From an optimization exercise on the open Yosys and OpenROAD flow, aimed at small area; shortcuts taken in it are not production practice. The RTL was checked by simulation tests, not by an equivalence proof against the original design. Some runs may be left out. An edit can pass the tests and still lose a function that they never use. In runs 9 to 11 the design's own scripts or RTL, not TritonCTS, make the clock network. No driver is modelled on the clock port, so clock power and skew are understated where the tree is cut down; a real chip needs a root buffer or a tree. No activity file was given, so power comes from the tool's default toggle rates.

===== design/flow/run.sh =====
#!/bin/bash
# synth_recipe.tcl (not shown) runs the flow's synth.tcl, then flattens the netlist and writes it again
# the make line also repeats each setting of config.mk as NAME=value (left out here)
make -C /OpenROAD-flow-scripts/flow DESIGN_CONFIG=/design/flow/config.mk WORK_HOME=/design/flow/orfs CLKGATE_MAP_FILE= SYNTH_SCRIPT=/design/flow/synth_recipe.tcl finish

===== design/flow/config.mk =====
export PLATFORM = sky130hd
export DESIGN_NAME = mainController
export DESIGN_NICKNAME = mainController
export VERILOG_FILES = /design/flow/design.v
export SDC_FILE = /design/flow/constraint.sdc
export NUM_CORES = 4
export LEC_CHECK = 0
export CAP_MARGIN = 20
export CORE_MARGIN = 2
export CORE_UTILIZATION = 40
export SLEW_MARGIN = 20

===== design/flow/constraint.sdc =====
create_clock -name core_clock -period 10.0 [get_ports {clk}]
set_input_delay 2.0000 -clock core_clock [delete_from_list [all_inputs] [get_ports {clk}]]
set_output_delay 2.0000 -clock core_clock [all_outputs]
set_load 0.01 [all_outputs]

===== design/flow/design.v =====
module piezoController #(parameter FRQ = 1_000_000)
                        (input[2:0] octave,
                         input nOn,
                         input clk,
                         input nrst,
                         output reg piezo_wire);
    reg[29:0] cnt;
    localparam integer MATCH0 = FRQ / 262 / 2;
    localparam integer MATCH1 = FRQ / 294 / 2;
    localparam integer MATCH2 = FRQ / 330 / 2;
    localparam integer MATCH3 = FRQ / 349 / 2;
    localparam integer MATCH4 = FRQ / 392 / 2;
    localparam integer MATCH5 = FRQ / 440 / 2;
    localparam integer MATCH6 = FRQ / 494 / 2;
    localparam integer MATCH7 = FRQ / 523 / 2;
    reg[31:0] match_cnt;
    always @(*) begin
        case (octave)
            3'd0: match_cnt = MATCH0;
            3'd1: match_cnt = MATCH1;
            3'd2: match_cnt = MATCH2;
            3'd3: match_cnt = MATCH3;
            3'd4: match_cnt = MATCH4;
            3'd5: match_cnt = MATCH5;
            3'd6: match_cnt = MATCH6;
            default: match_cnt = MATCH7;
        endcase
    end
    always@(posedge clk)begin
        if (nrst == 0) begin
            piezo_wire <= 0;
            cnt        <= 0;
        end
        else if (nOn == 0)begin
            if (match_cnt < cnt) begin
                piezo_wire <= ~piezo_wire;
                cnt        <= 0;
            end
            else begin
                cnt <= cnt+1;
            end
        end
    end
endmodule
module displayController (input clk,
                          input nrst,
                          input[1:0]display,        
                          output reg[7:0] seg_com,
                          output reg[6:0] seg7);
    reg[6:0] segments[0:7];
    reg[2:0] cnt;
    always @(posedge clk) begin
        if (!nrst)
            cnt <= 0;
        else
            cnt <= cnt + 1;
        seg_com <= 8'b1111_1111 ^ (2 ** cnt);
        seg7    <= segments[7-cnt];
    end
    always @(*) begin
        if (!nrst)begin  
            segments[0] = 7'b000_0001;
            segments[1] = 7'b000_0001;
            segments[2] = 7'b000_0001;
            segments[3] = 7'b000_0101;
            segments[4] = 7'b100_1111;
            segments[5] = 7'b101_1011;
            segments[6] = 7'b100_1111;
            segments[7] = 7'b000_1111;
        end
        else begin
            case(display)
                2'd0:begin  
                    segments[0] = 7'b000_0001;
                    segments[1] = 7'b000_0001;
                    segments[2] = 7'b000_0001;
                    segments[3] = 7'b000_0001;
                    segments[4] = 7'b101_1011;
                    segments[5] = 7'b000_1111;
                    segments[6] = 7'b111_0111;
                    segments[7] = 7'b011_0011;
                end
                2'd1:begin  
                    segments[0] = 7'b000_0001;
                    segments[1] = 7'b000_0001;
                    segments[2] = 7'b000_0001;
                    segments[3] = 7'b000_0001;
                    segments[4] = 7'b110_0111;
                    segments[5] = 7'b000_1110;
                    segments[6] = 7'b111_0111;
                    segments[7] = 7'b011_0011;
                end
                2'd2:begin  
                    segments[0] = 7'b000_0001;
                    segments[1] = 7'b000_0001;
                    segments[2] = 7'b000_0001;
                    segments[3] = 7'b000_0001;
                    segments[4] = 7'b110_0111;
                    segments[5] = 7'b111_0111;
                    segments[6] = 7'b101_1011;
                    segments[7] = 7'b101_1011;
                end
                default:begin  
                    segments[0] = 7'b000_0001;
                    segments[1] = 7'b000_0001;
                    segments[2] = 7'b000_0001;
                    segments[3] = 7'b000_0001;
                    segments[4] = 7'b100_0111;
                    segments[5] = 7'b111_0111;
                    segments[6] = 7'b000_0110;
                    segments[7] = 7'b000_1110;
                end
            endcase
        end
    end
endmodule
module mainController #(parameter FRQ = 1_000_000)  
                       (input clk,
                        input[7:0] key,
                        input nrst,
                        output[7:0] seg_com,
                        output[6:0] seg7,
                        output piezo_wire);
    reg[2:0] state;
    reg[2:0] octave;  
    reg piezo_nOn;
    reg[1:0] display;  
    reg[29:0] cnt;
    reg[29:0] tmp_cnt;
    piezoController #(.FRQ(FRQ)) piezoController01(.octave(octave), .nOn(piezo_nOn), .clk(clk), .nrst(nrst), .piezo_wire(piezo_wire));
    displayController displayController01(.clk(clk), .nrst(nrst), .display(display), .seg_com(seg_com), .seg7(seg7));
    always @(posedge clk) begin
        if (nrst == 0) begin
            cnt       <= 0;
            tmp_cnt   <= 0;
            state     <= 0;
            octave    <= 0;
            piezo_nOn <= 1;
            display   <= 0;
        end
        else begin
            case(state)
                3'd0: begin
                    cnt <= cnt+1;
                    piezo_nOn <= 1;
                    display <= 0;
                    if (key[4] == 1) begin
                        state <= 1;
                    end
                end
                3'd1: begin
                    octave <= cnt % 8;
                    piezo_nOn <= 0;
                    tmp_cnt <= cnt;
                    state <= 2;
                    display <=1;
                end
                3'd2:begin
                    cnt <= cnt+1;
                    if((cnt-tmp_cnt) > FRQ)begin
                        state <=3;
                    end
                end
                3'd3: begin
                    piezo_nOn <= 1;
                    cnt <= cnt+1;
                    if(key != 0)begin
                        state <= 4;
                    end
                end
                3'd4: begin
                    tmp_cnt <= cnt;
                    if(key[octave] == 1) begin
                        display <=2;
                        state <=5;
                    end
                    else begin
                        display <=3;
                        state <=5;
                    end
                end
                3'd5:begin
                    cnt <= cnt+1;
                    if((cnt-tmp_cnt) > FRQ)begin
                        state <=1;
                    end
                end
            endcase
        end
    end
endmodule

==> results.py, run 1 <==
metrics = {
    "clock_network": {
        "clock_latency_ns": 0.42,
        "clk_pin_slew_ns": 0.06,
        "tritoncts": "done",
        "cts_root_buf": "clkbuf_16",
        "clock-sinks": 118,
        "cts.repair.resized": 0,
        "htreeDepth": 4,
        "cts_setup_buffers": 0,
        "cts_max_path_buffers": 2,
        "cts_buffers": 17,
        "ctsHoldBuffers": 0,
    },
    "pwr": {
        "clkPwrFrac_pct": 43.3,
        "ir_drop_v": 0.000129,
        "pwr-share-seq_pct": 35.8,
        "p_leak_nw": 3.33,
        "pwr-share-comb_pct": 21.0,
        "power.total_mw": 1.43,
        "p_sw_share_pct": 30.7,
        "switching_power_mw": 0.437,
        "p_per_area_nw_per_um2": 171,
    },
    "drt": {
        "dr.first_iter.drc_count": 406,
        "dr.pass1.iters": 4,
        "vias_per_cell": 5.32,
        "drc": 0,
        "antenna_left": 0,
    },
    "status": {
        "status": "finished clean",
    },
    "synthesis": {
        "syn_inst": 944,
        "ys_ff_latch": 118,
        "synth_nets": 1010,
        "syn_area_per_cell_um2": 7.77,
        "ys_types": 75,
        "synth_edf_count": 0,
        "async_reset_ff_share_pct": 0,
        "yosys-top-cells-area": "dfxtp_1 (32%), ha_1 (9.4%), nand2_1 (6.6%)",
        "netlist_area_um2": 7330,
        "yosys.area.top_type_share_pct": 32.2,
        "yosysWarningCount": 4,
    },
    "worst_setup_path": {
        "endpoint_kind": "register",
        "path_class": "register to register",
        "startpoint": "cnt[0]",
        "r2r-start": "cnt[0]",
        "critical_path.slowest_cell": "a2111oi_2",
        "cp.required_ns": 10.29,
        "cp_data_arrival_time_ns": 4.17,
        "crit_fanout": 6,
        "slowest_delay_ns": 0.54,
        "crit_buf_inv": 1,
        "ff2ff_setup_slack_ns": 6.12,
    },
    "final_layout": {
        "drive_gt1_share_pct": 6.78,
        "syn_to_final_growth_pct": 13.8,
        "fillers": 1807,
        "fin_nets": 1026,
    },
    "sta": {
        "worst-slew-pin-transition_ns": 0.913,
        "period_share_pct": 38.8,
        "setup_violations": 0,
        "rsz0062_at_grt": "false",
        "finalHoldViolations": 0,
        "period_minus_slack_ns": 3.88,
        "slew_headroom_pct": 38.6,
        "setup-tns-final_ns": 0,
        "slew_violations": 0,
        "fin_hold_ws_ns": 0.452,
    },
    "flow_run": {
        "cap_violations": 0,
    },
    "hold_path": {
        "hold_start": "tmp_cnt[3]",
        "hold_class": "register to register",
    },
    "floorplanning": {
        "die_w_um": 139,
        "die_area_um2": 19400,
        "io_pins": 26,
        "core_um2": 18000,
        "start_util_pct": 40.8,
        "num_rows": 49,
    },
    "grt": {
        "grt_max_degree": 73,
        "grt_pass1_wl_um": 28800,
        "overflow": 0,
    },
    "placed_design": {
        "hpwl_um": 12100,
        "pre_cts_ws_ns": 6.07,
    },
}
## run 1: cell type report
| cell class | instances | area [um^2] | area share, % |
|---|---|---|---|
| Multi-Input combinational cell | 723 | 4560 | 54.7 |
| Sequential cell | 118 | 2360 | 28.3 |
| Clock buffer | 17 | 425 | 5.10 |
| Tap cell | 229 | 287 | 3.43 |
| Timing Repair Buffer | 28 | 273 | 3.27 |
| Inverter | 72 | 270 | 3.24 |
| Clock inverter | 15 | 168 | 2.01 |
## run 1: path summary, 6_finish.rpt
path                                    to  cells after the start
worst max-delay path              state[0]                     12
worst min register to register  tmp_cnt[3]                      2
worst max register to register    state[0]                     12
worst min-delay path            tmp_cnt[3]                      2
## run 1: metrics by stage
step           instances  area (um^2)
4_1_cts             1202         8350
5_1_grt             1202         8350
6_report            1202         8350
3_3_place_gp        1170         7750
3_5_place_dp        1170         7750
2_1_floorplan        944         7330
## run 1: routing by layer
metal  track usage [%]  up-vias  wire [um]
met5                 0        -          0
met4              6.33        0        289
met3              3.30       23        497
met2              28.6      105       7530
met1              23.4     2945       8120
li1                  -     3323          -
## run 1: state kept, by name (all words and copies together), names as in the netlist
name,count
octave,3
displayController01.seg_com,8
displayController01.cnt,3
state,3
tmp_cnt,30
cnt,30
piezo_nOn,1
piezoController01.cnt,30
displayController01.seg7,7
display,2
piezoController01.piezo_wire,1
## run 1: cells in the final DEF (no fill, tap or decap), types with 7 or more instances in the layout
cell	Yosys	routed
a21o_1	11	11
a21oi_1	94	94
and2_1	7	7
and3_1	13	13
clkbuf_16	0	17
clkdlybuf4s50_1	0	25
dfxtp_1	118	118
ha_1	55	55
inv_1	72	71
inv_6	0	7
nand2_1	129	129
nand3_1	28	28
nand4_1	14	14
nor2_1	102	101
nor2b_1	8	8
nor3_1	14	14
nor4_1	10	10
o211ai_1	9	9
o21a_1	8	8
o21ai_0	40	39
or3_1	9	9
xnor2_1	30	30
xor2_1	32	32
## run 1: logic make-up after synthesis
kind of cell,count (synthesis),share of synthesized area [%]
multiplexers,8,1.52
AND/OR/NAND/NOR,372,24.1
XOR/XNOR,62,7.40
flip-flops,118,32.2
adder cells (fa/ha/maj),56,9.66
buffers and inverters,103,5.82
AO/OA/AOI/OAI,225,19.2
## run 1: power groups by stage
stage          Clock (mW)  Sequential (mW)  Combinational [mW]
2_1_floorplan           0            0.512               0.225
3_3_place_gp            0            0.519               0.297
3_5_place_dp            0            0.520               0.298
4_1_cts             0.633            0.510               0.299
5_1_grt             0.654            0.512               0.330
6_report            0.617            0.509               0.299
## run 1: worst reg2reg max path, cell delays in order (launching register included)
cell and delay [ns]:
dfxtp_1 0.43, inv_1 0.10, ha_1 0.26, fa_1 0.41, nand2b_1 0.20, a21oi_2 0.30, o211ai_1 0.17, a2111oi_2 0.54
o211ai_1 0.17, or2_2 0.32, a21o_2 0.22, a2111oi_2 0.51, a21oi_1 0.12
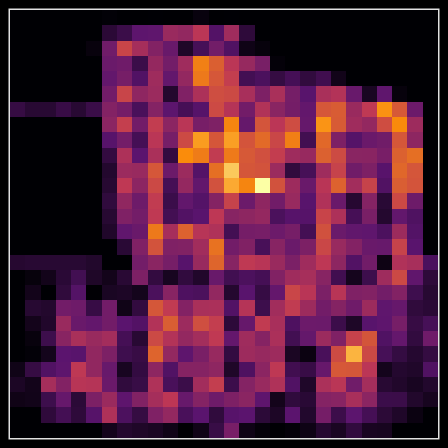
Fig. 1. Wire density map (run 1).
The die is cut into 28 by 28 equal tiles; black is low, pale yellow is high, scaled to the fullest tile. Values are wire area over tile area, all layers added.
The mean over all tiles is 0.13. 13% of the tiles are over half the peak. The densest ninth of the die: centre. The fullest tile reaches 0.54. 25% of the tiles are nearly empty.
Wirelength per Cell: 13.7 um
DRT Wirelength: 16400 um
GRT Total Usage: 17.6%

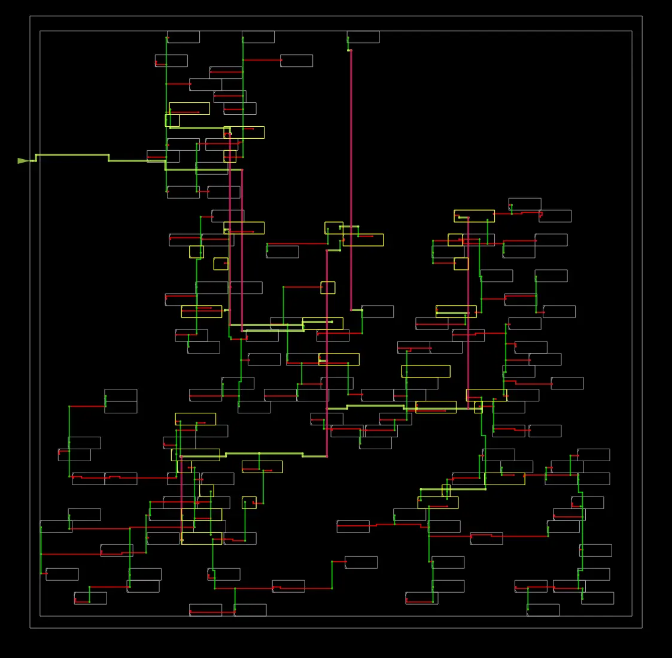
Fig. 2. Clock routing (run 1).
clock group total power: 0.617 mW
Clock buffer cells: 17
Clock Skew: 0.00864 ns
Seq cells: 118

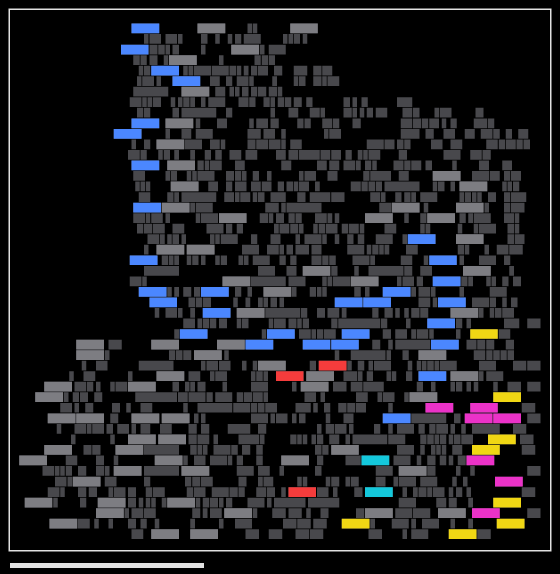
Fig. 3. Sequential cells grouped by signal name (run 1).
Scale bar: 50 um.
Magenta stands for `displayController01.seg7`, placed flops 7, where lower right. Yellow stands for `displayController01.seg_com`, placed flops 8, where lower right. Blue stands for `cnt`, placed flops 30. Red stands for `octave`, placed flops 3. Cyan stands for `display`, placed flops 2.
Another 68 sequential cells are not coloured.
register area: 2360 um^2
flip-flop and latch power: 0.509 mW
Core Util, Final: 46.5%
Seq area share: 28.3%

--- run 2 (changed files replaced; the others as in run 1) ---
==> design/flow/design.v <==
module piezoController #(parameter FRQ = 1_000_000)
                        (input[2:0] octave,
                         input nOn,
                         input clk,
                         input nrst,
                         output reg piezo_wire);
    localparam integer MATCH0 = FRQ / 262 / 2;
    localparam integer MATCH1 = FRQ / 294 / 2;
    localparam integer MATCH2 = FRQ / 330 / 2;
    localparam integer MATCH3 = FRQ / 349 / 2;
    localparam integer MATCH4 = FRQ / 392 / 2;
    localparam integer MATCH5 = FRQ / 440 / 2;
    localparam integer MATCH6 = FRQ / 494 / 2;
    localparam integer MATCH7 = FRQ / 523 / 2;
    localparam integer W = (MATCH0 < 2047) ? 11 : 32;
    reg[W-1:0] cnt;
    reg[W-1:0] match_cnt;
    always @(*) begin
        case (octave)
            3'd0: match_cnt = MATCH0;
            3'd1: match_cnt = MATCH1;
            3'd2: match_cnt = MATCH2;
            3'd3: match_cnt = MATCH3;
            3'd4: match_cnt = MATCH4;
            3'd5: match_cnt = MATCH5;
            3'd6: match_cnt = MATCH6;
            default: match_cnt = MATCH7;
        endcase
    end
    always@(posedge clk)begin
        if (nrst == 0) begin
            piezo_wire <= 0;
            cnt        <= 0;
        end
        else if (nOn == 0)begin
            if (match_cnt < cnt) begin
                piezo_wire <= ~piezo_wire;
                cnt        <= 0;
            end
            else begin
                cnt <= cnt+1;
            end
        end
    end
endmodule
module displayController (input clk,
                          input nrst,
                          input[1:0]display,        
                          output[7:0] seg_com,
                          output reg[6:0] seg7);
    reg[2:0] cnt_d;
    reg nrst_d;
    reg[1:0] display_d;
    wire[2:0] cnt = nrst_d ? cnt_d + 3'd1 : 3'd0;
    always @(posedge clk) begin
        cnt_d     <= cnt;
        nrst_d    <= nrst;
        display_d <= display;
    end
    assign seg_com = 8'b1111_1111 ^ (8'd1 << cnt_d);
    always @(*) begin
        if (!nrst_d) begin  
            case (cnt_d)
                3'd7: seg7 = 7'b000_0001;
                3'd6: seg7 = 7'b000_0001;
                3'd5: seg7 = 7'b000_0001;
                3'd4: seg7 = 7'b000_0101;
                3'd3: seg7 = 7'b100_1111;
                3'd2: seg7 = 7'b101_1011;
                3'd1: seg7 = 7'b100_1111;
                default: seg7 = 7'b000_1111;
            endcase
        end
        else if (cnt_d[2])  
            seg7 = 7'b000_0001;
        else begin
            case ({display_d, cnt_d[1:0]})
                4'b00_11: seg7 = 7'b101_1011;  
                4'b00_10: seg7 = 7'b000_1111;
                4'b00_01: seg7 = 7'b111_0111;
                4'b00_00: seg7 = 7'b011_0011;
                4'b01_11: seg7 = 7'b110_0111;  
                4'b01_10: seg7 = 7'b000_1110;
                4'b01_01: seg7 = 7'b111_0111;
                4'b01_00: seg7 = 7'b011_0011;
                4'b10_11: seg7 = 7'b110_0111;  
                4'b10_10: seg7 = 7'b111_0111;
                4'b10_01: seg7 = 7'b101_1011;
                4'b10_00: seg7 = 7'b101_1011;
                4'b11_11: seg7 = 7'b100_0111;  
                4'b11_10: seg7 = 7'b111_0111;
                4'b11_01: seg7 = 7'b000_0110;
                default:  seg7 = 7'b000_1110;
            endcase
        end
    end
endmodule
module mainController #(parameter FRQ = 1_000_000)  
                       (input clk,
                        input[7:0] key,
                        input nrst,
                        output[7:0] seg_com,
                        output[6:0] seg7,
                        output piezo_wire);
    reg[2:0] state;
    reg[2:0] octave;
    reg piezo_nOn;
    reg[1:0] display;  
    reg[29:0] cnt;     
    reg wrap;          
    wire tload = (state == 3'd1) || (state == 3'd4);
    wire tdone;
    durationTimer #(.FRQ(FRQ)) timer01(.clk(clk), .load(tload), .done(tdone));
    piezoController #(.FRQ(FRQ)) piezoController01(.octave(octave), .nOn(piezo_nOn), .clk(clk), .nrst(nrst), .piezo_wire(piezo_wire));
    displayController displayController01(.clk(clk), .nrst(nrst), .display(display), .seg_com(seg_com), .seg7(seg7));
    wire inc = (state == 3'd0) || (state == 3'd2) || (state == 3'd3) || (state == 3'd5);
    always @(posedge clk) begin
        if (nrst == 0) begin
            cnt       <= 0;
            wrap      <= 0;
            state     <= 0;
            octave    <= 0;
            piezo_nOn <= 1;
            display   <= 0;
        end
        else begin
            wrap <= inc && (&cnt);
            if (inc)
                cnt <= cnt + 1;
            case(state)
                3'd0: begin
                    piezo_nOn <= 1;
                    display <= 0;
                    if (key[4] == 1)
                        state <= 1;
                end
                3'd1: begin
                    octave <= cnt[2:0];
                    piezo_nOn <= 0;
                    state <= 2;
                    display <= 1;
                end
                3'd2: begin
                    if (tdone || wrap)
                        state <= 3;
                end
                3'd3: begin
                    piezo_nOn <= 1;
                    if (key != 0)
                        state <= 4;
                end
                3'd4: begin
                    display <= key[octave] ? 2'd2 : 2'd3;
                    state <= 5;
                end
                3'd5: begin
                    if (tdone || wrap)
                        state <= 1;
                end
            endcase
        end
    end
endmodule
module durationTimer #(parameter FRQ = 1_000_000)
                      (input clk,
                       input load,
                       output done);
    generate
        if (FRQ == 1_000_000) begin : g_lfsr
            reg[19:0] e;
            always @(posedge clk)
                e <= load ? 20'hea668 : {e[18:0], e[19] ^ e[16]};
            assign done = &e;
        end
        else begin : g_bin
            reg[31:0] e;
            always @(posedge clk)
                e <= load ? 32'd0 : e + 1;
            assign done = (e > FRQ);
        end
    endgenerate
endmodule
==> results.py, run 2 <==
metrics = {
    "sta": {
        "rsz0062_at_grt": "false",
        "slew_violations": 0,
        "period_share_pct": 43.9,
        "setup_violations": 0,
        "fin_hold_ws_ns": 0.352,
    },
    "final_layout": {
        "fin_area_um2": 4380,
        "fillers": 913,
        "layout_commonest_cell": "dfxtp_1",
        "post_layout_nonfiller_instances": 600,
        "reg_top3": "cnt x30, timer01.g_lfsr.e x20, piezoController01.cnt x11",
        "syn_to_final_growth_pct": 14.6,
    },
    "placed_design": {
        "hpwl_um": 5240,
        "place_inst": 584,
    },
    "worst_setup_path": {
        "r2r_cells": 7,
        "ff2ff_setup_slack_ns": 7.09,
        "crit_fanout": 9,
        "path_class": "register to primary output",
        "r2r-start": "octave[1]",
        "cp.required_ns": 8.00,
    },
    "grt": {
        "overflow": 0,
        "grt_pass1_wl_um": 13500,
        "grt_max_degree": 37,
    },
    "clock_network": {
        "clock_latency_ns": 0.35,
        "tritoncts": "done",
        "cts_root_buf": "clkbuf_8",
        "cts.repair.resized": 0,
        "htreeDepth": 3,
    },
    "synthesis": {
        "netlist_area_um2": 3820,
        "synth_nets": 477,
        "yosys.area.top_type_share_pct": 40.9,
    },
    "hold_path": {
        "hold_path_end": "displayController01.display_d[1]",
        "whs_path_depth": 0,
        "hold_start": "display[1]",
        "hold_class": "register to register",
    },
    "drt": {
        "met3_length_um": 200,
        "vias_per_cell": 5.17,
        "wl_met1_um": 3680,
    },
    "floorplanning": {
        "die_w_um": 102,
        "die_area_um2": 10400,
        "start_util_pct": 41.4,
    },
    "pwr": {
        "p_per_area_nw_per_um2": 207,
    },
    "flow_run": {
        "cap_violations": 0,
    },
    "status": {
        "status": "finished clean",
    },
}
run 2: power by group:
group / internal, mW / switching, mW
clock network: 0.124 / 0.122
registers: 0.374 / 0.0637
logic: 0.118 / 0.107
run 2: cell families (layout without fill, tap and decap cells):
family	Yosys count	in the layout	share of synthesized area, %
adders and majority gates	20	20	6.55
muxes	9	9	3.01
and+or+nand+nor	182	182	25.5
DFF	78	78	40.9
AOI/OAI and AO/OA	89	89	14.2
buffers and inverters	46	70	4.58
xor gates and xnor gates	23	23	5.27
run 2: how the worst max path moves through the flow:
stage	from	endpoint	slack, ns
after floorplan	displayController01.cnt_d[1]	seg7[2]	6.66
after global placement	displayController01.cnt_d[1]	seg7[2]	6.06
after detailed placement	displayController01.cnt_d[1]	seg7[2]	5.96
after CTS	displayController01.cnt_d[1]	seg7[2]	5.57
after global routing	displayController01.cnt_d[1]	seg7[2]	5.45
final	displayController01.cnt_d[1]	seg7[2]	5.61
run 2: cell type report:
cell class,instances,area [um^2],share of cell area (%)
clock inverters,6,68.8,1.57
repair buffers,27,265,6.06
multi-input cells,323,2080,47.6
clock buffers,10,138,3.14
flip-flops and latches,78,1560,35.6
well taps,129,161,3.68
inverters,27,101,2.31
run 2: per-layer routing:
metal,global-route usage (%),up-vias
met5,0,-
met4,6.55,0
met3,2.90,12
met2,27.2,39
met1,20.1,1445
li1,-,1605
run 2: critical path: stages, from the launching register on:
cell and delay [ns]:
dfxtp_1 0.51, inv_1 0.16, ha_1 0.33, mux2i_1 0.07, o21ai_0 0.16, mux2i_1 0.09, o32ai_1 0.13, clkdlybuf4s50_1 0.58
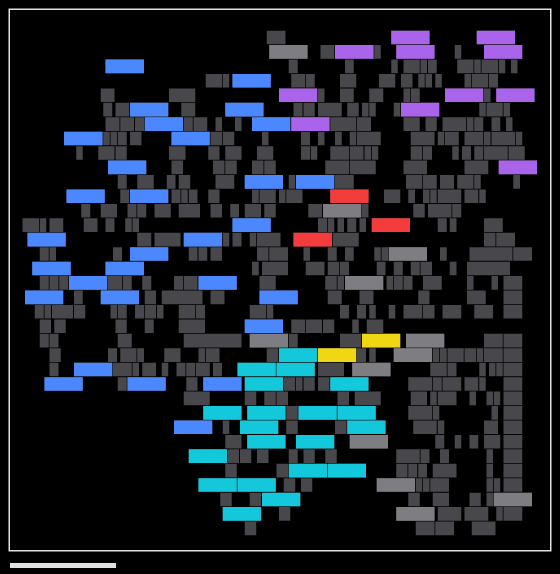
Fig. 4. Sequential cells grouped by signal name (run 2).
Scale bar: 20 um.
Cyan stands for `timer01.g_lfsr.e`, placed flops 20, where bottom centre. Red stands for `octave`, placed flops 3. Blue stands for `cnt`, placed flops 30. Purple stands for `piezoController01.cnt`, placed flops 11. Yellow stands for `display`, placed flops 2.
Another 12 sequential cells are not coloured.
register area: 1560 um^2
Seq area share: 35.6%

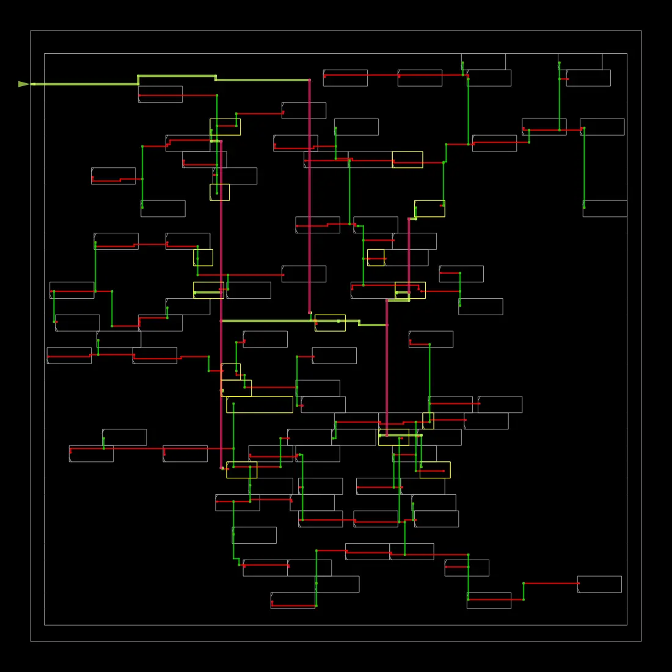
Fig. 5. Clock routing (run 2).
Seq cells: 78
clock group total power: 0.246 mW
CTS buffer count: 9
clock sink count: 78

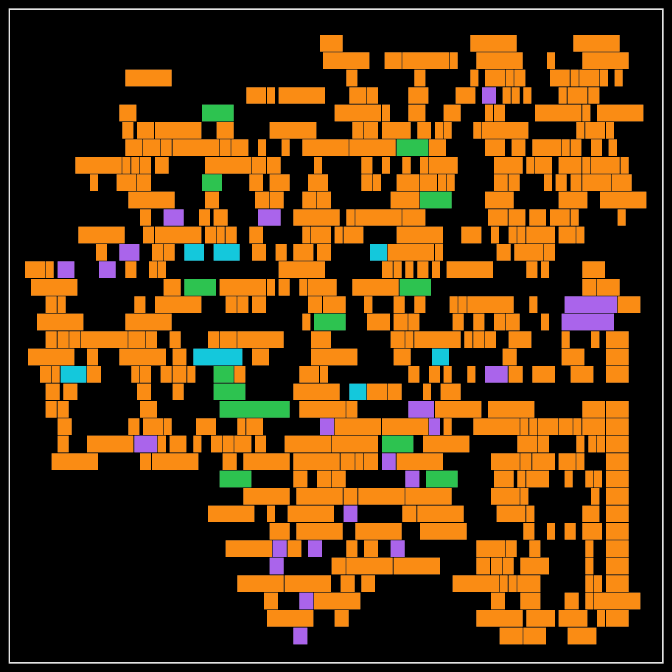
Fig. 6. Cells by drive strength (run 2).
Cyan stands for _3 and _4 cells, cells 7, most used buf_4. Orange stands for _0 and _1 cells, cells 429, most used dfxtp_1. Purple stands for _2 cells, cells 22, most used or2_2. Green stands for _6 and larger, cells 13, most used clkbuf_8.
count of non-CTS buffers in the layout: 27
PnR worst setup slack: 5.61 ns

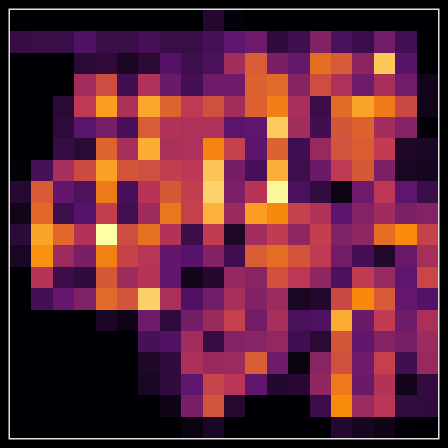
Fig. 7. Wire density map (run 2).
The die is cut into 20 by 20 equal tiles; black is low, pale yellow is high, scaled to the fullest tile. Values are wire area over tile area, all layers added.
21% of the tiles are nearly empty. The densest ninth of the die: centre. The mean over all tiles is 0.11. 24% of the tiles are over half the peak.
DRT Wirelength: 7480 um
Wirelength per Cell: 12.5 um

## Run 3: files that changed since run 2, shown whole
==> design/flow/design.v <==
module piezoController #(parameter FRQ = 1_000_000)
                        (input[2:0] octave,
                         input nOn,
                         input clk,
                         input nrst,
                         output reg piezo_wire);
    localparam integer MATCH0 = FRQ / 262 / 2;
    localparam integer MATCH1 = FRQ / 294 / 2;
    localparam integer MATCH2 = FRQ / 330 / 2;
    localparam integer MATCH3 = FRQ / 349 / 2;
    localparam integer MATCH4 = FRQ / 392 / 2;
    localparam integer MATCH5 = FRQ / 440 / 2;
    localparam integer MATCH6 = FRQ / 494 / 2;
    localparam integer MATCH7 = FRQ / 523 / 2;
    localparam integer W = (MATCH0 < 2047) ? 11 : 32;
    reg[W-1:0] cnt;
    reg[W-1:0] match_cnt;
    always @(*) begin
        case (octave)
            3'd0: match_cnt = MATCH0;
            3'd1: match_cnt = MATCH1;
            3'd2: match_cnt = MATCH2;
            3'd3: match_cnt = MATCH3;
            3'd4: match_cnt = MATCH4;
            3'd5: match_cnt = MATCH5;
            3'd6: match_cnt = MATCH6;
            default: match_cnt = MATCH7;
        endcase
    end
    reg gt;
    integer i;
    always @(*) begin
        gt = 1'b0;
        for (i = 0; i < W; i = i + 1)
            gt = match_cnt[i] ? (cnt[i] & gt) : (cnt[i] | gt);
    end
    reg[W-1:0] cnt_inc;
    reg c;
    always @(*) begin
        c = ~nOn;
        for (i = 0; i < W; i = i + 1) begin
            cnt_inc[i] = cnt[i] ^ c;
            c = c & cnt[i];
        end
    end
    wire clr = ~nrst | (~nOn & gt);
    always@(posedge clk)begin
        cnt <= clr ? {W{1'b0}} : cnt_inc;
        if (nrst == 0)
            piezo_wire <= 0;
        else if (~nOn & gt)
            piezo_wire <= ~piezo_wire;
    end
endmodule
module displayController (input clk,
                          input nrst,
                          input[1:0] display_d,  
                          output[7:0] seg_com,
                          output[6:0] seg7);
    reg[3:0] j;
    reg nrst_d;
    always @(posedge clk) begin
        j      <= {4{nrst_d}} & {j[2:0], ~j[3]};
        nrst_d <= nrst;
    end
    wire[7:0] dg;  
    assign dg[0] = ~j[0] & ~j[3];
    assign dg[1] = j[0] & ~j[1];
    assign dg[2] = j[1] & ~j[2];
    assign dg[3] = j[2] & ~j[3];
    assign dg[4] = j[3] & j[0];
    assign dg[5] = ~j[0] & j[1];
    assign dg[6] = ~j[1] & j[2];
    assign dg[7] = ~j[2] & j[3];
    assign seg_com = ~dg;
    wire[2:0] nd = {nrst_d, display_d};
    assign seg7[0] = (dg[0] & (nd == 3'd0 | nd == 3'd1 | nd == 3'd2 | nd == 3'd3 | nd == 3'd4 | nd == 3'd5 | nd == 3'd6)) |
                     (dg[1] & (nd == 3'd0 | nd == 3'd1 | nd == 3'd2 | nd == 3'd3 | nd == 3'd4 | nd == 3'd5 | nd == 3'd6)) |
                     (dg[2] & (nd == 3'd0 | nd == 3'd1 | nd == 3'd2 | nd == 3'd3 | nd == 3'd4 | nd == 3'd6 | nd == 3'd7)) |
                     dg[3] |
                     dg[4] |
                     dg[5] |
                     dg[6] |
                     dg[7];
    assign seg7[1] = dg[0] |
                     dg[1] |
                     dg[2] |
                     dg[3];
    assign seg7[2] = (dg[0] & (nd == 3'd0 | nd == 3'd1 | nd == 3'd2 | nd == 3'd3 | nd == 3'd7)) |
                     (dg[1] & (nd == 3'd0 | nd == 3'd1 | nd == 3'd2 | nd == 3'd3 | nd == 3'd4 | nd == 3'd5 | nd == 3'd7)) |
                     (dg[2] & (nd == 3'd4 | nd == 3'd5 | nd == 3'd6 | nd == 3'd7)) |
                     (dg[3] & (nd == 3'd0 | nd == 3'd1 | nd == 3'd2 | nd == 3'd3 | nd == 3'd5 | nd == 3'd6 | nd == 3'd7)) |
                     (dg[4] & (nd == 3'd0 | nd == 3'd1 | nd == 3'd2 | nd == 3'd3));
    assign seg7[3] = (dg[0] & (nd == 3'd0 | nd == 3'd1 | nd == 3'd2 | nd == 3'd3 | nd == 3'd6 | nd == 3'd7)) |
                     (dg[1] & (nd == 3'd0 | nd == 3'd1 | nd == 3'd2 | nd == 3'd3 | nd == 3'd6)) |
                     (dg[2] & (nd == 3'd0 | nd == 3'd1 | nd == 3'd2 | nd == 3'd3 | nd == 3'd4 | nd == 3'd5)) |
                     (dg[3] & (nd == 3'd0 | nd == 3'd1 | nd == 3'd2 | nd == 3'd3 | nd == 3'd4));
    assign seg7[4] = (dg[0] & (nd == 3'd4 | nd == 3'd5 | nd == 3'd6)) |
                     (dg[1] & (nd == 3'd4 | nd == 3'd5 | nd == 3'd6)) |
                     (dg[2] & (nd == 3'd0 | nd == 3'd1 | nd == 3'd2 | nd == 3'd3 | nd == 3'd6 | nd == 3'd7)) |
                     (dg[3] & (nd == 3'd4));
    assign seg7[5] = (dg[0] & (nd == 3'd4 | nd == 3'd5)) |
                     (dg[1] & (nd == 3'd4 | nd == 3'd5)) |
                     (dg[2] & (nd == 3'd6 | nd == 3'd7)) |
                     (dg[3] & (nd == 3'd5 | nd == 3'd6));
    assign seg7[6] = (dg[0] & (nd == 3'd6)) |
                     (dg[1] & (nd == 3'd0 | nd == 3'd1 | nd == 3'd2 | nd == 3'd3 | nd == 3'd4 | nd == 3'd5 | nd == 3'd6)) |
                     (dg[2] & (nd == 3'd0 | nd == 3'd1 | nd == 3'd2 | nd == 3'd3 | nd == 3'd6 | nd == 3'd7)) |
                     dg[3];
endmodule
module mainController #(parameter FRQ = 1_000_000)  
                       (input clk,
                        input[7:0] key,
                        input nrst,
                        output[7:0] seg_com,
                        output[6:0] seg7,
                        output piezo_wire);
    localparam[3:0] S0   = 4'b0000, S5   = 4'b0001, S3   = 4'b0010, S5F  = 4'b0011,
                    S1A  = 4'b0100, S1B  = 4'b0101, S4   = 4'b0110,
                    S2FA = 4'b1000, S2FB = 4'b1001, S2   = 4'b1010, S3F  = 4'b1011;
    reg[3:0] state;
    reg pass;          
    reg[2:0] octave;   
    wire[2:0] cnt_lo;
    wire cnt_zero;
    runCounter runCounter01(.clk(clk), .nrst(nrst), .inc(~state[2]), .lo(cnt_lo), .zero(cnt_zero));
    wire tdone;
    durationTimer #(.FRQ(FRQ)) timer01(.clk(clk), .load(state[2]), .done(tdone));
    wire tend = tdone | cnt_zero;
    wire[1:0] display_d = state[1] ? 2'd1 : (state[0] ? {1'b1, ~pass} : 2'd0);
    piezoController #(.FRQ(FRQ)) piezoController01(.octave(octave), .nOn(~state[3]), .clk(clk), .nrst(nrst), .piezo_wire(piezo_wire));
    displayController displayController01(.clk(clk), .nrst(nrst), .display_d(display_d), .seg_com(seg_com), .seg7(seg7));
    always @(posedge clk) begin
        if (state[2])
            octave <= cnt_lo;
        if (state == S4)
            pass <= key[octave];
        if (nrst == 0)
            state <= S0;
        else begin
            case (state)
                S0:   state <= key[4] ? S1A : S0;
                S1A:  state <= S2FA;
                S1B:  state <= S2FB;
                S2FA: state <= S2;
                S2FB: state <= S2;
                S2:   state <= tend ? S3F : S2;
                S3F:  state <= (key != 0) ? S4 : S3;
                S3:   state <= (key != 0) ? S4 : S3;
                S4:   state <= S5F;
                S5F:  state <= S5;
                S5:   state <= tend ? S1B : S5;
                default: state <= S0;
            endcase
        end
    end
endmodule
module runCounter (input clk,
                   input nrst,
                   input inc,
                   output reg[2:0] lo,
                   output zero);
    reg[26:0] hi;
    wire step = inc & lo[2] & lo[1] & lo[0];
    wire low0 = ~|hi[25:0];
    wire fb = hi[26] ^ hi[25] ^ hi[24] ^ hi[21] ^ low0;
    assign zero = low0 & ~hi[26] & ~lo[2] & ~lo[1] & ~lo[0];
    wire sh = nrst & step;
    wire hd = nrst & ~step;
    always @(posedge clk) begin
        lo[0] <= nrst & (lo[0] ^ inc);
        lo[1] <= nrst & (lo[1] ^ (inc & lo[0]));
        lo[2] <= nrst & (lo[2] ^ (inc & lo[1] & lo[0]));
        hi    <= ({27{sh}} & {hi[25:0], fb}) | ({27{hd}} & hi);
    end
endmodule
module durationTimer #(parameter FRQ = 1_000_000)
                      (input clk,
                       input load,
                       output done);
    generate
        if (FRQ == 1_000_000) begin : g_lfsr
            localparam[19:0] P = 20'haaaaa;
            reg[19:0] es;
            wire[19:0] e = es ^ P;
            always @(posedge clk)
                es <= load ? (20'hea668 ^ P) : ({e[18:0], e[19] ^ e[16]} ^ P);
            assign done = &e;
        end
        else begin : g_bin
            reg[31:0] e;
            always @(posedge clk)
                e <= load ? 32'd0 : e + 1;
            assign done = (e > FRQ);
        end
    endgenerate
endmodule
==> design/flow/config.mk <==
export PLATFORM = sky130hd
export DESIGN_NAME = mainController
export DESIGN_NICKNAME = mainController
export VERILOG_FILES = /design/flow/design.v
export SDC_FILE = /design/flow/constraint.sdc
export NUM_CORES = 4
export LEC_CHECK = 0
export ABC_AREA = 1
export CAP_MARGIN = 20
export CORE_MARGIN = 2
export CORE_UTILIZATION = 40
export SLEW_MARGIN = 20
==> results.py, run 3 <==
metrics = {
    "clock_network": {
        "cts_buffers": 9,
        "clock-sinks": 75,
        "cts_setup_buffers": 0,
        "cts_max_path_buffers": 2,
        "clk_pin_slew_ns": 0.08,
        "tritoncts": "done",
        "htreeDepth": 3,
        "cts.repair.resized": 0,
    },
    "final_layout": {
        "largest_reg_flops": 27,
        "final_cell_mix": "inv_1 (72), dfxtp_1 (71), nand2_1 (53)",
        "fillers": 757,
        "fin_area_um2": 3680,
        "reg_top3": "runCounter01.hi x27, timer01.g_lfsr.es x20, piezoController01.cnt x11",
    },
    "flow_run": {
        "cap_violations": 0,
    },
    "synthesis": {
        "yosys.area.top_type_share_pct": 45.5,
        "ys_ff_latch": 75,
        "synth_nets": 411,
        "syn_area_per_cell_um2": 8.00,
    },
    "sta": {
        "slew_violations": 0,
        "finalHoldViolations": 0,
        "worst-slew-pin-transition_ns": 0.872,
        "rsz0062_at_grt": "false",
        "final.setup.worst_slack_ns": 5.75,
        "setup_violations": 0,
        "slew_headroom_pct": 41.7,
        "period_share_pct": 42.5,
    },
    "worst_setup_path": {
        "cp_data_arrival_time_ns": 2.25,
        "crit_buf_inv": 4,
        "crit_top_cell": "inv_1",
        "crit_chain": "inv_1, nor3_1, inv_1, nor2_1, inv_1, o21ai_0, nand2_1, o221ai_1, clkdlybuf4s50_1",
        "cp_top_family": "buffers and inverters",
        "cp.required_ns": 8.00,
    },
    "placed_design": {
        "post_dp_cell_area_um2": 3450,
        "pre_cts_ws_ns": 5.89,
    },
    "pwr": {
        "p_leak_nw": 1.52,
        "p_per_area_nw_per_um2": 194,
    },
    "grt": {
        "grt_pass1_wl_um": 10000,
    },
    "floorplanning": {
        "num_rows": 32,
        "io_pins": 26,
        "die_area_um2": 8520,
        "core_um2": 7650,
    },
    "status": {
        "status": "finished clean",
    },
    "drt": {
        "antenna_left": 0,
        "avgRoutedWirePerCell_um": 11.0,
    },
}
run 3: cell count changes after synthesis, sizes merged, moves of 11 or more:
cell | previous run | this run
a21oi | 33 | 12
o22ai | 1 | 27
nor2b | 14 | 0
nand4 | 18 | 7
nand2 | 35 | 59
xnor2 | 15 | 4
inv | 27 | 74
or3 | 11 | 0
or2 | 12 | 0
clkbuf | 17 | 6
run 3: metal layers:
metal  global-route usage (%)  vias to the layer above  share of wire [%]
met2                     22.5                       48                 44
met4                     8.58                        0                1.8
met5                        0                        -                  0
met3                     3.66                        9                4.7
met1                     19.3                     1104                 50
li1                         -                     1325                  -
run 3: logic make-up after synthesis:
family,share of synthesized area [%]
AOI/OAI and AO/OA,14.0
xor gates and xnor gates,1.40
adders and majority gates,4.41
buffers and inverters,10.7
DFF,49.4
and+or+nand+nor,20.0
run 3: power breakdown:
| part | switching, mW | internal [mW] | leakage, nW |
|---|---|---|---|
| clock network | 0.110 | 0.155 | 0.120 |
| registers | 0.0300 | 0.344 | 0.619 |
| logic | 0.0422 | 0.0343 | 0.782 |
| total | 0.182 | 0.533 | 1.52 |
run 3: path summary, 6_finish.rpt:
path | start | cells after the start | end | slack, ns
worst max-delay path | displayController01.nrst_d | 9 | seg7[5] | 5.75
worst min-delay path | timer01.g_lfsr.es[6] | 1 | timer01.g_lfsr.es[7] | 0.40
worst max register to register | state[3] | 12 | piezoController01.cnt[10] | 7.41
worst min register to register | timer01.g_lfsr.es[6] | 1 | timer01.g_lfsr.es[7] | 0.40
run 3: final cells by class:
class / instances / area (um^2) / share of cell area [%]
timing repair buffer: 25 / 250 / 6.80
inverter: 76 / 285 / 7.75
multi-input combinational: 229 / 1240 / 33.8
clock inverter: 5 / 82.6 / 2.24
sequential: 75 / 1540 / 41.9
tap: 102 / 128 / 3.47
clock buffer: 11 / 151 / 4.11
run 3: per-stage QoR:
step / std cells / hold slack [ns] / power, mW / utilization, %
floorplan: 390 / 0.366 / 0.427 / -
global placement: 507 / 0.372 / 0.456 / 45.1
detailed placement: 507 / 0.380 / 0.457 / 45.1
CTS: 523 / 0.401 / 0.726 / 48.2
global route: 523 / 0.418 / 0.757 / 48.2
finish: 523 / 0.398 / 0.716 / 48.2
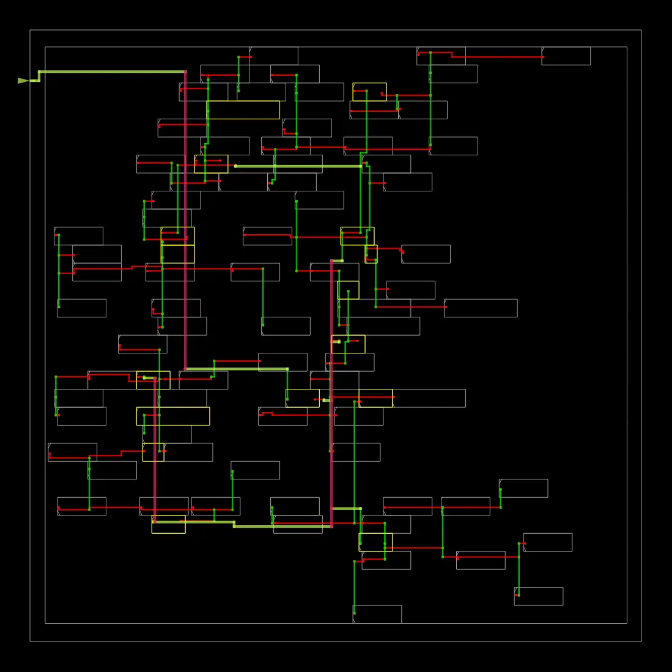
Fig. 8. Clock routing (run 3).
Seq cells: 75
Clock Skew: 0.00927 ns
clock group total power: 0.266 mW

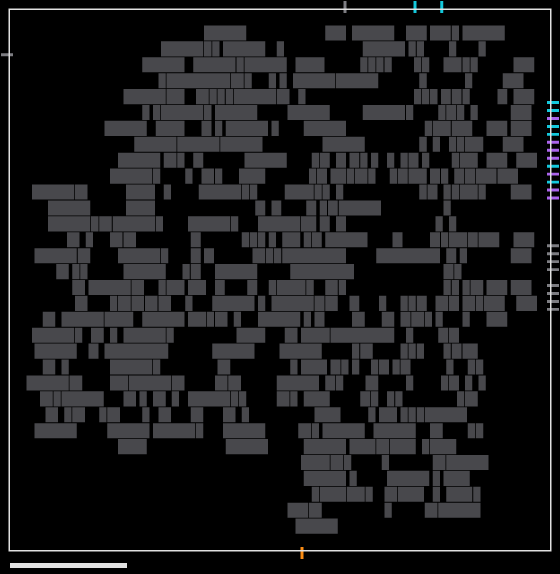
Fig. 9. Pin placement (run 3).
Scale bar: 20 um. Pins as bars across the die edge, other pins in grey.
Cyan stands for `seg_com`, pins 8, direction output, edge 6 right, 2 top. Purple stands for `seg7`, pins 7, direction output, edge right. Orange stands for `piezo_wire`, pins 1, direction output, edge bottom.
Die H: 92.3 um
input/output buffers: 25
Die X: 92.3 um

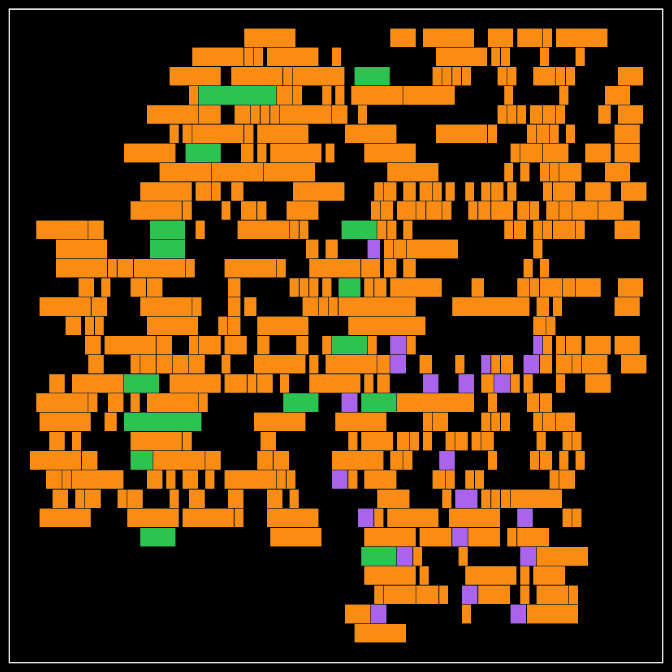
Fig. 10. Cells by drive strength (run 3).
Orange stands for _0 and _1 cells, cells 385, most used inv_1. Purple stands for _2 cells, cells 21, most used nor2_2. Green stands for _6 and larger, cells 15, most used clkbuf_8.
P&R area growth vs syn: 18.0%
count of non-CTS buffers in the layout: 25

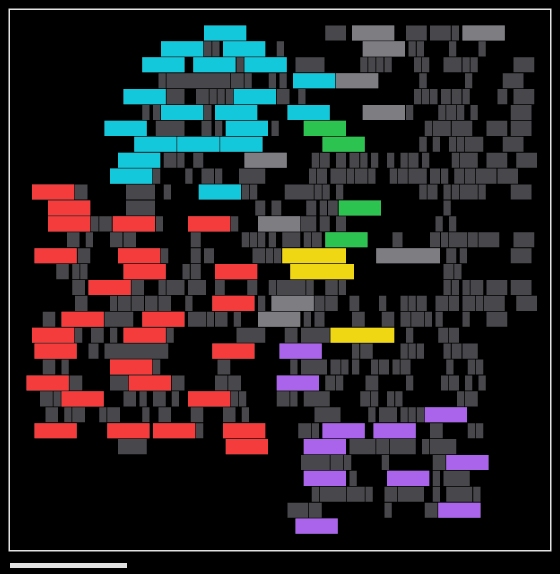
Fig. 11. Sequential cells grouped by signal name (run 3).
Scale bar: 20 um.
Seq area share: 41.9%
flip-flop and latch power: 0.373 mW

==> run 4, diff against run 3 <==
==> design/flow/flow/run.sh (new file) <==
#!/bin/bash
# Own layout flow: the standard ORFS flow (standard.sh), with these
# changes to how the layout is made:
#  - synthesis maps with ABC's amap (abc_area.script here) and without the
#    full/half-adder extraction (ADDER_MAP_FILE empty); the registers are
#    those of the standard synthesis, as the same script makes them;
#  - ports are buffered with the smallest buffer, sky130_fd_sc_hd__buf_1;
#  - clock tree synthesis adds no dummy loads.
# Every tool's output goes to the ORFS logs under orfs/logs, and make's own
# output to flow_make.log, in the folder this runs in.
set -euo pipefail
W=$(pwd)
rm -rf "$W/orfs_scripts"
cp -r "$FLOW_HOME/scripts" "$W/orfs_scripts"
cp "$W/flow/abc_area.script" "$W/orfs_scripts/abc_area.script"
export SCRIPTS_DIR="$W/orfs_scripts"
export ADDER_MAP_FILE=
export BUFFER_PORTS_ARGS="-buffer_cell sky130_fd_sc_hd__buf_1"
export CTS_ARGS="-sink_clustering_enable -repair_clock_nets -dont_use_dummy_load -buf_list sky130_fd_sc_hd__clkbuf_16 -sink_clustering_size 80 -sink_clustering_max_diameter 500"
bash "$W/standard.sh" > "$W/flow_make.log" 2>&1
==> design/flow/flow/abc_area.script (new file) <==
strash
dch
amap
topo
==> design/flow/standard.sh (new file) <==
#!/bin/bash
# synth_recipe.tcl (not shown) runs the flow's synth.tcl, then flattens the netlist and writes it again
# the make line also repeats each setting of config.mk as NAME=value (left out here)
make -C /OpenROAD-flow-scripts/flow DESIGN_CONFIG=/design/flow/config.mk WORK_HOME=/design/flow/orfs CLKGATE_MAP_FILE= SYNTH_SCRIPT=/design/flow/synth_recipe.tcl "${@:-finish}"
removed: design/flow/run.sh
==> results.py, run 4 <==
metrics = {
    "sta": {
        "period_share_pct": 44.6,
        "slew_violations": 0,
        "setup-tns-final_ns": 0,
        "worst-slew-pin-transition_ns": 0.947,
        "rsz0062_at_grt": "false",
        "finalHoldViolations": 0,
        "fmax_mhz": 224,
        "final.setup.worst_slack_ns": 5.54,
        "slew_headroom_pct": 36.7,
        "setup_violations": 0,
        "period_minus_slack_ns": 4.46,
    },
    "pwr": {
        "p_leak_nw": 1.14,
        "p_sw_share_pct": 24.3,
        "p_per_area_nw_per_um2": 211,
        "ir_drop_v": 0.0000914,
        "pwr-share-seq_pct": 53.4,
        "pwr-share-comb_pct": 9.9,
        "clkPwrFrac_pct": 36.7,
        "p_int_mw": 0.529,
        "switching_power_mw": 0.170,
    },
    "final_layout": {
        "largest_reg_flops": 27,
        "top_register": "runCounter01.hi",
        "antennaDiodeCount": 0,
        "fin_nets": 395,
        "final_cell_mix": "dfxtp_1 (71), nor2_1 (70), clkinv_1 (54)",
        "syn_to_final_growth_pct": 15.6,
        "drive_gt1_share_pct": 2.61,
        "reg_top3": "runCounter01.hi x27, timer01.g_lfsr.es x20, piezoController01.cnt x11",
        "fillers": 704,
        "layout_commonest_cell": "dfxtp_1",
    },
    "clock_network": {
        "ctsHoldBuffers": 0,
        "cts_setup_buffers": 0,
        "cts.repair.resized": 0,
        "cts_root_buf": "clkbuf_16",
        "cts_buffers": 9,
        "clk_pin_slew_ns": 0.06,
        "tritoncts": "done",
        "htreeDepth": 3,
        "cts_max_path_buffers": 2,
    },
    "worst_setup_path": {
        "startpoint": "state[0]",
        "cp-start-kind": "register",
        "cp.required_ns": 8.00,
        "cp_data_arrival_time_ns": 2.46,
        "crit_fanout": 5,
        "path_class": "register to primary output",
        "endpoint_kind": "primary output",
        "r2r-start": "octave[2]",
    },
    "synthesis": {
        "netlist_area_um2": 2860,
        "synth_nets": 358,
        "ys_ff_latch": 75,
        "synth_edf_count": 4,
        "syn_inst": 348,
        "async_reset_ff_share_pct": 0,
        "synth-main-ff-cell": "dfxtp_1",
        "yosysSeqAreaShare_pct": 53.8,
        "yosysMostFrequentCell": "dfxtp_1",
        "yosys-top-cells-area": "dfxtp_1 (50%), nor2_1 (9.2%), clkinv_1 (7.1%)",
        "ys_types": 30,
        "yosys.area.top_type_share_pct": 49.7,
        "synthTopCellsByCount": "dfxtp_1 (71), nor2_1 (70), clkinv_1 (54)",
        "syn_area_per_cell_um2": 8.23,
        "yosysWarningCount": 5,
        "yosysTopAreaCell": "dfxtp_1",
    },
    "grt": {
        "grt_pass1_wl_um": 9270,
        "grt_pass1_vias": 2195,
        "overflow": 0,
        "grt_max_degree": 29,
        "grt_antenna_before_repair": 0,
    },
    "floorplanning": {
        "core_um2": 6870,
        "num_rows": 30,
        "start_util_pct": 41.7,
        "io_pins": 26,
        "die_area_um2": 7850,
    },
    "placed_design": {
        "hpwl_um": 3810,
        "gp_congestion": 0.932,
        "pre_cts_ws_ns": 5.86,
        "port_buffers": 25,
    },
    "drt": {
        "drc": 0,
        "antenna_left": 0,
        "dr.pass1.iters": 4,
        "vias_per_cell": 4.99,
        "dr.first_iter.drc_count": 49,
    },
    "hold_path": {
        "hold_start": "timer01.g_lfsr.es[9]",
        "hold_class": "register to register",
    },
    "flow_run": {
        "cap_violations": 0,
    },
    "status": {
        "status": "finished clean",
    },
}
==> run 4: changes by cell type in the layout (fill, tap and decap cells not counted), moves of 25 or more <==
cell / change
buf_1: +25
nand2_1: -28
clkinv_1: +52
inv_1: -72
clkdlybuf4s50_1: -25
nor2_1: +30
==> run 4: routing by layer <==
metal / part of all wire (%) / track usage, % / up-vias
met5: 0 / 0 / -
met4: 1.8 / 7.85 / 0
met3: 2.9 / 4.20 / 7
met2: 44 / 24.4 / 38
met1: 52 / 18.7 / 1051
li1: - / - / 1294
==> run 4: final timing paths <==
| kind | end | slack (ns) | cells past startpoint |
|---|---|---|---|
| max | seg7[0] | 5.54 | 10 |
| min | timer01.g_lfsr.es[10] | 0.38 | 1 |
| max reg2reg | piezoController01.cnt[2] | 6.91 | 18 |
| min reg2reg | timer01.g_lfsr.es[10] | 0.38 | 1 |
==> run 4: worst max-delay path: stages (launching register included) <==
cell and delay, ns:
dfxtp_1 0.38, clkinv_1 0.15, nor2_1 0.23, clkinv_1 0.16
nor2_1 0.18, clkinv_1 0.11, nor2_1 0.20, o22ai_1 0.12
a2111oi_0 0.36, nand3_1 0.12, buf_1 0.14
==> run 4: power groups by stage <==
stage	registers, mW	clock network (mW)	logic [mW]
global route	0.379	0.280	0.0811
detailed placement	0.379	0	0.0698
floorplan	0.371	0	0.0536
global placement	0.379	0	0.0688
CTS	0.374	0.266	0.0698
finish	0.373	0.256	0.0688
==> run 4: cells by family after synthesis <==
| family | synth area share [%] |
|---|---|
| DFF | 53.8 |
| and+or+nand+nor | 20.1 |
| buffers and inverters | 7.08 |
| AOI/OAI and AO/OA | 18.9 |
==> run 4: area by class of cell <==
class	instances	area [um^2]	share of cell area, %
flip-flops and latches	75	1540	46.6
multi-input cells	219	1120	33.8
clock buffers	9	225	6.81
inverters	54	203	6.12
well taps	96	120	3.63
repair buffers	26	101	3.06
==> run 4: per-stage QoR <==
| step | cells | total power [mW] | hold slack (ns) | cell area, um^2 |
|---|---|---|---|---|
| 6_report | 479 | 0.698 | 0.378 | 3310 |
| 4_1_cts | 479 | 0.710 | 0.376 | 3310 |
| 2_1_floorplan | 348 | 0.424 | 0.366 | 2860 |
| 3_3_place_gp | 470 | 0.448 | 0.372 | 3080 |
| 5_1_grt | 479 | 0.740 | 0.396 | 3310 |
| 3_5_place_dp | 470 | 0.449 | 0.377 | 3080 |
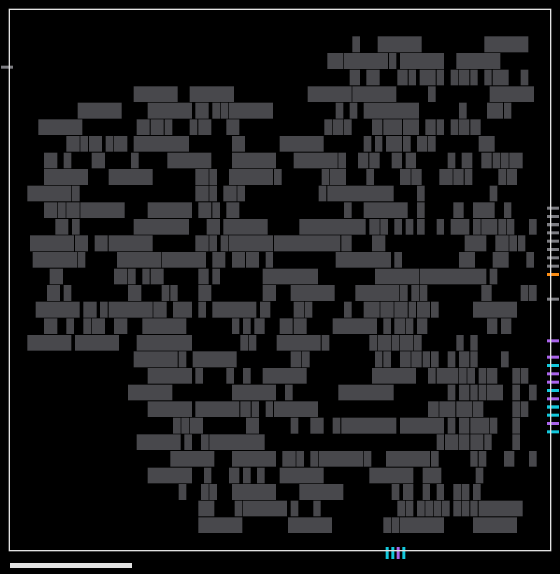
Fig. 12. Pin placement (run 4).
Scale bar: 20 um. Pins as bars across the die edge, other pins in grey.
Cyan stands for `seg_com`, pins 8, direction output, edge 5 right, 3 bottom. Purple stands for `seg7`, pins 7, direction output, edge 6 right, 1 bottom. Orange stands for `piezo_wire`, pins 1, direction output, edge right.
All pins by edge: 21 right, 4 bottom, 1 left.
Die H: 88.6 um
Die X: 88.6 um

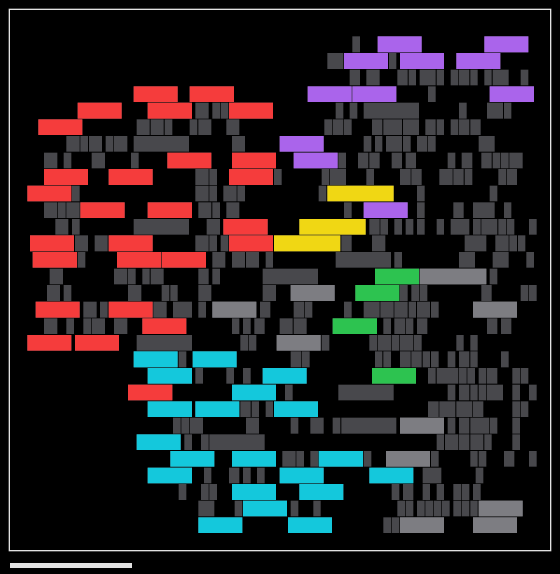
Fig. 13. Sequential cells grouped by signal name (run 4).
Scale bar: 20 um.
Core Util, Final: 48.2%
Seq area share: 46.6%
register area: 1540 um^2

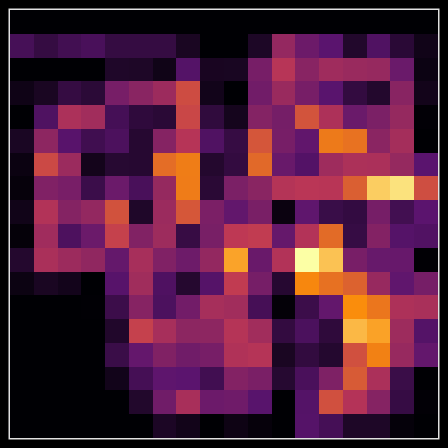
Fig. 14. Wire density map (run 4).
The die is cut into 18 by 18 equal tiles; black is low, pale yellow is high, scaled to the fullest tile. Values are wire area over tile area, all layers added.
The densest ninth of the die: middle right. 11% of the tiles are over half the peak. The emptiest ninth of the die: lower left. The fullest tile reaches 0.42.
DRT Wirelength: 5280 um
Wirelength per Cell: 11.0 um
Vias: 2390
GRT Total Usage: 15.2%

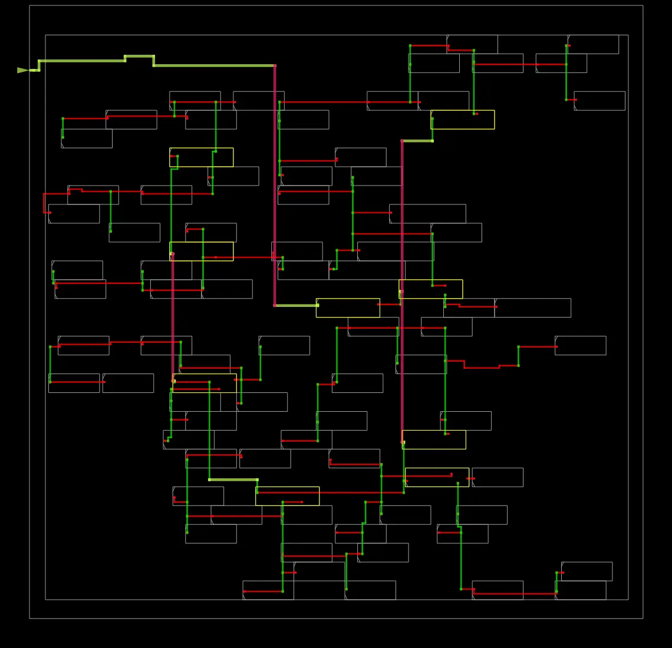
Fig. 15. Clock routing (run 4).
Clock buffer cells: 9
Clock Latency Late Sink: 0.32 ns
clock group total power: 0.256 mW
Clock Skew: 0.0106 ns
clock sink count: 75

==> run 5, diff against run 4 <==
--- a/design/flow/flow/run.sh
+++ b/design/flow/flow/run.sh
@@ -16,5 +16,5 @@
 export SCRIPTS_DIR="$W/orfs_scripts"
 export ADDER_MAP_FILE=
 export BUFFER_PORTS_ARGS="-buffer_cell sky130_fd_sc_hd__buf_1"
-export CTS_ARGS="-sink_clustering_enable -repair_clock_nets -dont_use_dummy_load -buf_list sky130_fd_sc_hd__clkbuf_16 -sink_clustering_size 80 -sink_clustering_max_diameter 500"
+export CTS_ARGS="-sink_clustering_enable -repair_clock_nets -dont_use_dummy_load -buf_list sky130_fd_sc_hd__clkbuf_4"
 bash "$W/standard.sh" > "$W/flow_make.log" 2>&1
==> results.py, run 5 <==
metrics = {
    "clock_network": {
        "cts.repair.resized": 0,
        "cts_buffers": 9,
        "cts_max_path_buffers": 2,
        "cts_root_buf": "clkbuf_4",
        "tritoncts": "done",
        "cts_setup_buffers": 0,
        "clock-sinks": 75,
    },
    "sta": {
        "fin_hold_ws_ns": 0.373,
        "rsz0062_at_grt": "false",
        "period_minus_slack_ns": 4.54,
        "worst-slew-pin-transition_ns": 0.959,
        "slew_headroom_pct": 35.9,
        "finalHoldViolations": 0,
        "fmax_mhz": 220,
        "period_share_pct": 45.4,
        "setup-tns-final_ns": 0,
        "slew_violations": 0,
    },
    "floorplanning": {
        "die_w_um": 88.6,
        "num_rows": 30,
        "core_um2": 6870,
        "die_area_um2": 7850,
        "start_util_pct": 41.7,
        "io_pins": 26,
    },
    "final_layout": {
        "seq_area_um2": 1540,
        "top_register": "runCounter01.hi",
        "post_layout_nonfiller_instances": 479,
        "final_cell_mix": "dfxtp_1 (71), nor2_1 (70), clkinv_1 (54)",
        "drive_gt1_share_pct": 2.61,
        "reg_top3": "runCounter01.hi x27, timer01.g_lfsr.es x20, piezoController01.cnt x11",
        "fillers": 725,
    },
    "synthesis": {
        "synthXorXnorAreaFrac_pct": 0,
        "ys_types": 30,
        "synthSimpleGateAreaFrac_pct": 20.1,
        "yosysWarningCount": 5,
        "synthTopCellsByCount": "dfxtp_1 (71), nor2_1 (70), clkinv_1 (54)",
        "synth_fa_ha_area_share_pct": 0,
        "yosys.area.top_type_share_pct": 49.7,
        "yosys-top-cells-area": "dfxtp_1 (50%), nor2_1 (9.2%), clkinv_1 (7.1%)",
        "synth_edf_count": 4,
        "syn_inst": 348,
        "synth_compound_gate_area_share_pct": 18.9,
        "async_reset_ff_share_pct": 0,
        "yosysMostFrequentCell": "dfxtp_1",
        "synth_top_family_by_area": "simple AND/OR/NAND/NOR gates",
    },
    "worst_setup_path": {
        "critical_path.slowest_cell": "dfxtp_1",
        "cp_top_family": "simple AND/OR/NAND/NOR gates",
        "cp_data_arrival_time_ns": 2.54,
        "crit_chain": "clkinv_1, nor2_1, clkinv_1, nor2_1, clkinv_1, nor2_1, o22ai_1, a2111oi_0, nand3_1, buf_1",
        "endpoint_kind": "primary output",
        "crit_fanout": 5,
        "cp-start-kind": "register",
        "slowest_delay_ns": 0.39,
        "cp.required_ns": 8.00,
        "r2r_cells": 18,
    },
    "drt": {
        "antenna_left": 0,
        "dr.first_iter.drc_count": 70,
        "vias_per_cell": 5.01,
        "avgRoutedWirePerCell_um": 11.0,
        "dr.pass1.iters": 4,
    },
    "pwr": {
        "p_sw_share_pct": 27.2,
        "ir_drop_v": 0.0000811,
        "clkPwrFrac_pct": 22.2,
        "p_int_mw": 0.413,
        "power.total_mw": 0.567,
        "p_leak_nw": 1.07,
    },
    "placed_design": {
        "port_buffers": 25,
        "gp_congestion": 0.932,
        "hpwl_um": 3810,
    },
    "status": {
        "status": "finished clean",
    },
    "hold_path": {
        "hold_class": "register to register",
    },
    "grt": {
        "overflow": 0,
        "grt_pass1_vias": 2195,
    },
}
-- run 5: metal layers --
layer	vias up	routed length [um]	GRT usage (%)	part of all wire (%)
li1	1298	-	-	-
met1	1054	2710	18.5	51
met4	0	99	7.85	1.9
met2	38	2270	24.3	43
met3	9	186	3.36	3.5
met5	-	0	0	0
-- run 5: final timing paths --
check                             from                  endpoint  slack [ns]
setup / recovery              state[0]                   seg7[0]        5.46
hold / removal    timer01.g_lfsr.es[9]     timer01.g_lfsr.es[10]        0.37
setup reg to reg             octave[2]  piezoController01.cnt[2]        6.90
hold reg to reg   timer01.g_lfsr.es[9]     timer01.g_lfsr.es[10]        0.37
-- run 5: cell families (layout without fill, tap and decap cells) --
kind of cell           Yosys count  in the layout
and+or+nand+nor                133            133
buffers and inverters           54             89
DFF                             75             75
AOI/OAI and AO/OA               86             86
-- run 5: through the flow --
stage                     setup WS, ns  util [%]
after floorplan                   6.18         -
after global placement            5.92      44.9
after detailed placement          5.86      44.9
after CTS                         5.42      45.9
after global routing              5.20      45.9
final                             5.46      45.9
-- run 5: area by class of cell --
class,count,area share (%)
Tap cell,96,3.81
Sequential cell,75,48.9
Clock buffer,9,2.14
Timing Repair Buffer,26,3.22
Inverter,54,6.43
Multi-Input combinational cell,219,35.5
-- run 5: worst reg2reg max path, cell delays in order, from the launching register on --
cell and delay [ns]:
edfxtp_1 0.52, clkinv_1 0.12, nor2_1 0.07, a21oi_1 0.24, a21oi_1 0.13, a22oi_1 0.16
o21ai_0 0.10, o221ai_1 0.08, a21oi_1 0.09, o21ai_0 0.20, nand2_1 0.07, o21ai_0 0.22
o21ai_0 0.10, nor2b_1 0.13, o21a_1 0.09, a21oi_1 0.18, o21ai_0 0.11, buf_4 0.20
a211oi_1 0.24
-- run 5: power by group through the flow --
stage,Combinational [mW],Clock [mW],Sequential [mW]
detailed placement,0.0698,0,0.379
global placement,0.0688,0,0.379
floorplan,0.0536,0,0.371
global route,0.0811,0.146,0.378
CTS,0.0698,0.135,0.373
finish,0.0688,0.126,0.372
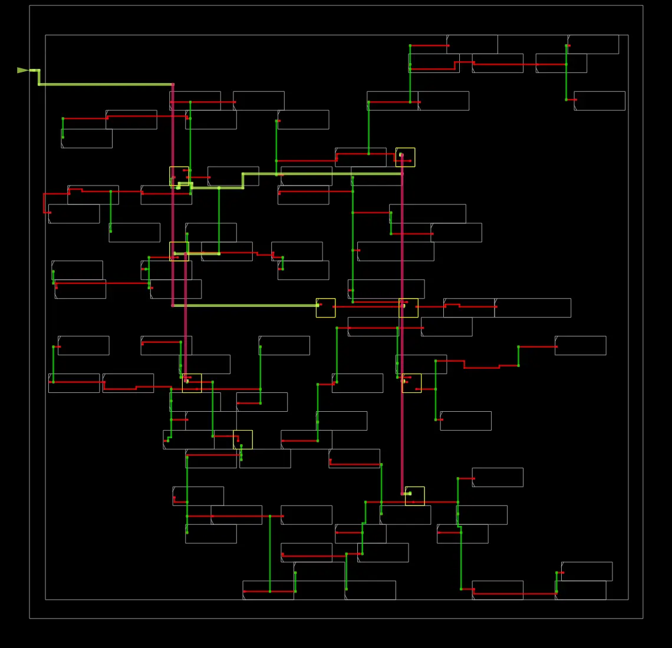
Fig. 16. Clock routing (run 5).
Clock Skew: 0.0300 ns
Clock Latency Late Sink: 0.40 ns
clock group total power: 0.126 mW

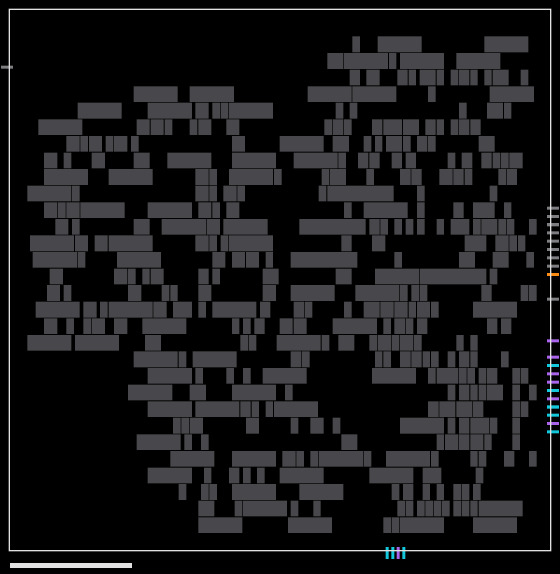
Fig. 17. Pin placement (run 5).
Scale bar: 20 um. Pins as bars across the die edge, other pins in grey.
Purple stands for `seg7`, pins 7, direction output, edge 6 right, 1 bottom. Orange stands for `piezo_wire`, pins 1, direction output, edge right. Cyan stands for `seg_com`, pins 8, direction output, edge 5 right, 3 bottom.
All pins by edge: 21 right, 4 bottom, 1 left.

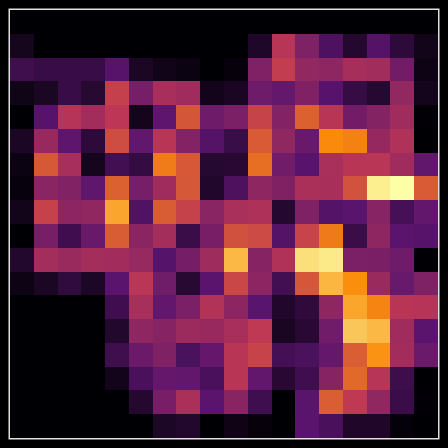
Fig. 18. Wire density map (run 5).
The die is cut into 18 by 18 equal tiles; black is low, pale yellow is high, scaled to the fullest tile. Values are wire area over tile area, all layers added.
The mean over all tiles is 0.11. 22% of the tiles are nearly empty. 14% of the tiles are over half the peak. The fullest tile reaches 0.39. The densest ninth of the die: middle right. The emptiest ninth of the die: lower left.
Vias: 2399
GRT Total Usage: 14.9%
DRT Wirelength: 5270 um

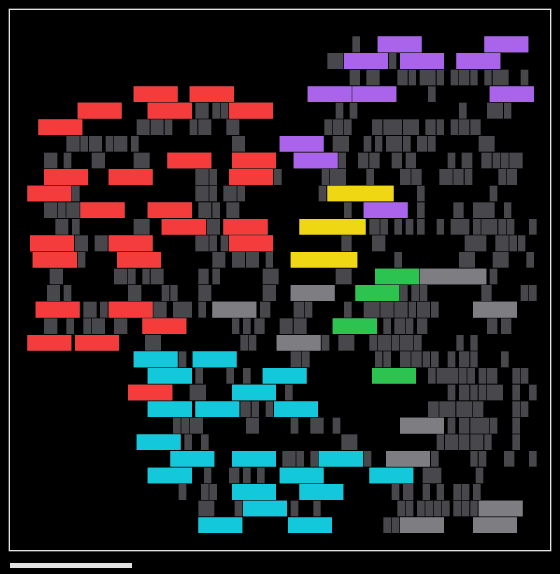
Fig. 19. Sequential cells grouped by signal name (run 5).
Scale bar: 20 um.
Yellow stands for `octave`, placed flops 3. Cyan stands for `timer01.g_lfsr.es`, placed flops 20, where bottom centre. Purple stands for `piezoController01.cnt`, placed flops 11. Red stands for `runCounter01.hi`, placed flops 27. Green stands for `state`, placed flops 4.
Another 10 sequential cells are not coloured.
Core Util, Final: 45.9%
flip-flop and latch power: 0.372 mW
Seq area share: 48.9%

==> run 6, diff against run 5 <==
--- a/design/flow/flow/run.sh
+++ b/design/flow/flow/run.sh
@@ -16,5 +16,5 @@
 export SCRIPTS_DIR="$W/orfs_scripts"
 export ADDER_MAP_FILE=
 export BUFFER_PORTS_ARGS="-buffer_cell sky130_fd_sc_hd__buf_1"
-export CTS_ARGS="-sink_clustering_enable -repair_clock_nets -dont_use_dummy_load -buf_list sky130_fd_sc_hd__clkbuf_4"
+export CTS_ARGS="-sink_clustering_enable -repair_clock_nets -dont_use_dummy_load"
 bash "$W/standard.sh" > "$W/flow_make.log" 2>&1
==> results.py, run 6 <==
metrics = {
    "pwr": {
        "p_int_mw": 0.451,
        "p_leak_nw": 1.10,
        "ir_drop_v": 0.0000797,
        "pwr-share-comb_pct": 11.3,
    },
    "final_layout": {
        "fillers": 714,
        "reg_top3": "runCounter01.hi x27, timer01.g_lfsr.es x20, piezoController01.cnt x11",
        "antennaDiodeCount": 0,
        "top_register": "runCounter01.hi",
        "layout_commonest_cell": "dfxtp_1",
        "fin_util_pct": 46.7,
    },
    "worst_setup_path": {
        "critical_path.slowest_cell": "dfxtp_1",
        "startpoint": "state[0]",
        "crit_chain": "clkinv_1, nor2_1, clkinv_1, nor2_1, clkinv_1, nor2_1, o22ai_1, a2111oi_0, nand3_1, buf_1",
        "cp.required_ns": 8.00,
        "ff2ff_setup_slack_ns": 6.91,
        "r2r-start": "octave[2]",
        "r2r-end": "piezoController01.cnt[2]",
        "cp_data_arrival_time_ns": 2.47,
        "slowest_delay_ns": 0.38,
        "cp-start-kind": "register",
        "endpoint_kind": "primary output",
    },
    "synthesis": {
        "syn_area_per_cell_um2": 8.23,
        "yosysWarningCount": 5,
        "synth_nets": 358,
        "async_reset_ff_share_pct": 0,
        "synth-main-ff-cell": "dfxtp_1",
        "yosysTopAreaCell": "dfxtp_1",
        "synthTopCellsByCount": "dfxtp_1 (71), nor2_1 (70), clkinv_1 (54)",
    },
    "sta": {
        "period_minus_slack_ns": 4.47,
        "slew_violations": 0,
        "slew_headroom_pct": 36.3,
        "finalHoldViolations": 0,
        "rsz0062_at_grt": "false",
        "period_share_pct": 44.7,
        "worst-slew-pin-transition_ns": 0.953,
        "fmax_mhz": 224,
        "setup_violations": 0,
    },
    "clock_network": {
        "clock-sinks": 75,
        "cts_buffers": 9,
        "ctsHoldBuffers": 0,
        "htreeDepth": 3,
    },
    "placed_design": {
        "hpwl_um": 3810,
        "port_buffers": 25,
        "gp_congestion": 0.932,
    },
    "floorplanning": {
        "die_area_um2": 7850,
        "die_w_um": 88.6,
    },
    "grt": {
        "grt_pass1_vias": 2179,
        "grt_usage_pct": 15.0,
        "grt_antenna_before_repair": 0,
        "overflow": 0,
        "grt_pass1_wl_um": 9180,
    },
    "hold_path": {
        "hold_start": "timer01.g_lfsr.es[9]",
        "hold_class": "register to register",
    },
    "drt": {
        "dr.pass1.iters": 4,
        "vias_per_cell": 4.98,
        "vias": 2387,
        "antenna_left": 0,
    },
    "status": {
        "status": "finished clean",
    },
}
[run 6: routing by layer]
layer	up-vias	global-route usage [%]	routed length, um
li1	1294	-	-
met1	1048	18.5	2700
met2	41	24.2	2290
met3	4	4.48	231
met4	0	6.61	54
met5	-	0	0
[run 6: how the worst min path moves through the flow]
stage,end,slack [ns]
3_5_place_dp,timer01.g_lfsr.es[10],0.38
6_report,timer01.g_lfsr.es[10],0.38
4_1_cts,timer01.g_lfsr.es[10],0.37
5_1_grt,timer01.g_lfsr.es[10],0.39
3_3_place_gp,timer01.g_lfsr.es[7],0.37
2_1_floorplan,timer01.g_lfsr.es[7],0.37
[run 6: final cells by class]
cell class	instances	share of cell area (%)
well taps	96	3.74
multi-input cells	219	34.9
flip-flops and latches	75	48.0
repair buffers	26	3.16
inverters	54	6.32
clock buffers	9	3.86
[run 6: cells by family after synthesis]
family / after synthesis / share of synthesized area [%]
flip-flops: 75 / 53.8
buffers and inverters: 54 / 7.08
AO/OA/AOI/OAI: 86 / 18.9
AND/OR/NAND/NOR: 133 / 20.1
[run 6: critical path: cells and delay by family, from the launching register on]
family / cells / cell delay (ns)
DFF: 1 / 0.38
buffers and inverters: 4 / 0.56
AOI/OAI and AO/OA: 2 / 0.48
and+or+nand+nor: 4 / 0.73
[run 6: per-stage QoR]
step                cell area, um^2  power, mW  hold slack (ns)
CTS                            3210      0.620            0.375
global route                   3210      0.649            0.391
global placement               3080      0.448            0.372
floorplan                      2860      0.424            0.366
detailed placement             3080      0.449            0.377
finish                         3210      0.611            0.378
[run 6: power groups by stage]
stage / combinational, mW / clock [mW] / sequential, mW
floorplan: 0.0536 / 0 / 0.371
global placement: 0.0688 / 0 / 0.379
detailed placement: 0.0698 / 0 / 0.379
CTS: 0.0698 / 0.178 / 0.373
global route: 0.0811 / 0.190 / 0.378
finish: 0.0688 / 0.170 / 0.373
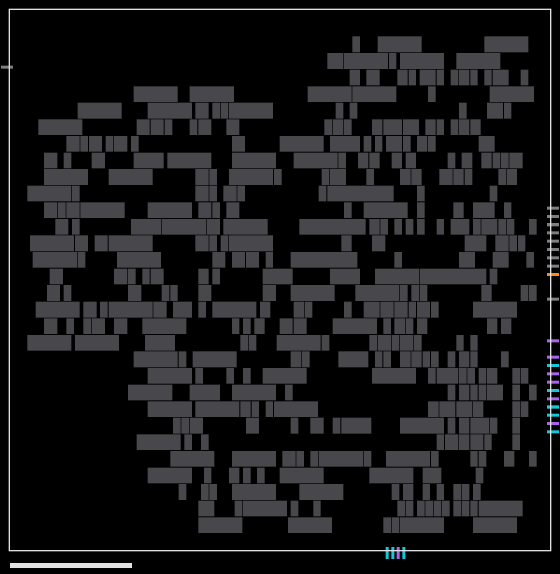
Fig. 20. Pin placement (run 6).
Scale bar: 20 um. Pins as bars across the die edge, other pins in grey.
Purple stands for `seg7`, pins 7, direction output, edge 6 right, 1 bottom. Cyan stands for `seg_com`, pins 8, direction output, edge 5 right, 3 bottom. Orange stands for `piezo_wire`, pins 1, direction output, edge right.
All pins by edge: 21 right, 4 bottom, 1 left.

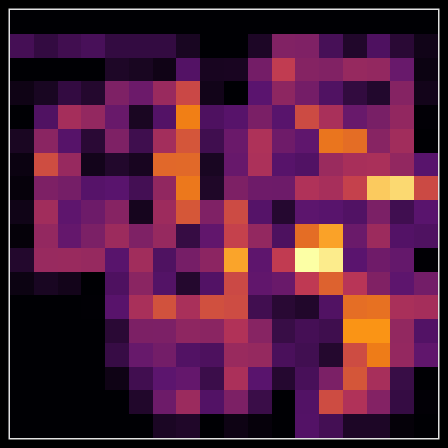
Fig. 21. Wire density map (run 6).
The die is cut into 18 by 18 equal tiles; black is low, pale yellow is high, scaled to the fullest tile. Values are wire area over tile area, all layers added.
Wirelength per Cell: 11.0 um
DRT Wirelength: 5280 um

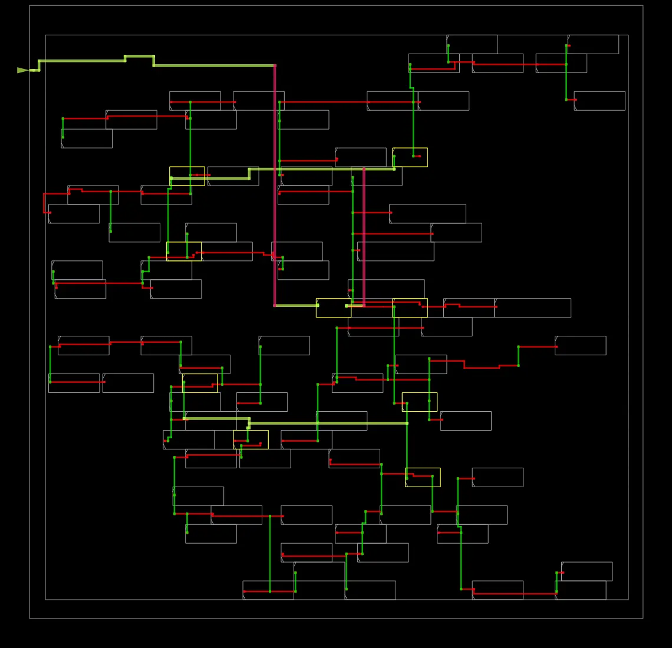
Fig. 22. Clock routing (run 6).
Clock Latency Late Sink: 0.33 ns
clock group total power: 0.170 mW
Clock Skew: 0.0174 ns

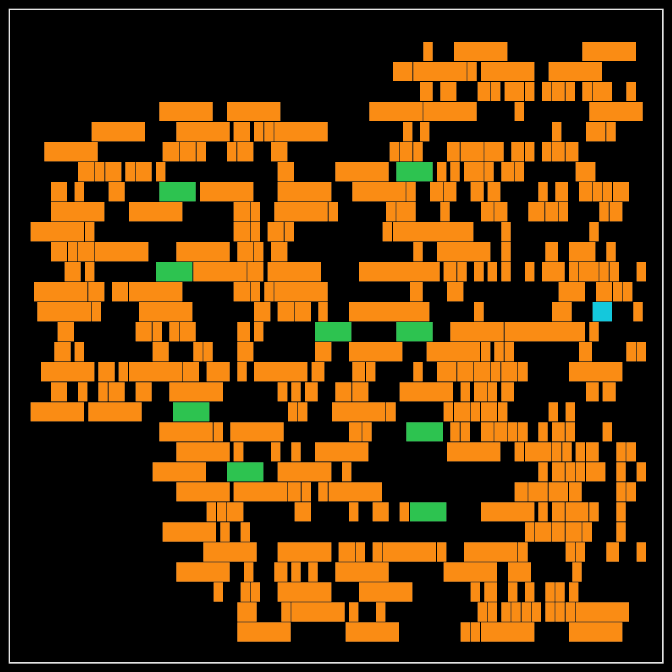
Fig. 23. Cells by drive strength (run 6).
Green stands for _6 and larger, cells 9, most used clkbuf_8. Cyan stands for _3 and _4 cells, cells 1, most used buf_4. Orange stands for _0 and _1 cells, cells 373, most used dfxtp_1.
Finished Cell Area: 3210 um^2
PnR worst setup slack: 5.53 ns
count of non-CTS buffers in the layout: 26

==> run 7, diff against run 6 <==
--- a/design/flow/flow/run.sh
+++ b/design/flow/flow/run.sh
@@ -16,5 +16,5 @@
 export SCRIPTS_DIR="$W/orfs_scripts"
 export ADDER_MAP_FILE=
 export BUFFER_PORTS_ARGS="-buffer_cell sky130_fd_sc_hd__buf_1"
-export CTS_ARGS="-sink_clustering_enable -repair_clock_nets -dont_use_dummy_load"
+export CTS_ARGS="-sink_clustering_enable -repair_clock_nets -dont_use_dummy_load -root_buf sky130_fd_sc_hd__clkbuf_8 -buf_list sky130_fd_sc_hd__clkbuf_4"
 bash "$W/standard.sh" > "$W/flow_make.log" 2>&1
==> results.py, run 7 <==
metrics = {
    "status": {
        "status": "finished clean",
    },
    "floorplanning": {
        "start_util_pct": 41.7,
        "die_h_um": 88.6,
        "core_um2": 6870,
        "die_area_um2": 7850,
        "io_pins": 26,
        "die_w_um": 88.6,
        "num_rows": 30,
    },
    "grt": {
        "grt_antenna_before_repair": 0,
        "grtUsageMet3_pct": 4.48,
        "grt_usage_pct": 15.0,
        "grt.busiest_layer": "met2",
        "overflow": 0,
        "grt_pass1_wl_um": 9180,
        "grt_max_degree": 29,
        "grtUsageMet2_pct": 24.2,
        "grt_pass1_vias": 2179,
        "met1_usage_pct": 18.5,
    },
    "synthesis": {
        "yosysTopAreaCell": "dfxtp_1",
        "yosys.area.top_type_share_pct": 49.7,
        "synthTopCellsByCount": "dfxtp_1 (71), nor2_1 (70), clkinv_1 (54)",
        "synth-main-ff-cell": "dfxtp_1",
        "synth_edf_count": 4,
        "syn_inst": 348,
        "syn_area_per_cell_um2": 8.23,
        "synth_nets": 358,
        "async_reset_ff_share_pct": 0,
        "yosysMostFrequentCell": "dfxtp_1",
        "ys_types": 30,
        "ys_ff_latch": 75,
        "yosysSeqAreaShare_pct": 53.8,
        "yosysWarningCount": 5,
        "netlist_area_um2": 2860,
        "yosys-top-cells-area": "dfxtp_1 (50%), nor2_1 (9.2%), clkinv_1 (7.1%)",
    },
    "clock_network": {
        "tritoncts": "done",
        "cts.repair.resized": 0,
        "clk_pin_slew_ns": 0.08,
        "ctsHoldBuffers": 0,
        "cts_root_buf": "clkbuf_8",
        "cts_setup_buffers": 0,
        "cts_buffers": 9,
        "htreeDepth": 3,
        "clock-sinks": 75,
        "cts_max_path_buffers": 2,
        "clock_latency_ns": 0.33,
    },
    "final_layout": {
        "drive_gt1_share_pct": 2.61,
        "antennaDiodeCount": 0,
        "fin_area_um2": 3210,
        "top_register": "runCounter01.hi",
        "largest_reg_flops": 27,
        "fin_nets": 395,
        "seq_area_um2": 1540,
        "layout_commonest_cell": "dfxtp_1",
        "final_cell_mix": "dfxtp_1 (71), nor2_1 (70), clkinv_1 (54)",
        "reg_top3": "runCounter01.hi x27, timer01.g_lfsr.es x20, piezoController01.cnt x11",
        "multiInputGateArea_um2": 1120,
        "fillers": 714,
        "syn_to_final_growth_pct": 12.1,
    },
    "sta": {
        "setup_violations": 0,
        "rsz0062_at_grt": "false",
        "period_minus_slack_ns": 4.47,
        "period_share_pct": 44.7,
        "slew_headroom_pct": 36.3,
        "finalHoldViolations": 0,
        "worst-slew-pin-transition_ns": 0.953,
        "setup-tns-final_ns": 0,
        "final.setup.worst_slack_ns": 5.53,
        "fmax_mhz": 224,
        "skew_ns": 0.0174,
        "slew_violations": 0,
    },
    "worst_setup_path": {
        "path_class": "register to primary output",
        "cp_data_arrival_time_ns": 2.47,
        "ff2ff_setup_slack_ns": 6.91,
        "cp.required_ns": 8.00,
        "endpoint_kind": "primary output",
        "r2r_cells": 18,
        "r2r-end": "piezoController01.cnt[2]",
        "r2r-start": "octave[2]",
        "cp-start-kind": "register",
        "crit_fanout": 5,
    },
    "drt": {
        "wl_um": 5280,
        "avgRoutedWirePerCell_um": 11.0,
        "antenna_left": 0,
        "dr.pass1.iters": 4,
        "vias": 2387,
        "drc": 0,
        "dr.first_iter.drc_count": 69,
        "vias_per_cell": 4.98,
    },
    "flow_run": {
        "cap_violations": 0,
    },
    "placed_design": {
        "hpwl_um": 3810,
        "pre_cts_ws_ns": 5.86,
        "post_dp_cell_area_um2": 3080,
        "port_buffers": 25,
        "gp_congestion": 0.932,
    },
    "hold_path": {
        "hold_class": "register to register",
        "hold_start": "timer01.g_lfsr.es[9]",
        "hold_path_end": "timer01.g_lfsr.es[10]",
        "whs_path_depth": 1,
    },
    "pwr": {
        "power.total_mw": 0.611,
        "p_leak_nw": 1.10,
        "p_per_area_nw_per_um2": 190,
        "ir_drop_v": 0.0000797,
    },
}
[run 7: cell counts after synthesis]
No cell type changed its count.
[run 7: worst max-delay path, stage by stage, from the launching register on]
cell and delay [ns]:
dfxtp_1 0.38, clkinv_1 0.15, nor2_1 0.23, clkinv_1 0.16, nor2_1 0.18, clkinv_1 0.11, nor2_1 0.20, o22ai_1 0.12
a2111oi_0 0.36, nand3_1 0.12, buf_1 0.14
[run 7: logic make-up (layout without fill, tap and decap cells)]
| kind of cell | count (synthesis) | in the layout | synth area share [%] |
|---|---|---|---|
| buf+inv | 54 | 89 | 7.08 |
| simple gates | 133 | 133 | 20.1 |
| compound gates | 86 | 86 | 18.9 |
| flops | 75 | 75 | 53.8 |
[run 7: layout make-up]
class                   instances  area share (%)
multi-input cells             219            34.9
repair buffers                 26            3.16
clock buffers                   9            3.86
inverters                      54            6.32
well taps                      96            3.74
flip-flops and latches         75            48.0
[run 7: worst max path at each step]
stage               startpoint  endpoint  depth (start not counted)
finish                state[0]   seg7[0]                         10
global route          state[0]   seg7[0]                         10
CTS                   state[0]   seg7[0]                         10
detailed placement    state[0]   seg7[0]                         10
global placement      state[0]   seg7[0]                         10
floorplan             state[0]   seg7[0]                          9
[run 7: stage by stage]
stage	hold WS, ns	utilization [%]	std cells
after global routing	0.391	46.7	479
after CTS	0.375	46.7	479
final	0.378	46.7	479
after floorplan	0.366	-	348
after global placement	0.372	44.9	470
after detailed placement	0.377	44.9	470
[run 7: power by group]
part           switching, mW  internal, mW
registers             0.0288         0.344
logic                 0.0415        0.0273
clock network         0.0894        0.0803
total                  0.160         0.451
[run 7: routing by layer]
layer	routed length, um	vias to the layer above
met5	0	-
met4	54	0
met3	231	4
met2	2290	41
met1	2700	1048
li1	-	1294
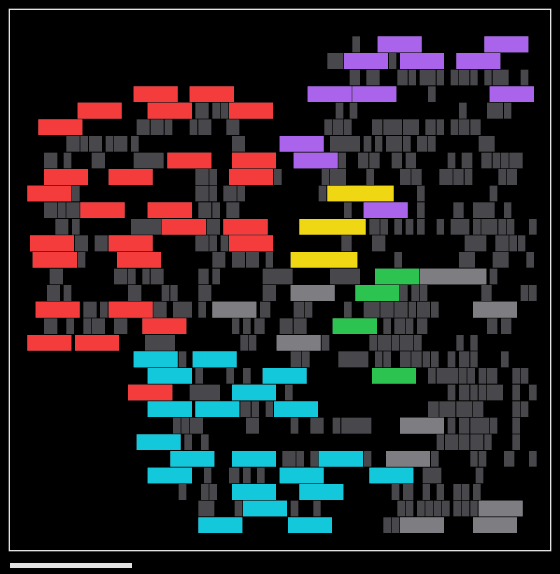
Fig. 24. Sequential cells grouped by signal name (run 7).
Scale bar: 20 um.
Yellow stands for `octave`, placed flops 3. Purple stands for `piezoController01.cnt`, placed flops 11. Red stands for `runCounter01.hi`, placed flops 27. Cyan stands for `timer01.g_lfsr.es`, placed flops 20, where bottom centre. Green stands for `state`, placed flops 4.
Another 10 sequential cells are not coloured.
Core Util, Final: 46.7%
flip-flop and latch power: 0.373 mW

==> run 8, diff against run 7 <==
--- a/design/flow/design.v
+++ b/design/flow/design.v
@@ -180,12 +180,12 @@
                        output done);
     generate
         if (FRQ == 1_000_000) begin : g_lfsr
-            localparam[19:0] P = 20'haaaaa;
+            localparam[19:0] P = 20'h55555;
             reg[19:0] es;
             wire[19:0] e = es ^ P;
             always @(posedge clk)
-                es <= load ? (20'hea668 ^ P) : ({e[18:0], e[19] ^ e[16]} ^ P);
-            assign done = &e;
+                es <= load ? 20'd0 : ({e[18:0], e[19] ^ e[16]} ^ P);
+            assign done = (e == 20'h5e7cd);
         end
         else begin : g_bin
             reg[31:0] e;
==> design/flow/flow/run.sh (replaced) <==
#!/bin/bash
# Own layout flow: the standard ORFS flow (standard.sh), with these
# changes to how the layout is made:
#  - synthesis runs without the full/half-adder extraction (ADDER_MAP_FILE
#    empty) and maps with each of the ABC scripts abc_*.script here in turn
#    (as ORFS's abc_area.script); the layout is made from the one whose
#    netlist has the smallest cell area. The registers are those of the
#    standard synthesis, as the same synthesis script makes them;
#  - ports are buffered with the smallest buffer, sky130_fd_sc_hd__buf_1;
#  - in place of clock tree synthesis, one clock buffer (clock_buffer.tcl)
#    drives all the registers' clock pins.
# Every tool's output goes to the ORFS logs under orfs/ (and try_N/ for the
# trial syntheses), and make's own output to flow_make.log and
# try_N.log, in the folder this runs in.
set -euo pipefail
W=$(pwd)
rm -rf "$W/orfs_scripts"
cp -r "$FLOW_HOME/scripts" "$W/orfs_scripts"
export SCRIPTS_DIR="$W/orfs_scripts"
export ADDER_MAP_FILE=
export BUFFER_PORTS_ARGS="-buffer_cell sky130_fd_sc_hd__buf_1"
export CLOCK_BUFFER_CELL=sky130_fd_sc_hd__clkbuf_8
python3 - "$W/orfs_scripts/cts.tcl" "$W/flow/clock_buffer.tcl" <<'PY'
import sys
p, t = sys.argv[1], sys.argv[2]
s = open(p).read()
old = "log_cmd clock_tree_synthesis {*}$cts_args"
assert s.count(old) == 1
open(p, "w").write(s.replace(old, "source " + t))
PY

best=""; best_area=""
for s in "$W"/flow/abc_*.script; do
  n=$(basename "$s" .script)
  cp "$s" "$W/orfs_scripts/abc_area.script"
  rm -rf "$W/try_$n"
  sed "s|WORK_HOME=[^ ]*|WORK_HOME=$W/try_$n|" "$W/standard.sh" > "$W/try_$n.sh"
  if bash "$W/try_$n.sh" synth > "$W/try_$n.log" 2>&1; then
    a=$(awk '/Chip area for module/ {print $NF}' "$W"/try_$n/reports/*/mainController/base/synth_stat.txt | head -1)
    echo "$n: $a" >> "$W/synth_choice.log"
    if [[ -n "$a" ]] && { [[ -z "$best_area" ]] || awk -v a="$a" -v b="$best_area" 'BEGIN{exit !(a<b)}'; }; then
      best=$s; best_area=$a
    fi
  else
    echo "$n: failed" >> "$W/synth_choice.log"
  fi
done
[[ -n "$best" ]] || best="$W/flow/abc_1.script"
echo "chosen: $(basename "$best")" >> "$W/synth_choice.log"
cp "$best" "$W/orfs_scripts/abc_area.script"
bash "$W/standard.sh" > "$W/flow_make.log" 2>&1
==> design/flow/flow/abc_1.script (new file) <==
strash
dch
amap
topo
==> design/flow/flow/abc_2.script (new file) <==
strash
&get -n
&fraig -x
&put
scorr
dc2
dretime
strash
&get -n
&dch -f
&nf
&put
==> design/flow/flow/abc_3.script (new file) <==
strash
dc2
&get -n
&dch -f
&nf -a
&put
==> design/flow/flow/abc_4.script (new file) <==
strash
&get -n
&dch -f
&nf -a -F 5 -A 5
&put
topo
==> design/flow/flow/abc_5.script (new file) <==
strash
dc2
dch -f
map -a
topo
==> design/flow/flow/clock_buffer.tcl (new file) <==
# Replaces clock_tree_synthesis in cts.tcl: the clock port's net is split
# by one clock buffer (CLOCK_BUFFER_CELL), placed at the centre of the
# flip-flops it drives, which then drives every clock sink. The clock thus
# reaches every register through the same single buffer.
proc single_clock_buffer { cell } {
  set db [ord::get_db]
  set block [ord::get_db_block]
  set clk_port [lindex [get_ports [get_property [lindex [all_clocks] 0] sources]] 0]
  set net [$block findNet [get_full_name [get_nets -of_objects $clk_port]]]
  set master [$db findMaster $cell]
  set inst [odb::dbInst_create $block $master "clkbuf_0_clk"]
  set newnet [odb::dbNet_create $block "clknet_0_clk"]
  $newnet setSigType CLOCK
  $net setSigType CLOCK
  set xs 0
  set ys 0
  set n 0
  foreach it [$net getITerms] {
    lassign [[$it getInst] getLocation] x y
    set xs [expr {$xs + $x}]
    set ys [expr {$ys + $y}]
    incr n
    $it disconnect
    $it connect $newnet
  }
  [$inst findITerm A] connect $net
  [$inst findITerm X] connect $newnet
  [$inst findITerm VPWR] connect [$block findNet VDD]
  [$inst findITerm VGND] connect [$block findNet VSS]
  $inst setLocation [expr {$xs / $n}] [expr {$ys / $n}]
  $inst setPlacementStatus PLACED
  puts "single_clock_buffer: $cell drives $n clock sinks"
}
single_clock_buffer $::env(CLOCK_BUFFER_CELL)
set_propagated_clock [all_clocks]
removed: design/flow/flow/abc_area.script
==> results.py, run 8 <==
metrics = {
    "synthesis": {
        "yosysWarningCount": 5,
        "netlist_area_um2": 2850,
        "yosysTopAreaCell": "dfxtp_1",
        "synth-main-ff-cell": "dfxtp_1",
        "yosys-top-cells-area": "dfxtp_1 (50%), nor2_1 (10%), o22ai_1 (7.0%)",
        "syn_area_per_cell_um2": 8.37,
        "yosysSeqAreaShare_pct": 54.0,
        "syn_inst": 341,
        "async_reset_ff_share_pct": 0,
        "yosysMostFrequentCell": "nor2_1",
        "synth_edf_count": 4,
        "synthTopCellsByCount": "nor2_1 (76), dfxtp_1 (71), clkinv_1 (51)",
        "ys_ff_latch": 75,
        "synth_nets": 351,
        "yosys.area.top_type_share_pct": 49.8,
        "ys_types": 33,
    },
    "placed_design": {
        "hpwl_um": 3810,
        "port_buffers": 25,
        "gp_congestion": 0.802,
    },
    "floorplanning": {
        "die_h_um": 88.5,
        "die_w_um": 88.5,
        "io_pins": 26,
        "start_util_pct": 41.8,
        "num_rows": 30,
    },
    "status": {
        "status": "stopped before the end",
        "tool.error": "[ERROR STA-0333] object '_c21a523b217f0000_p_Pin' is not a port.",
        "haltStage": "clock tree synthesis (4_1_cts)",
    },
}
[run 8: cell types whose count changed after synthesis, sizes merged, moves of 2 or more]
cell / before / now
a22oi: 2 / 0
nand2: 25 / 20
nor4: 12 / 6
o21ai: 16 / 12
nand4: 4 / 7
nor2: 70 / 76
nor2b: 3 / 5
clkinv: 54 / 51
nand3: 5 / 2
[run 8: metrics by stage]
stage               instances  area, um^2  power [mW]  worst slack, ns  utilization [%]
floorplan                 341        2850       0.425             6.38                -
global placement          463        3070       0.449             6.15             45.0
detailed placement        463        3070       0.451             6.07             45.0
[run 8: worst max-delay path by stage]
stage / cells past startpoint / slack, ns / start / to
3_5_place_dp: 10 / 6.07 / state[0] / seg7[0]
3_3_place_gp: 10 / 6.15 / state[0] / seg7[0]
2_1_floorplan: 9 / 6.38 / state[0] / seg7[0]
[run 8: kinds of logic after synthesis]
group                  share of synthesized area (%)
buffers and inverters                           6.71
AO/OA/AOI/OAI                                   18.8
AND/OR/NAND/NOR                                 20.5
flip-flops                                      54.0
[run 8: power by group through the flow]
stage | Combinational (mW) | Sequential [mW] | Clock, mW
after floorplan | 0.0533 | 0.372 | 0
after global placement | 0.0683 | 0.380 | 0
after detailed placement | 0.0699 | 0.381 | 0
==> run 9, diff against run 8 <==
--- a/design/flow/flow/run.sh
+++ b/design/flow/flow/run.sh
@@ -7,8 +7,10 @@
 #    netlist has the smallest cell area. The registers are those of the
 #    standard synthesis, as the same synthesis script makes them;
 #  - ports are buffered with the smallest buffer, sky130_fd_sc_hd__buf_1;
-#  - in place of clock tree synthesis, one clock buffer (clock_buffer.tcl)
-#    drives all the registers' clock pins.
+#  - in place of clock tree synthesis, clock_buffer.tcl splits the
+#    registers by location into CLOCK_COLS x CLOCK_ROWS equal groups, each
+#    driven by one CLOCK_LEAF_CELL buffer, driven in turn by the clock port
+#    (or by a CLOCK_ROOT_CELL buffer, if set).
 # Every tool's output goes to the ORFS logs under orfs/ (and try_N/ for the
 # trial syntheses), and make's own output to flow_make.log and
 # try_N.log, in the folder this runs in.
@@ -19,7 +21,10 @@
 export SCRIPTS_DIR="$W/orfs_scripts"
 export ADDER_MAP_FILE=
 export BUFFER_PORTS_ARGS="-buffer_cell sky130_fd_sc_hd__buf_1"
-export CLOCK_BUFFER_CELL=sky130_fd_sc_hd__clkbuf_8
+export CLOCK_LEAF_CELL=sky130_fd_sc_hd__buf_6
+export CLOCK_ROOT_CELL=
+export CLOCK_COLS=2
+export CLOCK_ROWS=2
 python3 - "$W/orfs_scripts/cts.tcl" "$W/flow/clock_buffer.tcl" <<'PY'
 import sys
 p, t = sys.argv[1], sys.argv[2]
==> design/flow/flow/clock_buffer.tcl (replaced) <==
proc clock_buffer_place { block master name innet outnet x y } {
  set inst [odb::dbInst_create $block $master $name]
  [$inst findITerm A] connect $innet
  [$inst findITerm X] connect $outnet
  [$inst findITerm VPWR] connect [$block findNet VDD]
  [$inst findITerm VGND] connect [$block findNet VSS]
  $inst setLocation $x $y
  $inst setPlacementStatus PLACED
  return $inst
}

proc clock_leaf_buffers { leaf_cell root_cell cols rows } {
  set db [ord::get_db]
  set block [ord::get_db_block]
  set src [lindex [get_property [lindex [all_clocks] 0] sources] 0]
  set net [[$block findBTerm [get_full_name $src]] getNet]
  $net setSigType CLOCK
  set sinks {}
  foreach it [$net getITerms] {
    lassign [[$it getInst] getLocation] x y
    lappend sinks [list $it $x $y]
  }
  set n [llength $sinks]
  set groups {}
  set by_x [lsort -integer -index 1 $sinks]
  for {set c 0} {$c < $cols} {incr c} {
    set col [lrange $by_x [expr {$c * $n / $cols}] [expr {($c + 1) * $n / $cols - 1}]]
    set m [llength $col]
    set by_y [lsort -integer -index 2 $col]
    for {set r 0} {$r < $rows} {incr r} {
      lappend groups [lrange $by_y [expr {$r * $m / $rows}] [expr {($r + 1) * $m / $rows - 1}]]
    }
  }
  if {$root_cell ne ""} {
    set leaf_in [odb::dbNet_create $block "clknet_0_clk"]
    $leaf_in setSigType CLOCK
  } else {
    set leaf_in $net
  }
  set leaf_master [$db findMaster $leaf_cell]
  set lx 0
  set ly 0
  set g 0
  foreach grp $groups {
    set newnet [odb::dbNet_create $block "clknet_leaf_${g}_clk"]
    $newnet setSigType CLOCK
    set sx 0
    set sy 0
    foreach s $grp {
      set it [lindex $s 0]
      $it disconnect
      $it connect $newnet
      set sx [expr {$sx + [lindex $s 1]}]
      set sy [expr {$sy + [lindex $s 2]}]
    }
    set cx [expr {$sx / [llength $grp]}]
    set cy [expr {$sy / [llength $grp]}]
    clock_buffer_place $block $leaf_master "clkbuf_leaf_${g}_clk" $leaf_in $newnet $cx $cy
    puts "clock_leaf_buffers: $leaf_cell $g drives [llength $grp] clock sinks"
    set lx [expr {$lx + $cx}]
    set ly [expr {$ly + $cy}]
    incr g
  }
  if {$root_cell ne ""} {
    clock_buffer_place $block [$db findMaster $root_cell] "clkbuf_0_clk" $net $leaf_in \
      [expr {$lx / $g}] [expr {$ly / $g}]
    puts "clock_leaf_buffers: root $root_cell drives $g leaf buffers"
  }
}
clock_leaf_buffers $::env(CLOCK_LEAF_CELL) $::env(CLOCK_ROOT_CELL) \
  $::env(CLOCK_COLS) $::env(CLOCK_ROWS)
set_propagated_clock [all_clocks]
==> results.py, run 9 <==
metrics = {
    "status": {
        "status": "finished clean",
    },
    "worst_setup_path": {
        "endpoint_kind": "primary output",
        "crit_fanout": 4,
        "cp.required_ns": 8.00,
        "critPathCapture": "seg7[0]",
        "cp-start-kind": "register",
        "r2r-end": "piezoController01.cnt[5]",
        "ff2ff_setup_slack_ns": 6.64,
        "path_class": "register to primary output",
        "cp_data_arrival_time_ns": 2.11,
        "startpoint": "state[0]",
        "r2r_cells": 21,
        "r2r-start": "octave[2]",
    },
    "synthesis": {
        "yosysMostFrequentCell": "nor2_1",
        "yosysSeqAreaShare_pct": 54.0,
        "ys_ff_latch": 75,
        "yosys-top-cells-area": "dfxtp_1 (50%), nor2_1 (10%), o22ai_1 (7.0%)",
        "netlist_area_um2": 2850,
        "async_reset_ff_share_pct": 0,
        "yosys.area.top_type_share_pct": 49.8,
        "syn_area_per_cell_um2": 8.37,
        "ys_types": 33,
        "synth_edf_count": 4,
        "synthTopCellsByCount": "nor2_1 (76), dfxtp_1 (71), clkinv_1 (51)",
        "synth_nets": 351,
        "yosysTopAreaCell": "dfxtp_1",
        "yosysWarningCount": 5,
    },
    "grt": {
        "grt_antenna_before_repair": 0,
        "grt_pass1_wl_um": 8690,
        "overflow": 0,
        "grt_max_degree": 29,
        "grt_pass1_vias": 2041,
    },
    "placed_design": {
        "post_dp_cell_area_um2": 3070,
        "hpwl_um": 3810,
        "port_buffers": 25,
        "pre_cts_ws_ns": 6.07,
        "gp_congestion": 0.802,
    },
    "floorplanning": {
        "num_rows": 30,
        "die_area_um2": 7820,
        "core_um2": 6830,
        "start_util_pct": 41.8,
    },
    "sta": {
        "period_share_pct": 41.1,
        "slew_headroom_pct": 34.3,
        "fmax_mhz": 243,
        "setup_violations": 0,
        "finalHoldViolations": 0,
        "fin_hold_ws_ns": 0.411,
        "slew_violations": 0,
        "period_minus_slack_ns": 4.11,
        "skew_ns": 0.0124,
        "rsz0062_at_grt": "false",
    },
    "pwr": {
        "pwr-share-seq_pct": 68.2,
        "clkPwrFrac_pct": 19.2,
        "pwr-share-comb_pct": 12.6,
        "p_per_area_nw_per_um2": 176,
        "p_sw_share_pct": 26.1,
        "p_int_mw": 0.406,
        "power.total_mw": 0.549,
    },
    "final_layout": {
        "largest_reg_flops": 27,
        "drive_gt1_share_pct": 1.35,
        "reg_top3": "runCounter01.hi x27, timer01.g_lfsr.es x20, piezoController01.cnt x11",
        "final_cell_mix": "nor2_1 (76), dfxtp_1 (71), clkinv_1 (51)",
        "antennaDiodeCount": 0,
        "top_register": "runCounter01.hi",
        "layout_commonest_cell": "nor2_1",
    },
    "clock_network": {
        "clk_pin_slew_ns": 0.12,
        "ctsHoldBuffers": 0,
        "cts_setup_buffers": 0,
        "clock_latency_ns": 0.15,
        "cts.repair.resized": 0,
    },
    "drt": {
        "dr.pass1.iters": 4,
        "dr.first_iter.drc_count": 120,
        "antenna_left": 0,
        "drc": 0,
        "wl_um": 5240,
    },
    "hold_path": {
        "hold_class": "register to register",
    },
    "flow_run": {
        "cap_violations": 0,
    },
}
## run 9: cell counts after synthesis
No cell type changed its count.
## run 9: layout make-up
type | instances | area, um^2
fillers | 726 | 3710
flip-flops and latches | 75 | 1540
multi-input cells | 215 | 1120
inverters | 51 | 191
well taps | 96 | 120
repair buffers | 26 | 101
plain buffers | 4 | 45.0
## run 9: metal layers
| metal | vias up | routed length, um | global-route usage [%] | part of all wire [%] |
|---|---|---|---|---|
| li1 | 1266 | - | - | - |
| met1 | 1072 | 2700 | 17.4 | 52 |
| met2 | 49 | 2230 | 23.1 | 43 |
| met3 | 6 | 238 | 1.40 | 4.5 |
| met4 | 0 | 69 | 1.93 | 1.3 |
| met5 | - | 0 | 0 | 0 |
## run 9: how the worst min path moves through the flow
| stage | from | to | depth (start not counted) |
|---|---|---|---|
| 5_1_grt | timer01.g_lfsr.es[12] | timer01.g_lfsr.es[13] | 1 |
| 4_1_cts | timer01.g_lfsr.es[17] | timer01.g_lfsr.es[18] | 1 |
| 3_3_place_gp | timer01.g_lfsr.es[0] | timer01.g_lfsr.es[1] | 1 |
| 6_report | timer01.g_lfsr.es[0] | timer01.g_lfsr.es[1] | 1 |
| 2_1_floorplan | timer01.g_lfsr.es[12] | timer01.g_lfsr.es[13] | 1 |
| 3_5_place_dp | timer01.g_lfsr.es[0] | timer01.g_lfsr.es[1] | 1 |
## run 9: worst max-delay path: stages, from the launching register on
cell	delay (ns)
dfxtp_1	0.40
clkinv_1	0.13
nor2_1	0.23
clkinv_1	0.15
nor2_1	0.18
clkinv_1	0.12
nor2_1	0.19
o22ai_1	0.12
a211oi_1	0.19
nand4_1	0.11
buf_1	0.14
## run 9: logic make-up (layout without fill, tap and decap cells)
kind of cell           after synthesis  count (layout)  share of synthesized area [%]
buffers and inverters               51              81                           6.71
AO/OA/AOI/OAI                       83              83                           18.8
flip-flops                          75              75                           54.0
AND/OR/NAND/NOR                    132             132                           20.5
## run 9: power by group through the flow
| stage | sequential (mW) | combinational (mW) | clock (mW) |
|---|---|---|---|
| 5_1_grt | 0.380 | 0.0791 | 0.119 |
| 2_1_floorplan | 0.372 | 0.0533 | 0 |
| 3_3_place_gp | 0.380 | 0.0683 | 0 |
| 4_1_cts | 0.374 | 0.0702 | 0.110 |
| 6_report | 0.374 | 0.0694 | 0.105 |
| 3_5_place_dp | 0.381 | 0.0699 | 0 |
## run 9: per-stage QoR
step | utilization (%) | instances
after floorplan | - | 341
after global placement | 45.0 | 463
after detailed placement | 45.0 | 463
after CTS | 45.7 | 467
after global routing | 45.7 | 467
final | 45.7 | 467
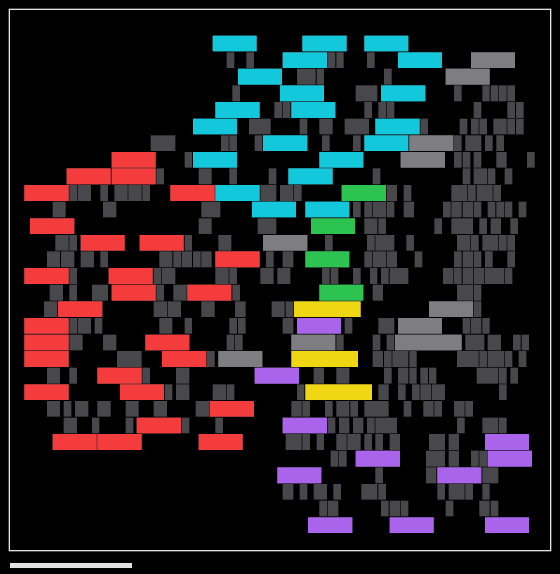
Fig. 25. Sequential cells grouped by signal name (run 9).
Scale bar: 20 um.
Yellow stands for `octave`, placed flops 3. Green stands for `state`, placed flops 4, where centre. Red stands for `runCounter01.hi`, placed flops 27. Cyan stands for `timer01.g_lfsr.es`, placed flops 20, where top centre. Purple stands for `piezoController01.cnt`, placed flops 11.
Another 10 sequential cells are not coloured.
flip-flop and latch power: 0.374 mW
Seq area share: 49.4%
Core Util, Final: 45.7%

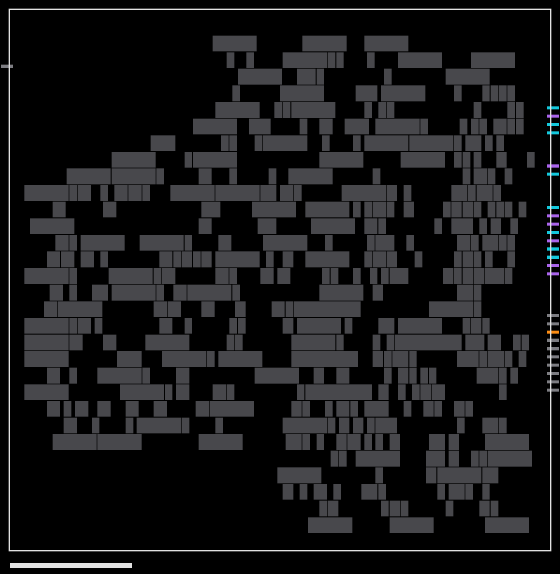
Fig. 26. Pin placement (run 9).
Scale bar: 20 um. Pins as bars across the die edge, other pins in grey.
Die X: 88.5 um
Die H: 88.5 um

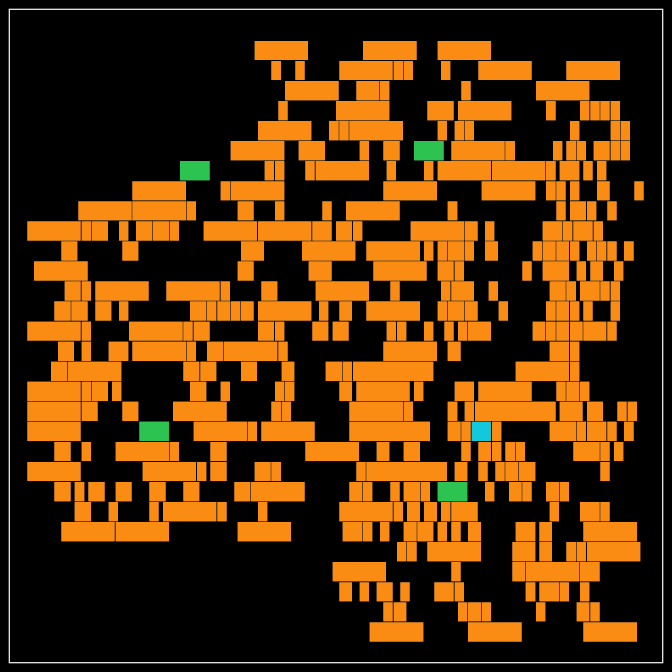
Fig. 27. Cells by drive strength (run 9).
Orange stands for _0 and _1 cells, cells 366, most used nor2_1. Cyan stands for _3 and _4 cells, cells 1, most used buf_4. Green stands for _6 and larger, cells 4, most used buf_6.
P&R area growth vs syn: 9.34%
Finished Cell Area: 3120 um^2
PnR worst setup slack: 5.89 ns

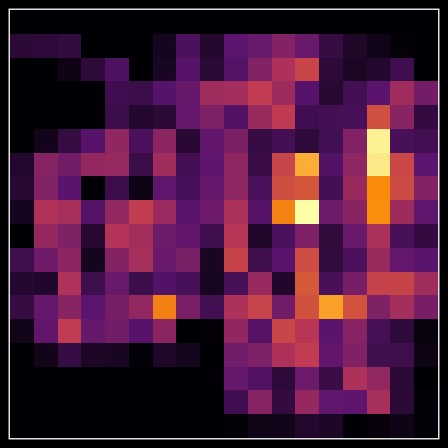
Fig. 28. Wire density map (run 9).
The die is cut into 18 by 18 equal tiles; black is low, pale yellow is high, scaled to the fullest tile. Values are wire area over tile area, all layers added.
The mean over all tiles is 0.11. 9.3% of the tiles are over half the peak. The fullest tile reaches 0.47. The densest ninth of the die: middle right. 24% of the tiles are nearly empty. The emptiest ninth of the die: upper left.
Vias: 2393
Wirelength per Cell: 11.2 um
GRT Total Usage: 13.0%

==> run 10, diff against run 9 <==
--- a/design/flow/flow/run.sh
+++ b/design/flow/flow/run.sh
@@ -21,7 +21,7 @@
 export SCRIPTS_DIR="$W/orfs_scripts"
 export ADDER_MAP_FILE=
 export BUFFER_PORTS_ARGS="-buffer_cell sky130_fd_sc_hd__buf_1"
-export CLOCK_LEAF_CELL=sky130_fd_sc_hd__buf_6
+export CLOCK_LEAF_CELL=sky130_fd_sc_hd__buf_8
 export CLOCK_ROOT_CELL=
 export CLOCK_COLS=2
 export CLOCK_ROWS=2
==> results.py, run 10 <==
metrics = {
    "status": {
        "status": "finished clean",
    },
    "synthesis": {
        "yosysTopAreaCell": "dfxtp_1",
        "yosysSeqAreaShare_pct": 54.0,
        "netlist_area_um2": 2850,
        "ys_ff_latch": 75,
        "synth_edf_count": 4,
        "synthSimpleGateAreaFrac_pct": 20.5,
        "syn_area_per_cell_um2": 8.37,
        "synth-main-ff-cell": "dfxtp_1",
        "synthTopCellsByCount": "nor2_1 (76), dfxtp_1 (71), clkinv_1 (51)",
        "async_reset_ff_share_pct": 0,
        "yosys-top-cells-area": "dfxtp_1 (50%), nor2_1 (10%), o22ai_1 (7.0%)",
        "synth.area.mux_share_pct": 0,
        "yosysMostFrequentCell": "nor2_1",
    },
    "sta": {
        "rsz0062_at_grt": "false",
        "fmax_mhz": 244,
        "setup_violations": 0,
        "period_share_pct": 40.9,
        "worst-slew-pin-transition_ns": 0.983,
    },
    "worst_setup_path": {
        "critical_path.slowest_cell": "dfxtp_1",
        "crit_chain": "clkinv_1, nor2_1, clkinv_1, nor2_1, clkinv_1, nor2_1, o22ai_1, a211oi_1, nand4_1, buf_1",
        "crit_fanout": 4,
        "endpoint_kind": "primary output",
        "cp-start-kind": "register",
    },
    "grt": {
        "grt_max_degree": 29,
    },
    "drt": {
        "dr.pass1.iters": 4,
        "met3_length_um": 229,
        "wl_met2_um": 2240,
        "avgRoutedWirePerCell_um": 11.2,
    },
    "final_layout": {
        "drive_gt1_share_pct": 1.35,
        "largest_reg_flops": 27,
        "top_register": "runCounter01.hi",
        "reg_top3": "runCounter01.hi x27, timer01.g_lfsr.es x20, piezoController01.cnt x11",
        "fillers": 723,
    },
    "pwr": {
        "ir_drop_v": 0.000114,
    },
    "floorplanning": {
        "die_w_um": 88.5,
        "num_rows": 30,
        "core_um2": 6830,
    },
    "placed_design": {
        "hpwl_um": 3810,
    },
    "clock_network": {
        "clk_pin_slew_ns": 0.10,
        "ctsHoldBuffers": 0,
    },
}
## run 10: layout make-up
class                           count  share of cell area (%)
Buffer                              4                    1.92
Inverter                           51                    6.11
Multi-Input combinational cell    215                    35.7
Sequential cell                    75                    49.2
Tap cell                           96                    3.83
Timing Repair Buffer               26                    3.23
## run 10: metrics by stage
step                cell area, um^2  std cells  hold slack, ns  total power [mW]
floorplan                      2850        341           0.378             0.425
global placement               3070        463           0.390             0.449
detailed placement             3070        463           0.396             0.451
CTS                            3130        467           0.415             0.567
global route                   3130        467           0.427             0.591
finish                         3130        467           0.408             0.562
## run 10: worst reg2reg max path: stages (launching register included)
cell	delay, ns
edfxtp_1	0.47
clkinv_1	0.15
nor2_1	0.09
a21oi_1	0.31
nor2b_1	0.22
nor2_1	0.06
a21oi_1	0.11
nor2_1	0.07
a21oi_1	0.13
o21ai_0	0.09
a221o_1	0.28
o21ai_0	0.07
o21a_1	0.14
a221oi_1	0.04
a21oi_1	0.12
o21ai_0	0.09
o21ai_0	0.08
nor2_1	0.05
a21oi_1	0.18
o21ai_0	0.10
buf_4	0.19
a211oi_1	0.21
## run 10: kinds of logic (layout without fill, tap and decap cells)
kind of cell / after synthesis / after routing
simple gates: 132 / 132
flops: 75 / 75
buf+inv: 51 / 81
compound gates: 83 / 83
## run 10: per-layer routing
layer / track usage (%) / up-vias
met5: 0 / -
met4: 1.93 / 0
met3: 1.31 / 6
met2: 23.0 / 46
met1: 17.5 / 1069
li1: - / 1267
## run 10: path summary, 6_finish.rpt
kind / depth (start not counted) / start / end / slack (ns)
max: 10 / state[0] / seg7[0] / 5.91
min reg2reg: 1 / timer01.g_lfsr.es[0] / timer01.g_lfsr.es[1] / 0.41
max reg2reg: 21 / octave[2] / piezoController01.cnt[5] / 6.65
min: 1 / timer01.g_lfsr.es[0] / timer01.g_lfsr.es[1] / 0.41
## run 10: power breakdown
group / internal [mW] / switching [mW]
Combinational: 0.0286 / 0.0407
Sequential: 0.345 / 0.0295
Clock: 0.0459 / 0.0728
Total: 0.419 / 0.143
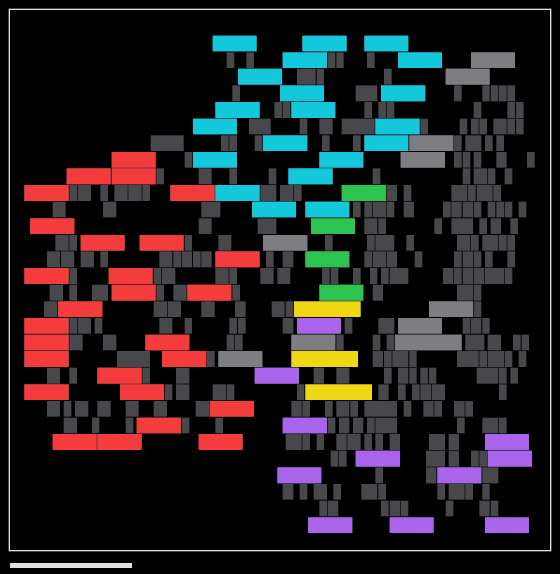
Fig. 29. Sequential cells grouped by signal name (run 10).
Scale bar: 20 um.
Purple stands for `piezoController01.cnt`, placed flops 11. Yellow stands for `octave`, placed flops 3. Green stands for `state`, placed flops 4, where centre. Cyan stands for `timer01.g_lfsr.es`, placed flops 20, where top centre. Red stands for `runCounter01.hi`, placed flops 27.
Another 10 sequential cells are not coloured.
Core Util, Final: 45.9%
Seq area share: 49.2%

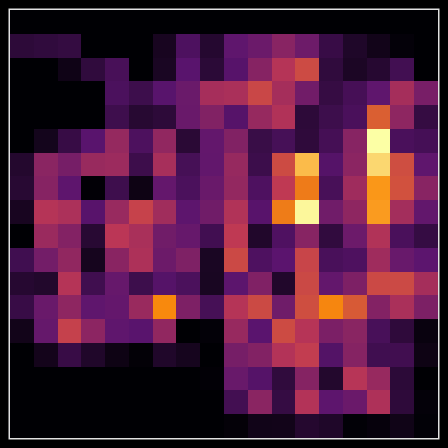
Fig. 30. Wire density map (run 10).
The die is cut into 18 by 18 equal tiles; black is low, pale yellow is high, scaled to the fullest tile. Values are wire area over tile area, all layers added.
9.3% of the tiles are over half the peak. The fullest tile reaches 0.46. 24% of the tiles are nearly empty. The mean over all tiles is 0.11.
Vias: 2388
DRT Wirelength: 5230 um

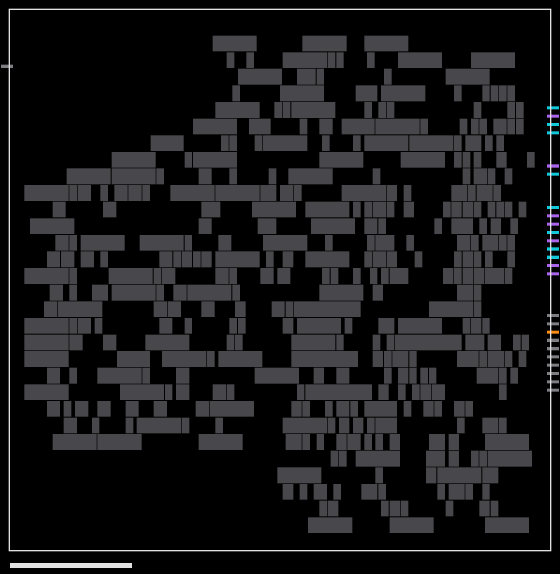
Fig. 31. Pin placement (run 10).
Scale bar: 20 um. Pins as bars across the die edge, other pins in grey.
Orange stands for `piezo_wire`, pins 1, direction output, edge right. Purple stands for `seg7`, pins 7, direction output, edge right. Cyan stands for `seg_com`, pins 8, direction output, edge right.

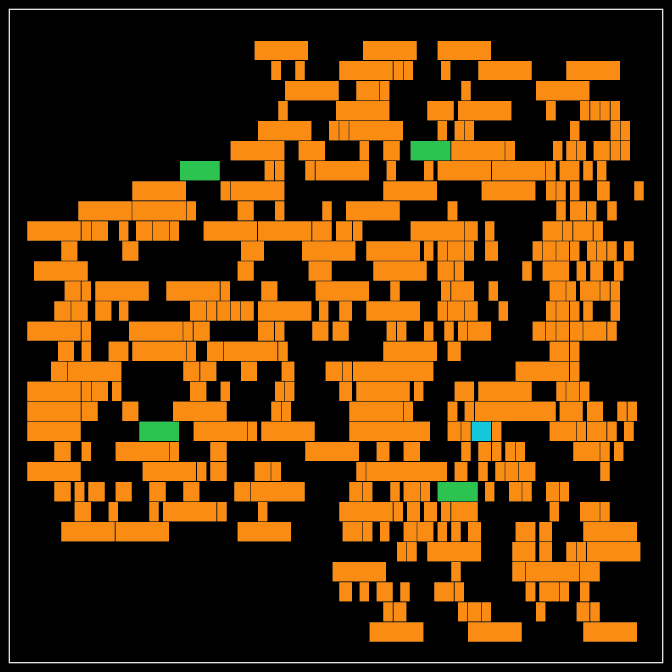
Fig. 32. Cells by drive strength (run 10).
Cyan stands for _3 and _4 cells, cells 1, most used buf_4. Green stands for _6 and larger, cells 4, most used buf_8. Orange stands for _0 and _1 cells, cells 366, most used nor2_1.
P&R area growth vs syn: 9.87%
Finished Cell Area: 3130 um^2
PnR worst setup slack: 5.91 ns

==> run 11, diff against run 10 <==
--- a/design/flow/flow/run.sh
+++ b/design/flow/flow/run.sh
@@ -21,9 +21,9 @@
 export SCRIPTS_DIR="$W/orfs_scripts"
 export ADDER_MAP_FILE=
 export BUFFER_PORTS_ARGS="-buffer_cell sky130_fd_sc_hd__buf_1"
-export CLOCK_LEAF_CELL=sky130_fd_sc_hd__buf_8
-export CLOCK_ROOT_CELL=
-export CLOCK_COLS=2
+export CLOCK_LEAF_CELL=sky130_fd_sc_hd__buf_4
+export CLOCK_ROOT_CELL=sky130_fd_sc_hd__clkbuf_2
+export CLOCK_COLS=3
 export CLOCK_ROWS=2
 python3 - "$W/orfs_scripts/cts.tcl" "$W/flow/clock_buffer.tcl" <<'PY'
 import sys
==> results.py, run 11 <==
metrics = {
    "status": {
        "status": "finished clean",
    },
    "grt": {
        "grt_max_degree": 29,
        "grt_pass1_wl_um": 8740,
        "overflow": 0,
        "grt_antenna_before_repair": 0,
        "grt_pass1_vias": 2085,
    },
    "synthesis": {
        "yosys.area.top_type_share_pct": 49.8,
        "ys_types": 33,
        "synth_nets": 351,
        "syn_inst": 341,
        "ys_ff_latch": 75,
        "yosysMostFrequentCell": "nor2_1",
        "async_reset_ff_share_pct": 0,
        "yosysWarningCount": 5,
        "synth-main-ff-cell": "dfxtp_1",
        "netlist_area_um2": 2850,
        "yosysTopAreaCell": "dfxtp_1",
        "yosysSeqAreaShare_pct": 54.0,
        "syn_area_per_cell_um2": 8.37,
        "synth_edf_count": 4,
    },
    "final_layout": {
        "final_cell_mix": "nor2_1 (76), dfxtp_1 (71), clkinv_1 (51)",
        "post_layout_nonfiller_instances": 470,
        "antennaDiodeCount": 0,
        "drive_gt1_share_pct": 2.14,
        "reg_top3": "runCounter01.hi x27, timer01.g_lfsr.es x20, piezoController01.cnt x11",
        "layout_commonest_cell": "nor2_1",
        "fin_nets": 386,
    },
    "sta": {
        "skew_ns": 0.0126,
        "slew_violations": 0,
        "setup-tns-final_ns": 0,
        "rsz0062_at_grt": "false",
        "worst-slew-pin-transition_ns": 0.985,
        "fin_hold_ws_ns": 0.406,
        "finalHoldViolations": 0,
        "setup_violations": 0,
        "fmax_mhz": 228,
    },
    "placed_design": {
        "gp_congestion": 0.802,
        "port_buffers": 25,
        "pre_cts_ws_ns": 6.07,
        "place_inst": 463,
        "post_dp_cell_area_um2": 3070,
    },
    "drt": {
        "dr.pass1.iters": 4,
        "wl_met2_um": 2290,
        "met3_length_um": 267,
        "wl_met1_um": 2670,
        "antenna_left": 0,
        "drc": 0,
        "vias": 2388,
        "wl_um": 5300,
        "vias_per_cell": 5.08,
        "top_layer": "met4",
    },
    "worst_setup_path": {
        "cp_data_arrival_time_ns": 2.39,
        "path_class": "register to primary output",
        "endpoint_kind": "primary output",
        "crit_chain": "clkinv_1, nor2_1, clkinv_1, nor2_1, clkinv_1, nor2_1, o22ai_1, a211oi_1, nand4_1, buf_1",
        "cp-start-kind": "register",
        "crit_fanout": 4,
        "crit_buf_inv": 4,
        "cp_top_family": "simple AND/OR/NAND/NOR gates",
        "startpoint": "state[0]",
        "r2r-start": "octave[2]",
    },
    "floorplanning": {
        "num_rows": 30,
        "core_um2": 6830,
        "die_area_um2": 7820,
        "die_h_um": 88.5,
        "io_pins": 26,
        "start_util_pct": 41.8,
        "die_w_um": 88.5,
    },
    "hold_path": {
        "hold_start": "timer01.g_lfsr.es[17]",
        "hold_class": "register to register",
    },
    "pwr": {
        "power.total_mw": 0.561,
        "p_per_area_nw_per_um2": 179,
        "p_leak_nw": 1.08,
        "ir_drop_v": 0.0000936,
    },
    "clock_network": {
        "clk_pin_slew_ns": 0.11,
        "ctsHoldBuffers": 0,
        "cts.repair.resized": 0,
        "cts_setup_buffers": 0,
    },
    "flow_run": {
        "cap_violations": 0,
    },
}
## run 11: cell counts after synthesis
Identical to the previous run, type by type.
## run 11: cell families after synthesis
kind of cell | count (synthesis) | share of synthesized area, %
AOI/OAI and AO/OA | 83 | 18.8
buffers and inverters | 51 | 6.71
DFF | 75 | 54.0
and+or+nand+nor | 132 | 20.5
## run 11: cell type report
type / instances / area [um^2]
buffer: 7 / 50.0
fill: 725 / 3710
inverter: 51 / 191
multi-input combinational: 215 / 1120
sequential: 75 / 1540
tap: 96 / 120
timing repair buffer: 26 / 101
## run 11: report_power, final
group | internal, mW | leakage, nW | switching (mW)
clock network | 0.0331 | 0.0330 | 0.0841
registers | 0.344 | 0.619 | 0.0296
logic | 0.0286 | 0.427 | 0.0407
## run 11: path summary, 6_finish.rpt
path	end	slack, ns	cells past startpoint
max reg2reg	piezoController01.cnt[2]	6.66	21
min	timer01.g_lfsr.es[18]	0.41	1
max	seg7[0]	5.61	10
min reg2reg	timer01.g_lfsr.es[18]	0.41	1
## run 11: metal layers
layer | vias up | global-route usage, %
li1 | 1270 | -
met1 | 1061 | 16.9
met2 | 50 | 23.7
met3 | 7 | 1.87
met4 | 0 | 2.62
met5 | - | 0
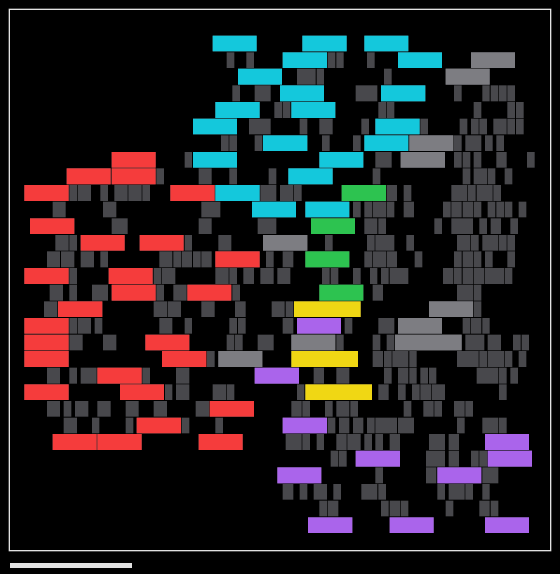
Fig. 33. Sequential cells grouped by signal name (run 11).
Scale bar: 20 um.
Green stands for `state`, placed flops 4, where centre. Yellow stands for `octave`, placed flops 3. Purple stands for `piezoController01.cnt`, placed flops 11. Red stands for `runCounter01.hi`, placed flops 27. Cyan stands for `timer01.g_lfsr.es`, placed flops 20, where top centre.
Another 10 sequential cells are not coloured.
Seq area share: 49.3%
Core Util, Final: 45.7%

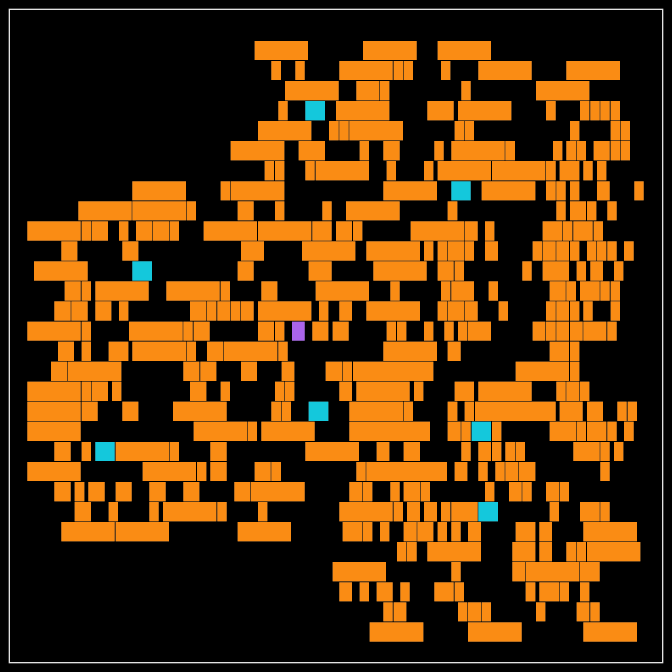
Fig. 34. Cells by drive strength (run 11).
Cyan stands for _3 and _4 cells, cells 7, most used buf_4. Purple stands for _2 cells, cells 1, most used clkbuf_2. Orange stands for _0 and _1 cells, cells 366, most used nor2_1.
Finished Cell Area: 3120 um^2
P&R area growth vs syn: 9.52%
PnR worst setup slack: 5.61 ns

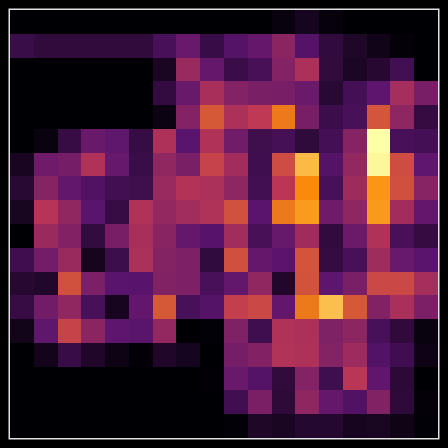
Fig. 35. Wire density map (run 11).
The die is cut into 18 by 18 equal tiles; black is low, pale yellow is high, scaled to the fullest tile. Values are wire area over tile area, all layers added.
The emptiest ninth of the die: upper left. 23% of the tiles are nearly empty. 9.3% of the tiles are over half the peak. The fullest tile reaches 0.46.
Wirelength per Cell: 11.3 um
GRT Total Usage: 13.1%

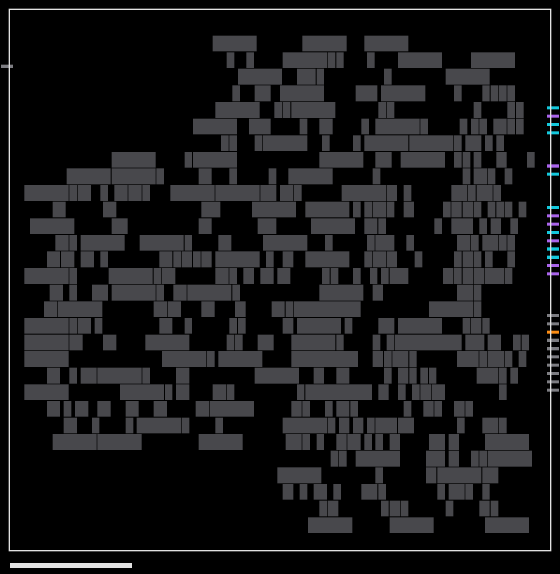
Fig. 36. Pin placement (run 11).
Scale bar: 20 um. Pins as bars across the die edge, other pins in grey.
Cyan stands for `seg_com`, pins 8, direction output, edge right. Purple stands for `seg7`, pins 7, direction output, edge right. Orange stands for `piezo_wire`, pins 1, direction output, edge right.

afterwards: timing with drivers on the ports:
The results above use ideal ports. As a check the final layouts listed here were re-extracted and re-timed, cells and wires unchanged. Step 1 assumes that a clkbuf_16 drives the clock port and a buf_2 every other input. Step 2 moves the port delays by t, midway between the first and last clock arrival at a register: inputs arrive t later, outputs are due t later. That takes back most of the time a late clock gives input paths. a / b / c = no drivers / after step 1 / after step 2; a / b = the first two.
run | t, ns | setup WS [ns] | worst register clock-pin slew, ns | worst data-port slew with drivers (ns) | cell pins on the clock port's net
run 1 | 0.458 | 6.122 / 6.122 / 6.055 | 0.07 / 0.07 | 0.03 | 1
run 2 | 0.376 | 5.612 / 5.581 / 5.957 | 0.09 / 0.09 | 0.04 | 1
run 3 | 0.372 | 5.750 / 5.718 / 5.865 | 0.08 / 0.08 | 0.04 | 1
run 4 | 0.347 | 5.542 / 5.508 / 5.855 | 0.06 / 0.06 | 0.03 | 1
run 5 | 0.407 | 5.463 / 5.437 / 5.845 | 0.12 / 0.12 | 0.03 | 1
run 6 | 0.351 | 5.534 / 5.505 / 5.856 | 0.08 / 0.08 | 0.03 | 1
run 7 | 0.351 | 5.534 / 5.505 / 5.856 | 0.08 / 0.08 | 0.03 | 1
run 9 | 0.199 | 5.888 / 5.829 / 6.028 | 0.12 / 0.12 | 0.03 | 4
run 10 | 0.195 | 5.909 / 5.840 / 6.035 | 0.10 / 0.10 | 0.03 | 4
run 11 | 0.447 | 5.610 / 5.585 / 6.032 | 0.12 / 0.12 | 0.03 | 1
After both steps every run listed still meets setup and hold. The setup slack of run 1, which loses most, moves by 0.000 ns with the drivers and by -0.067 ns with both steps.
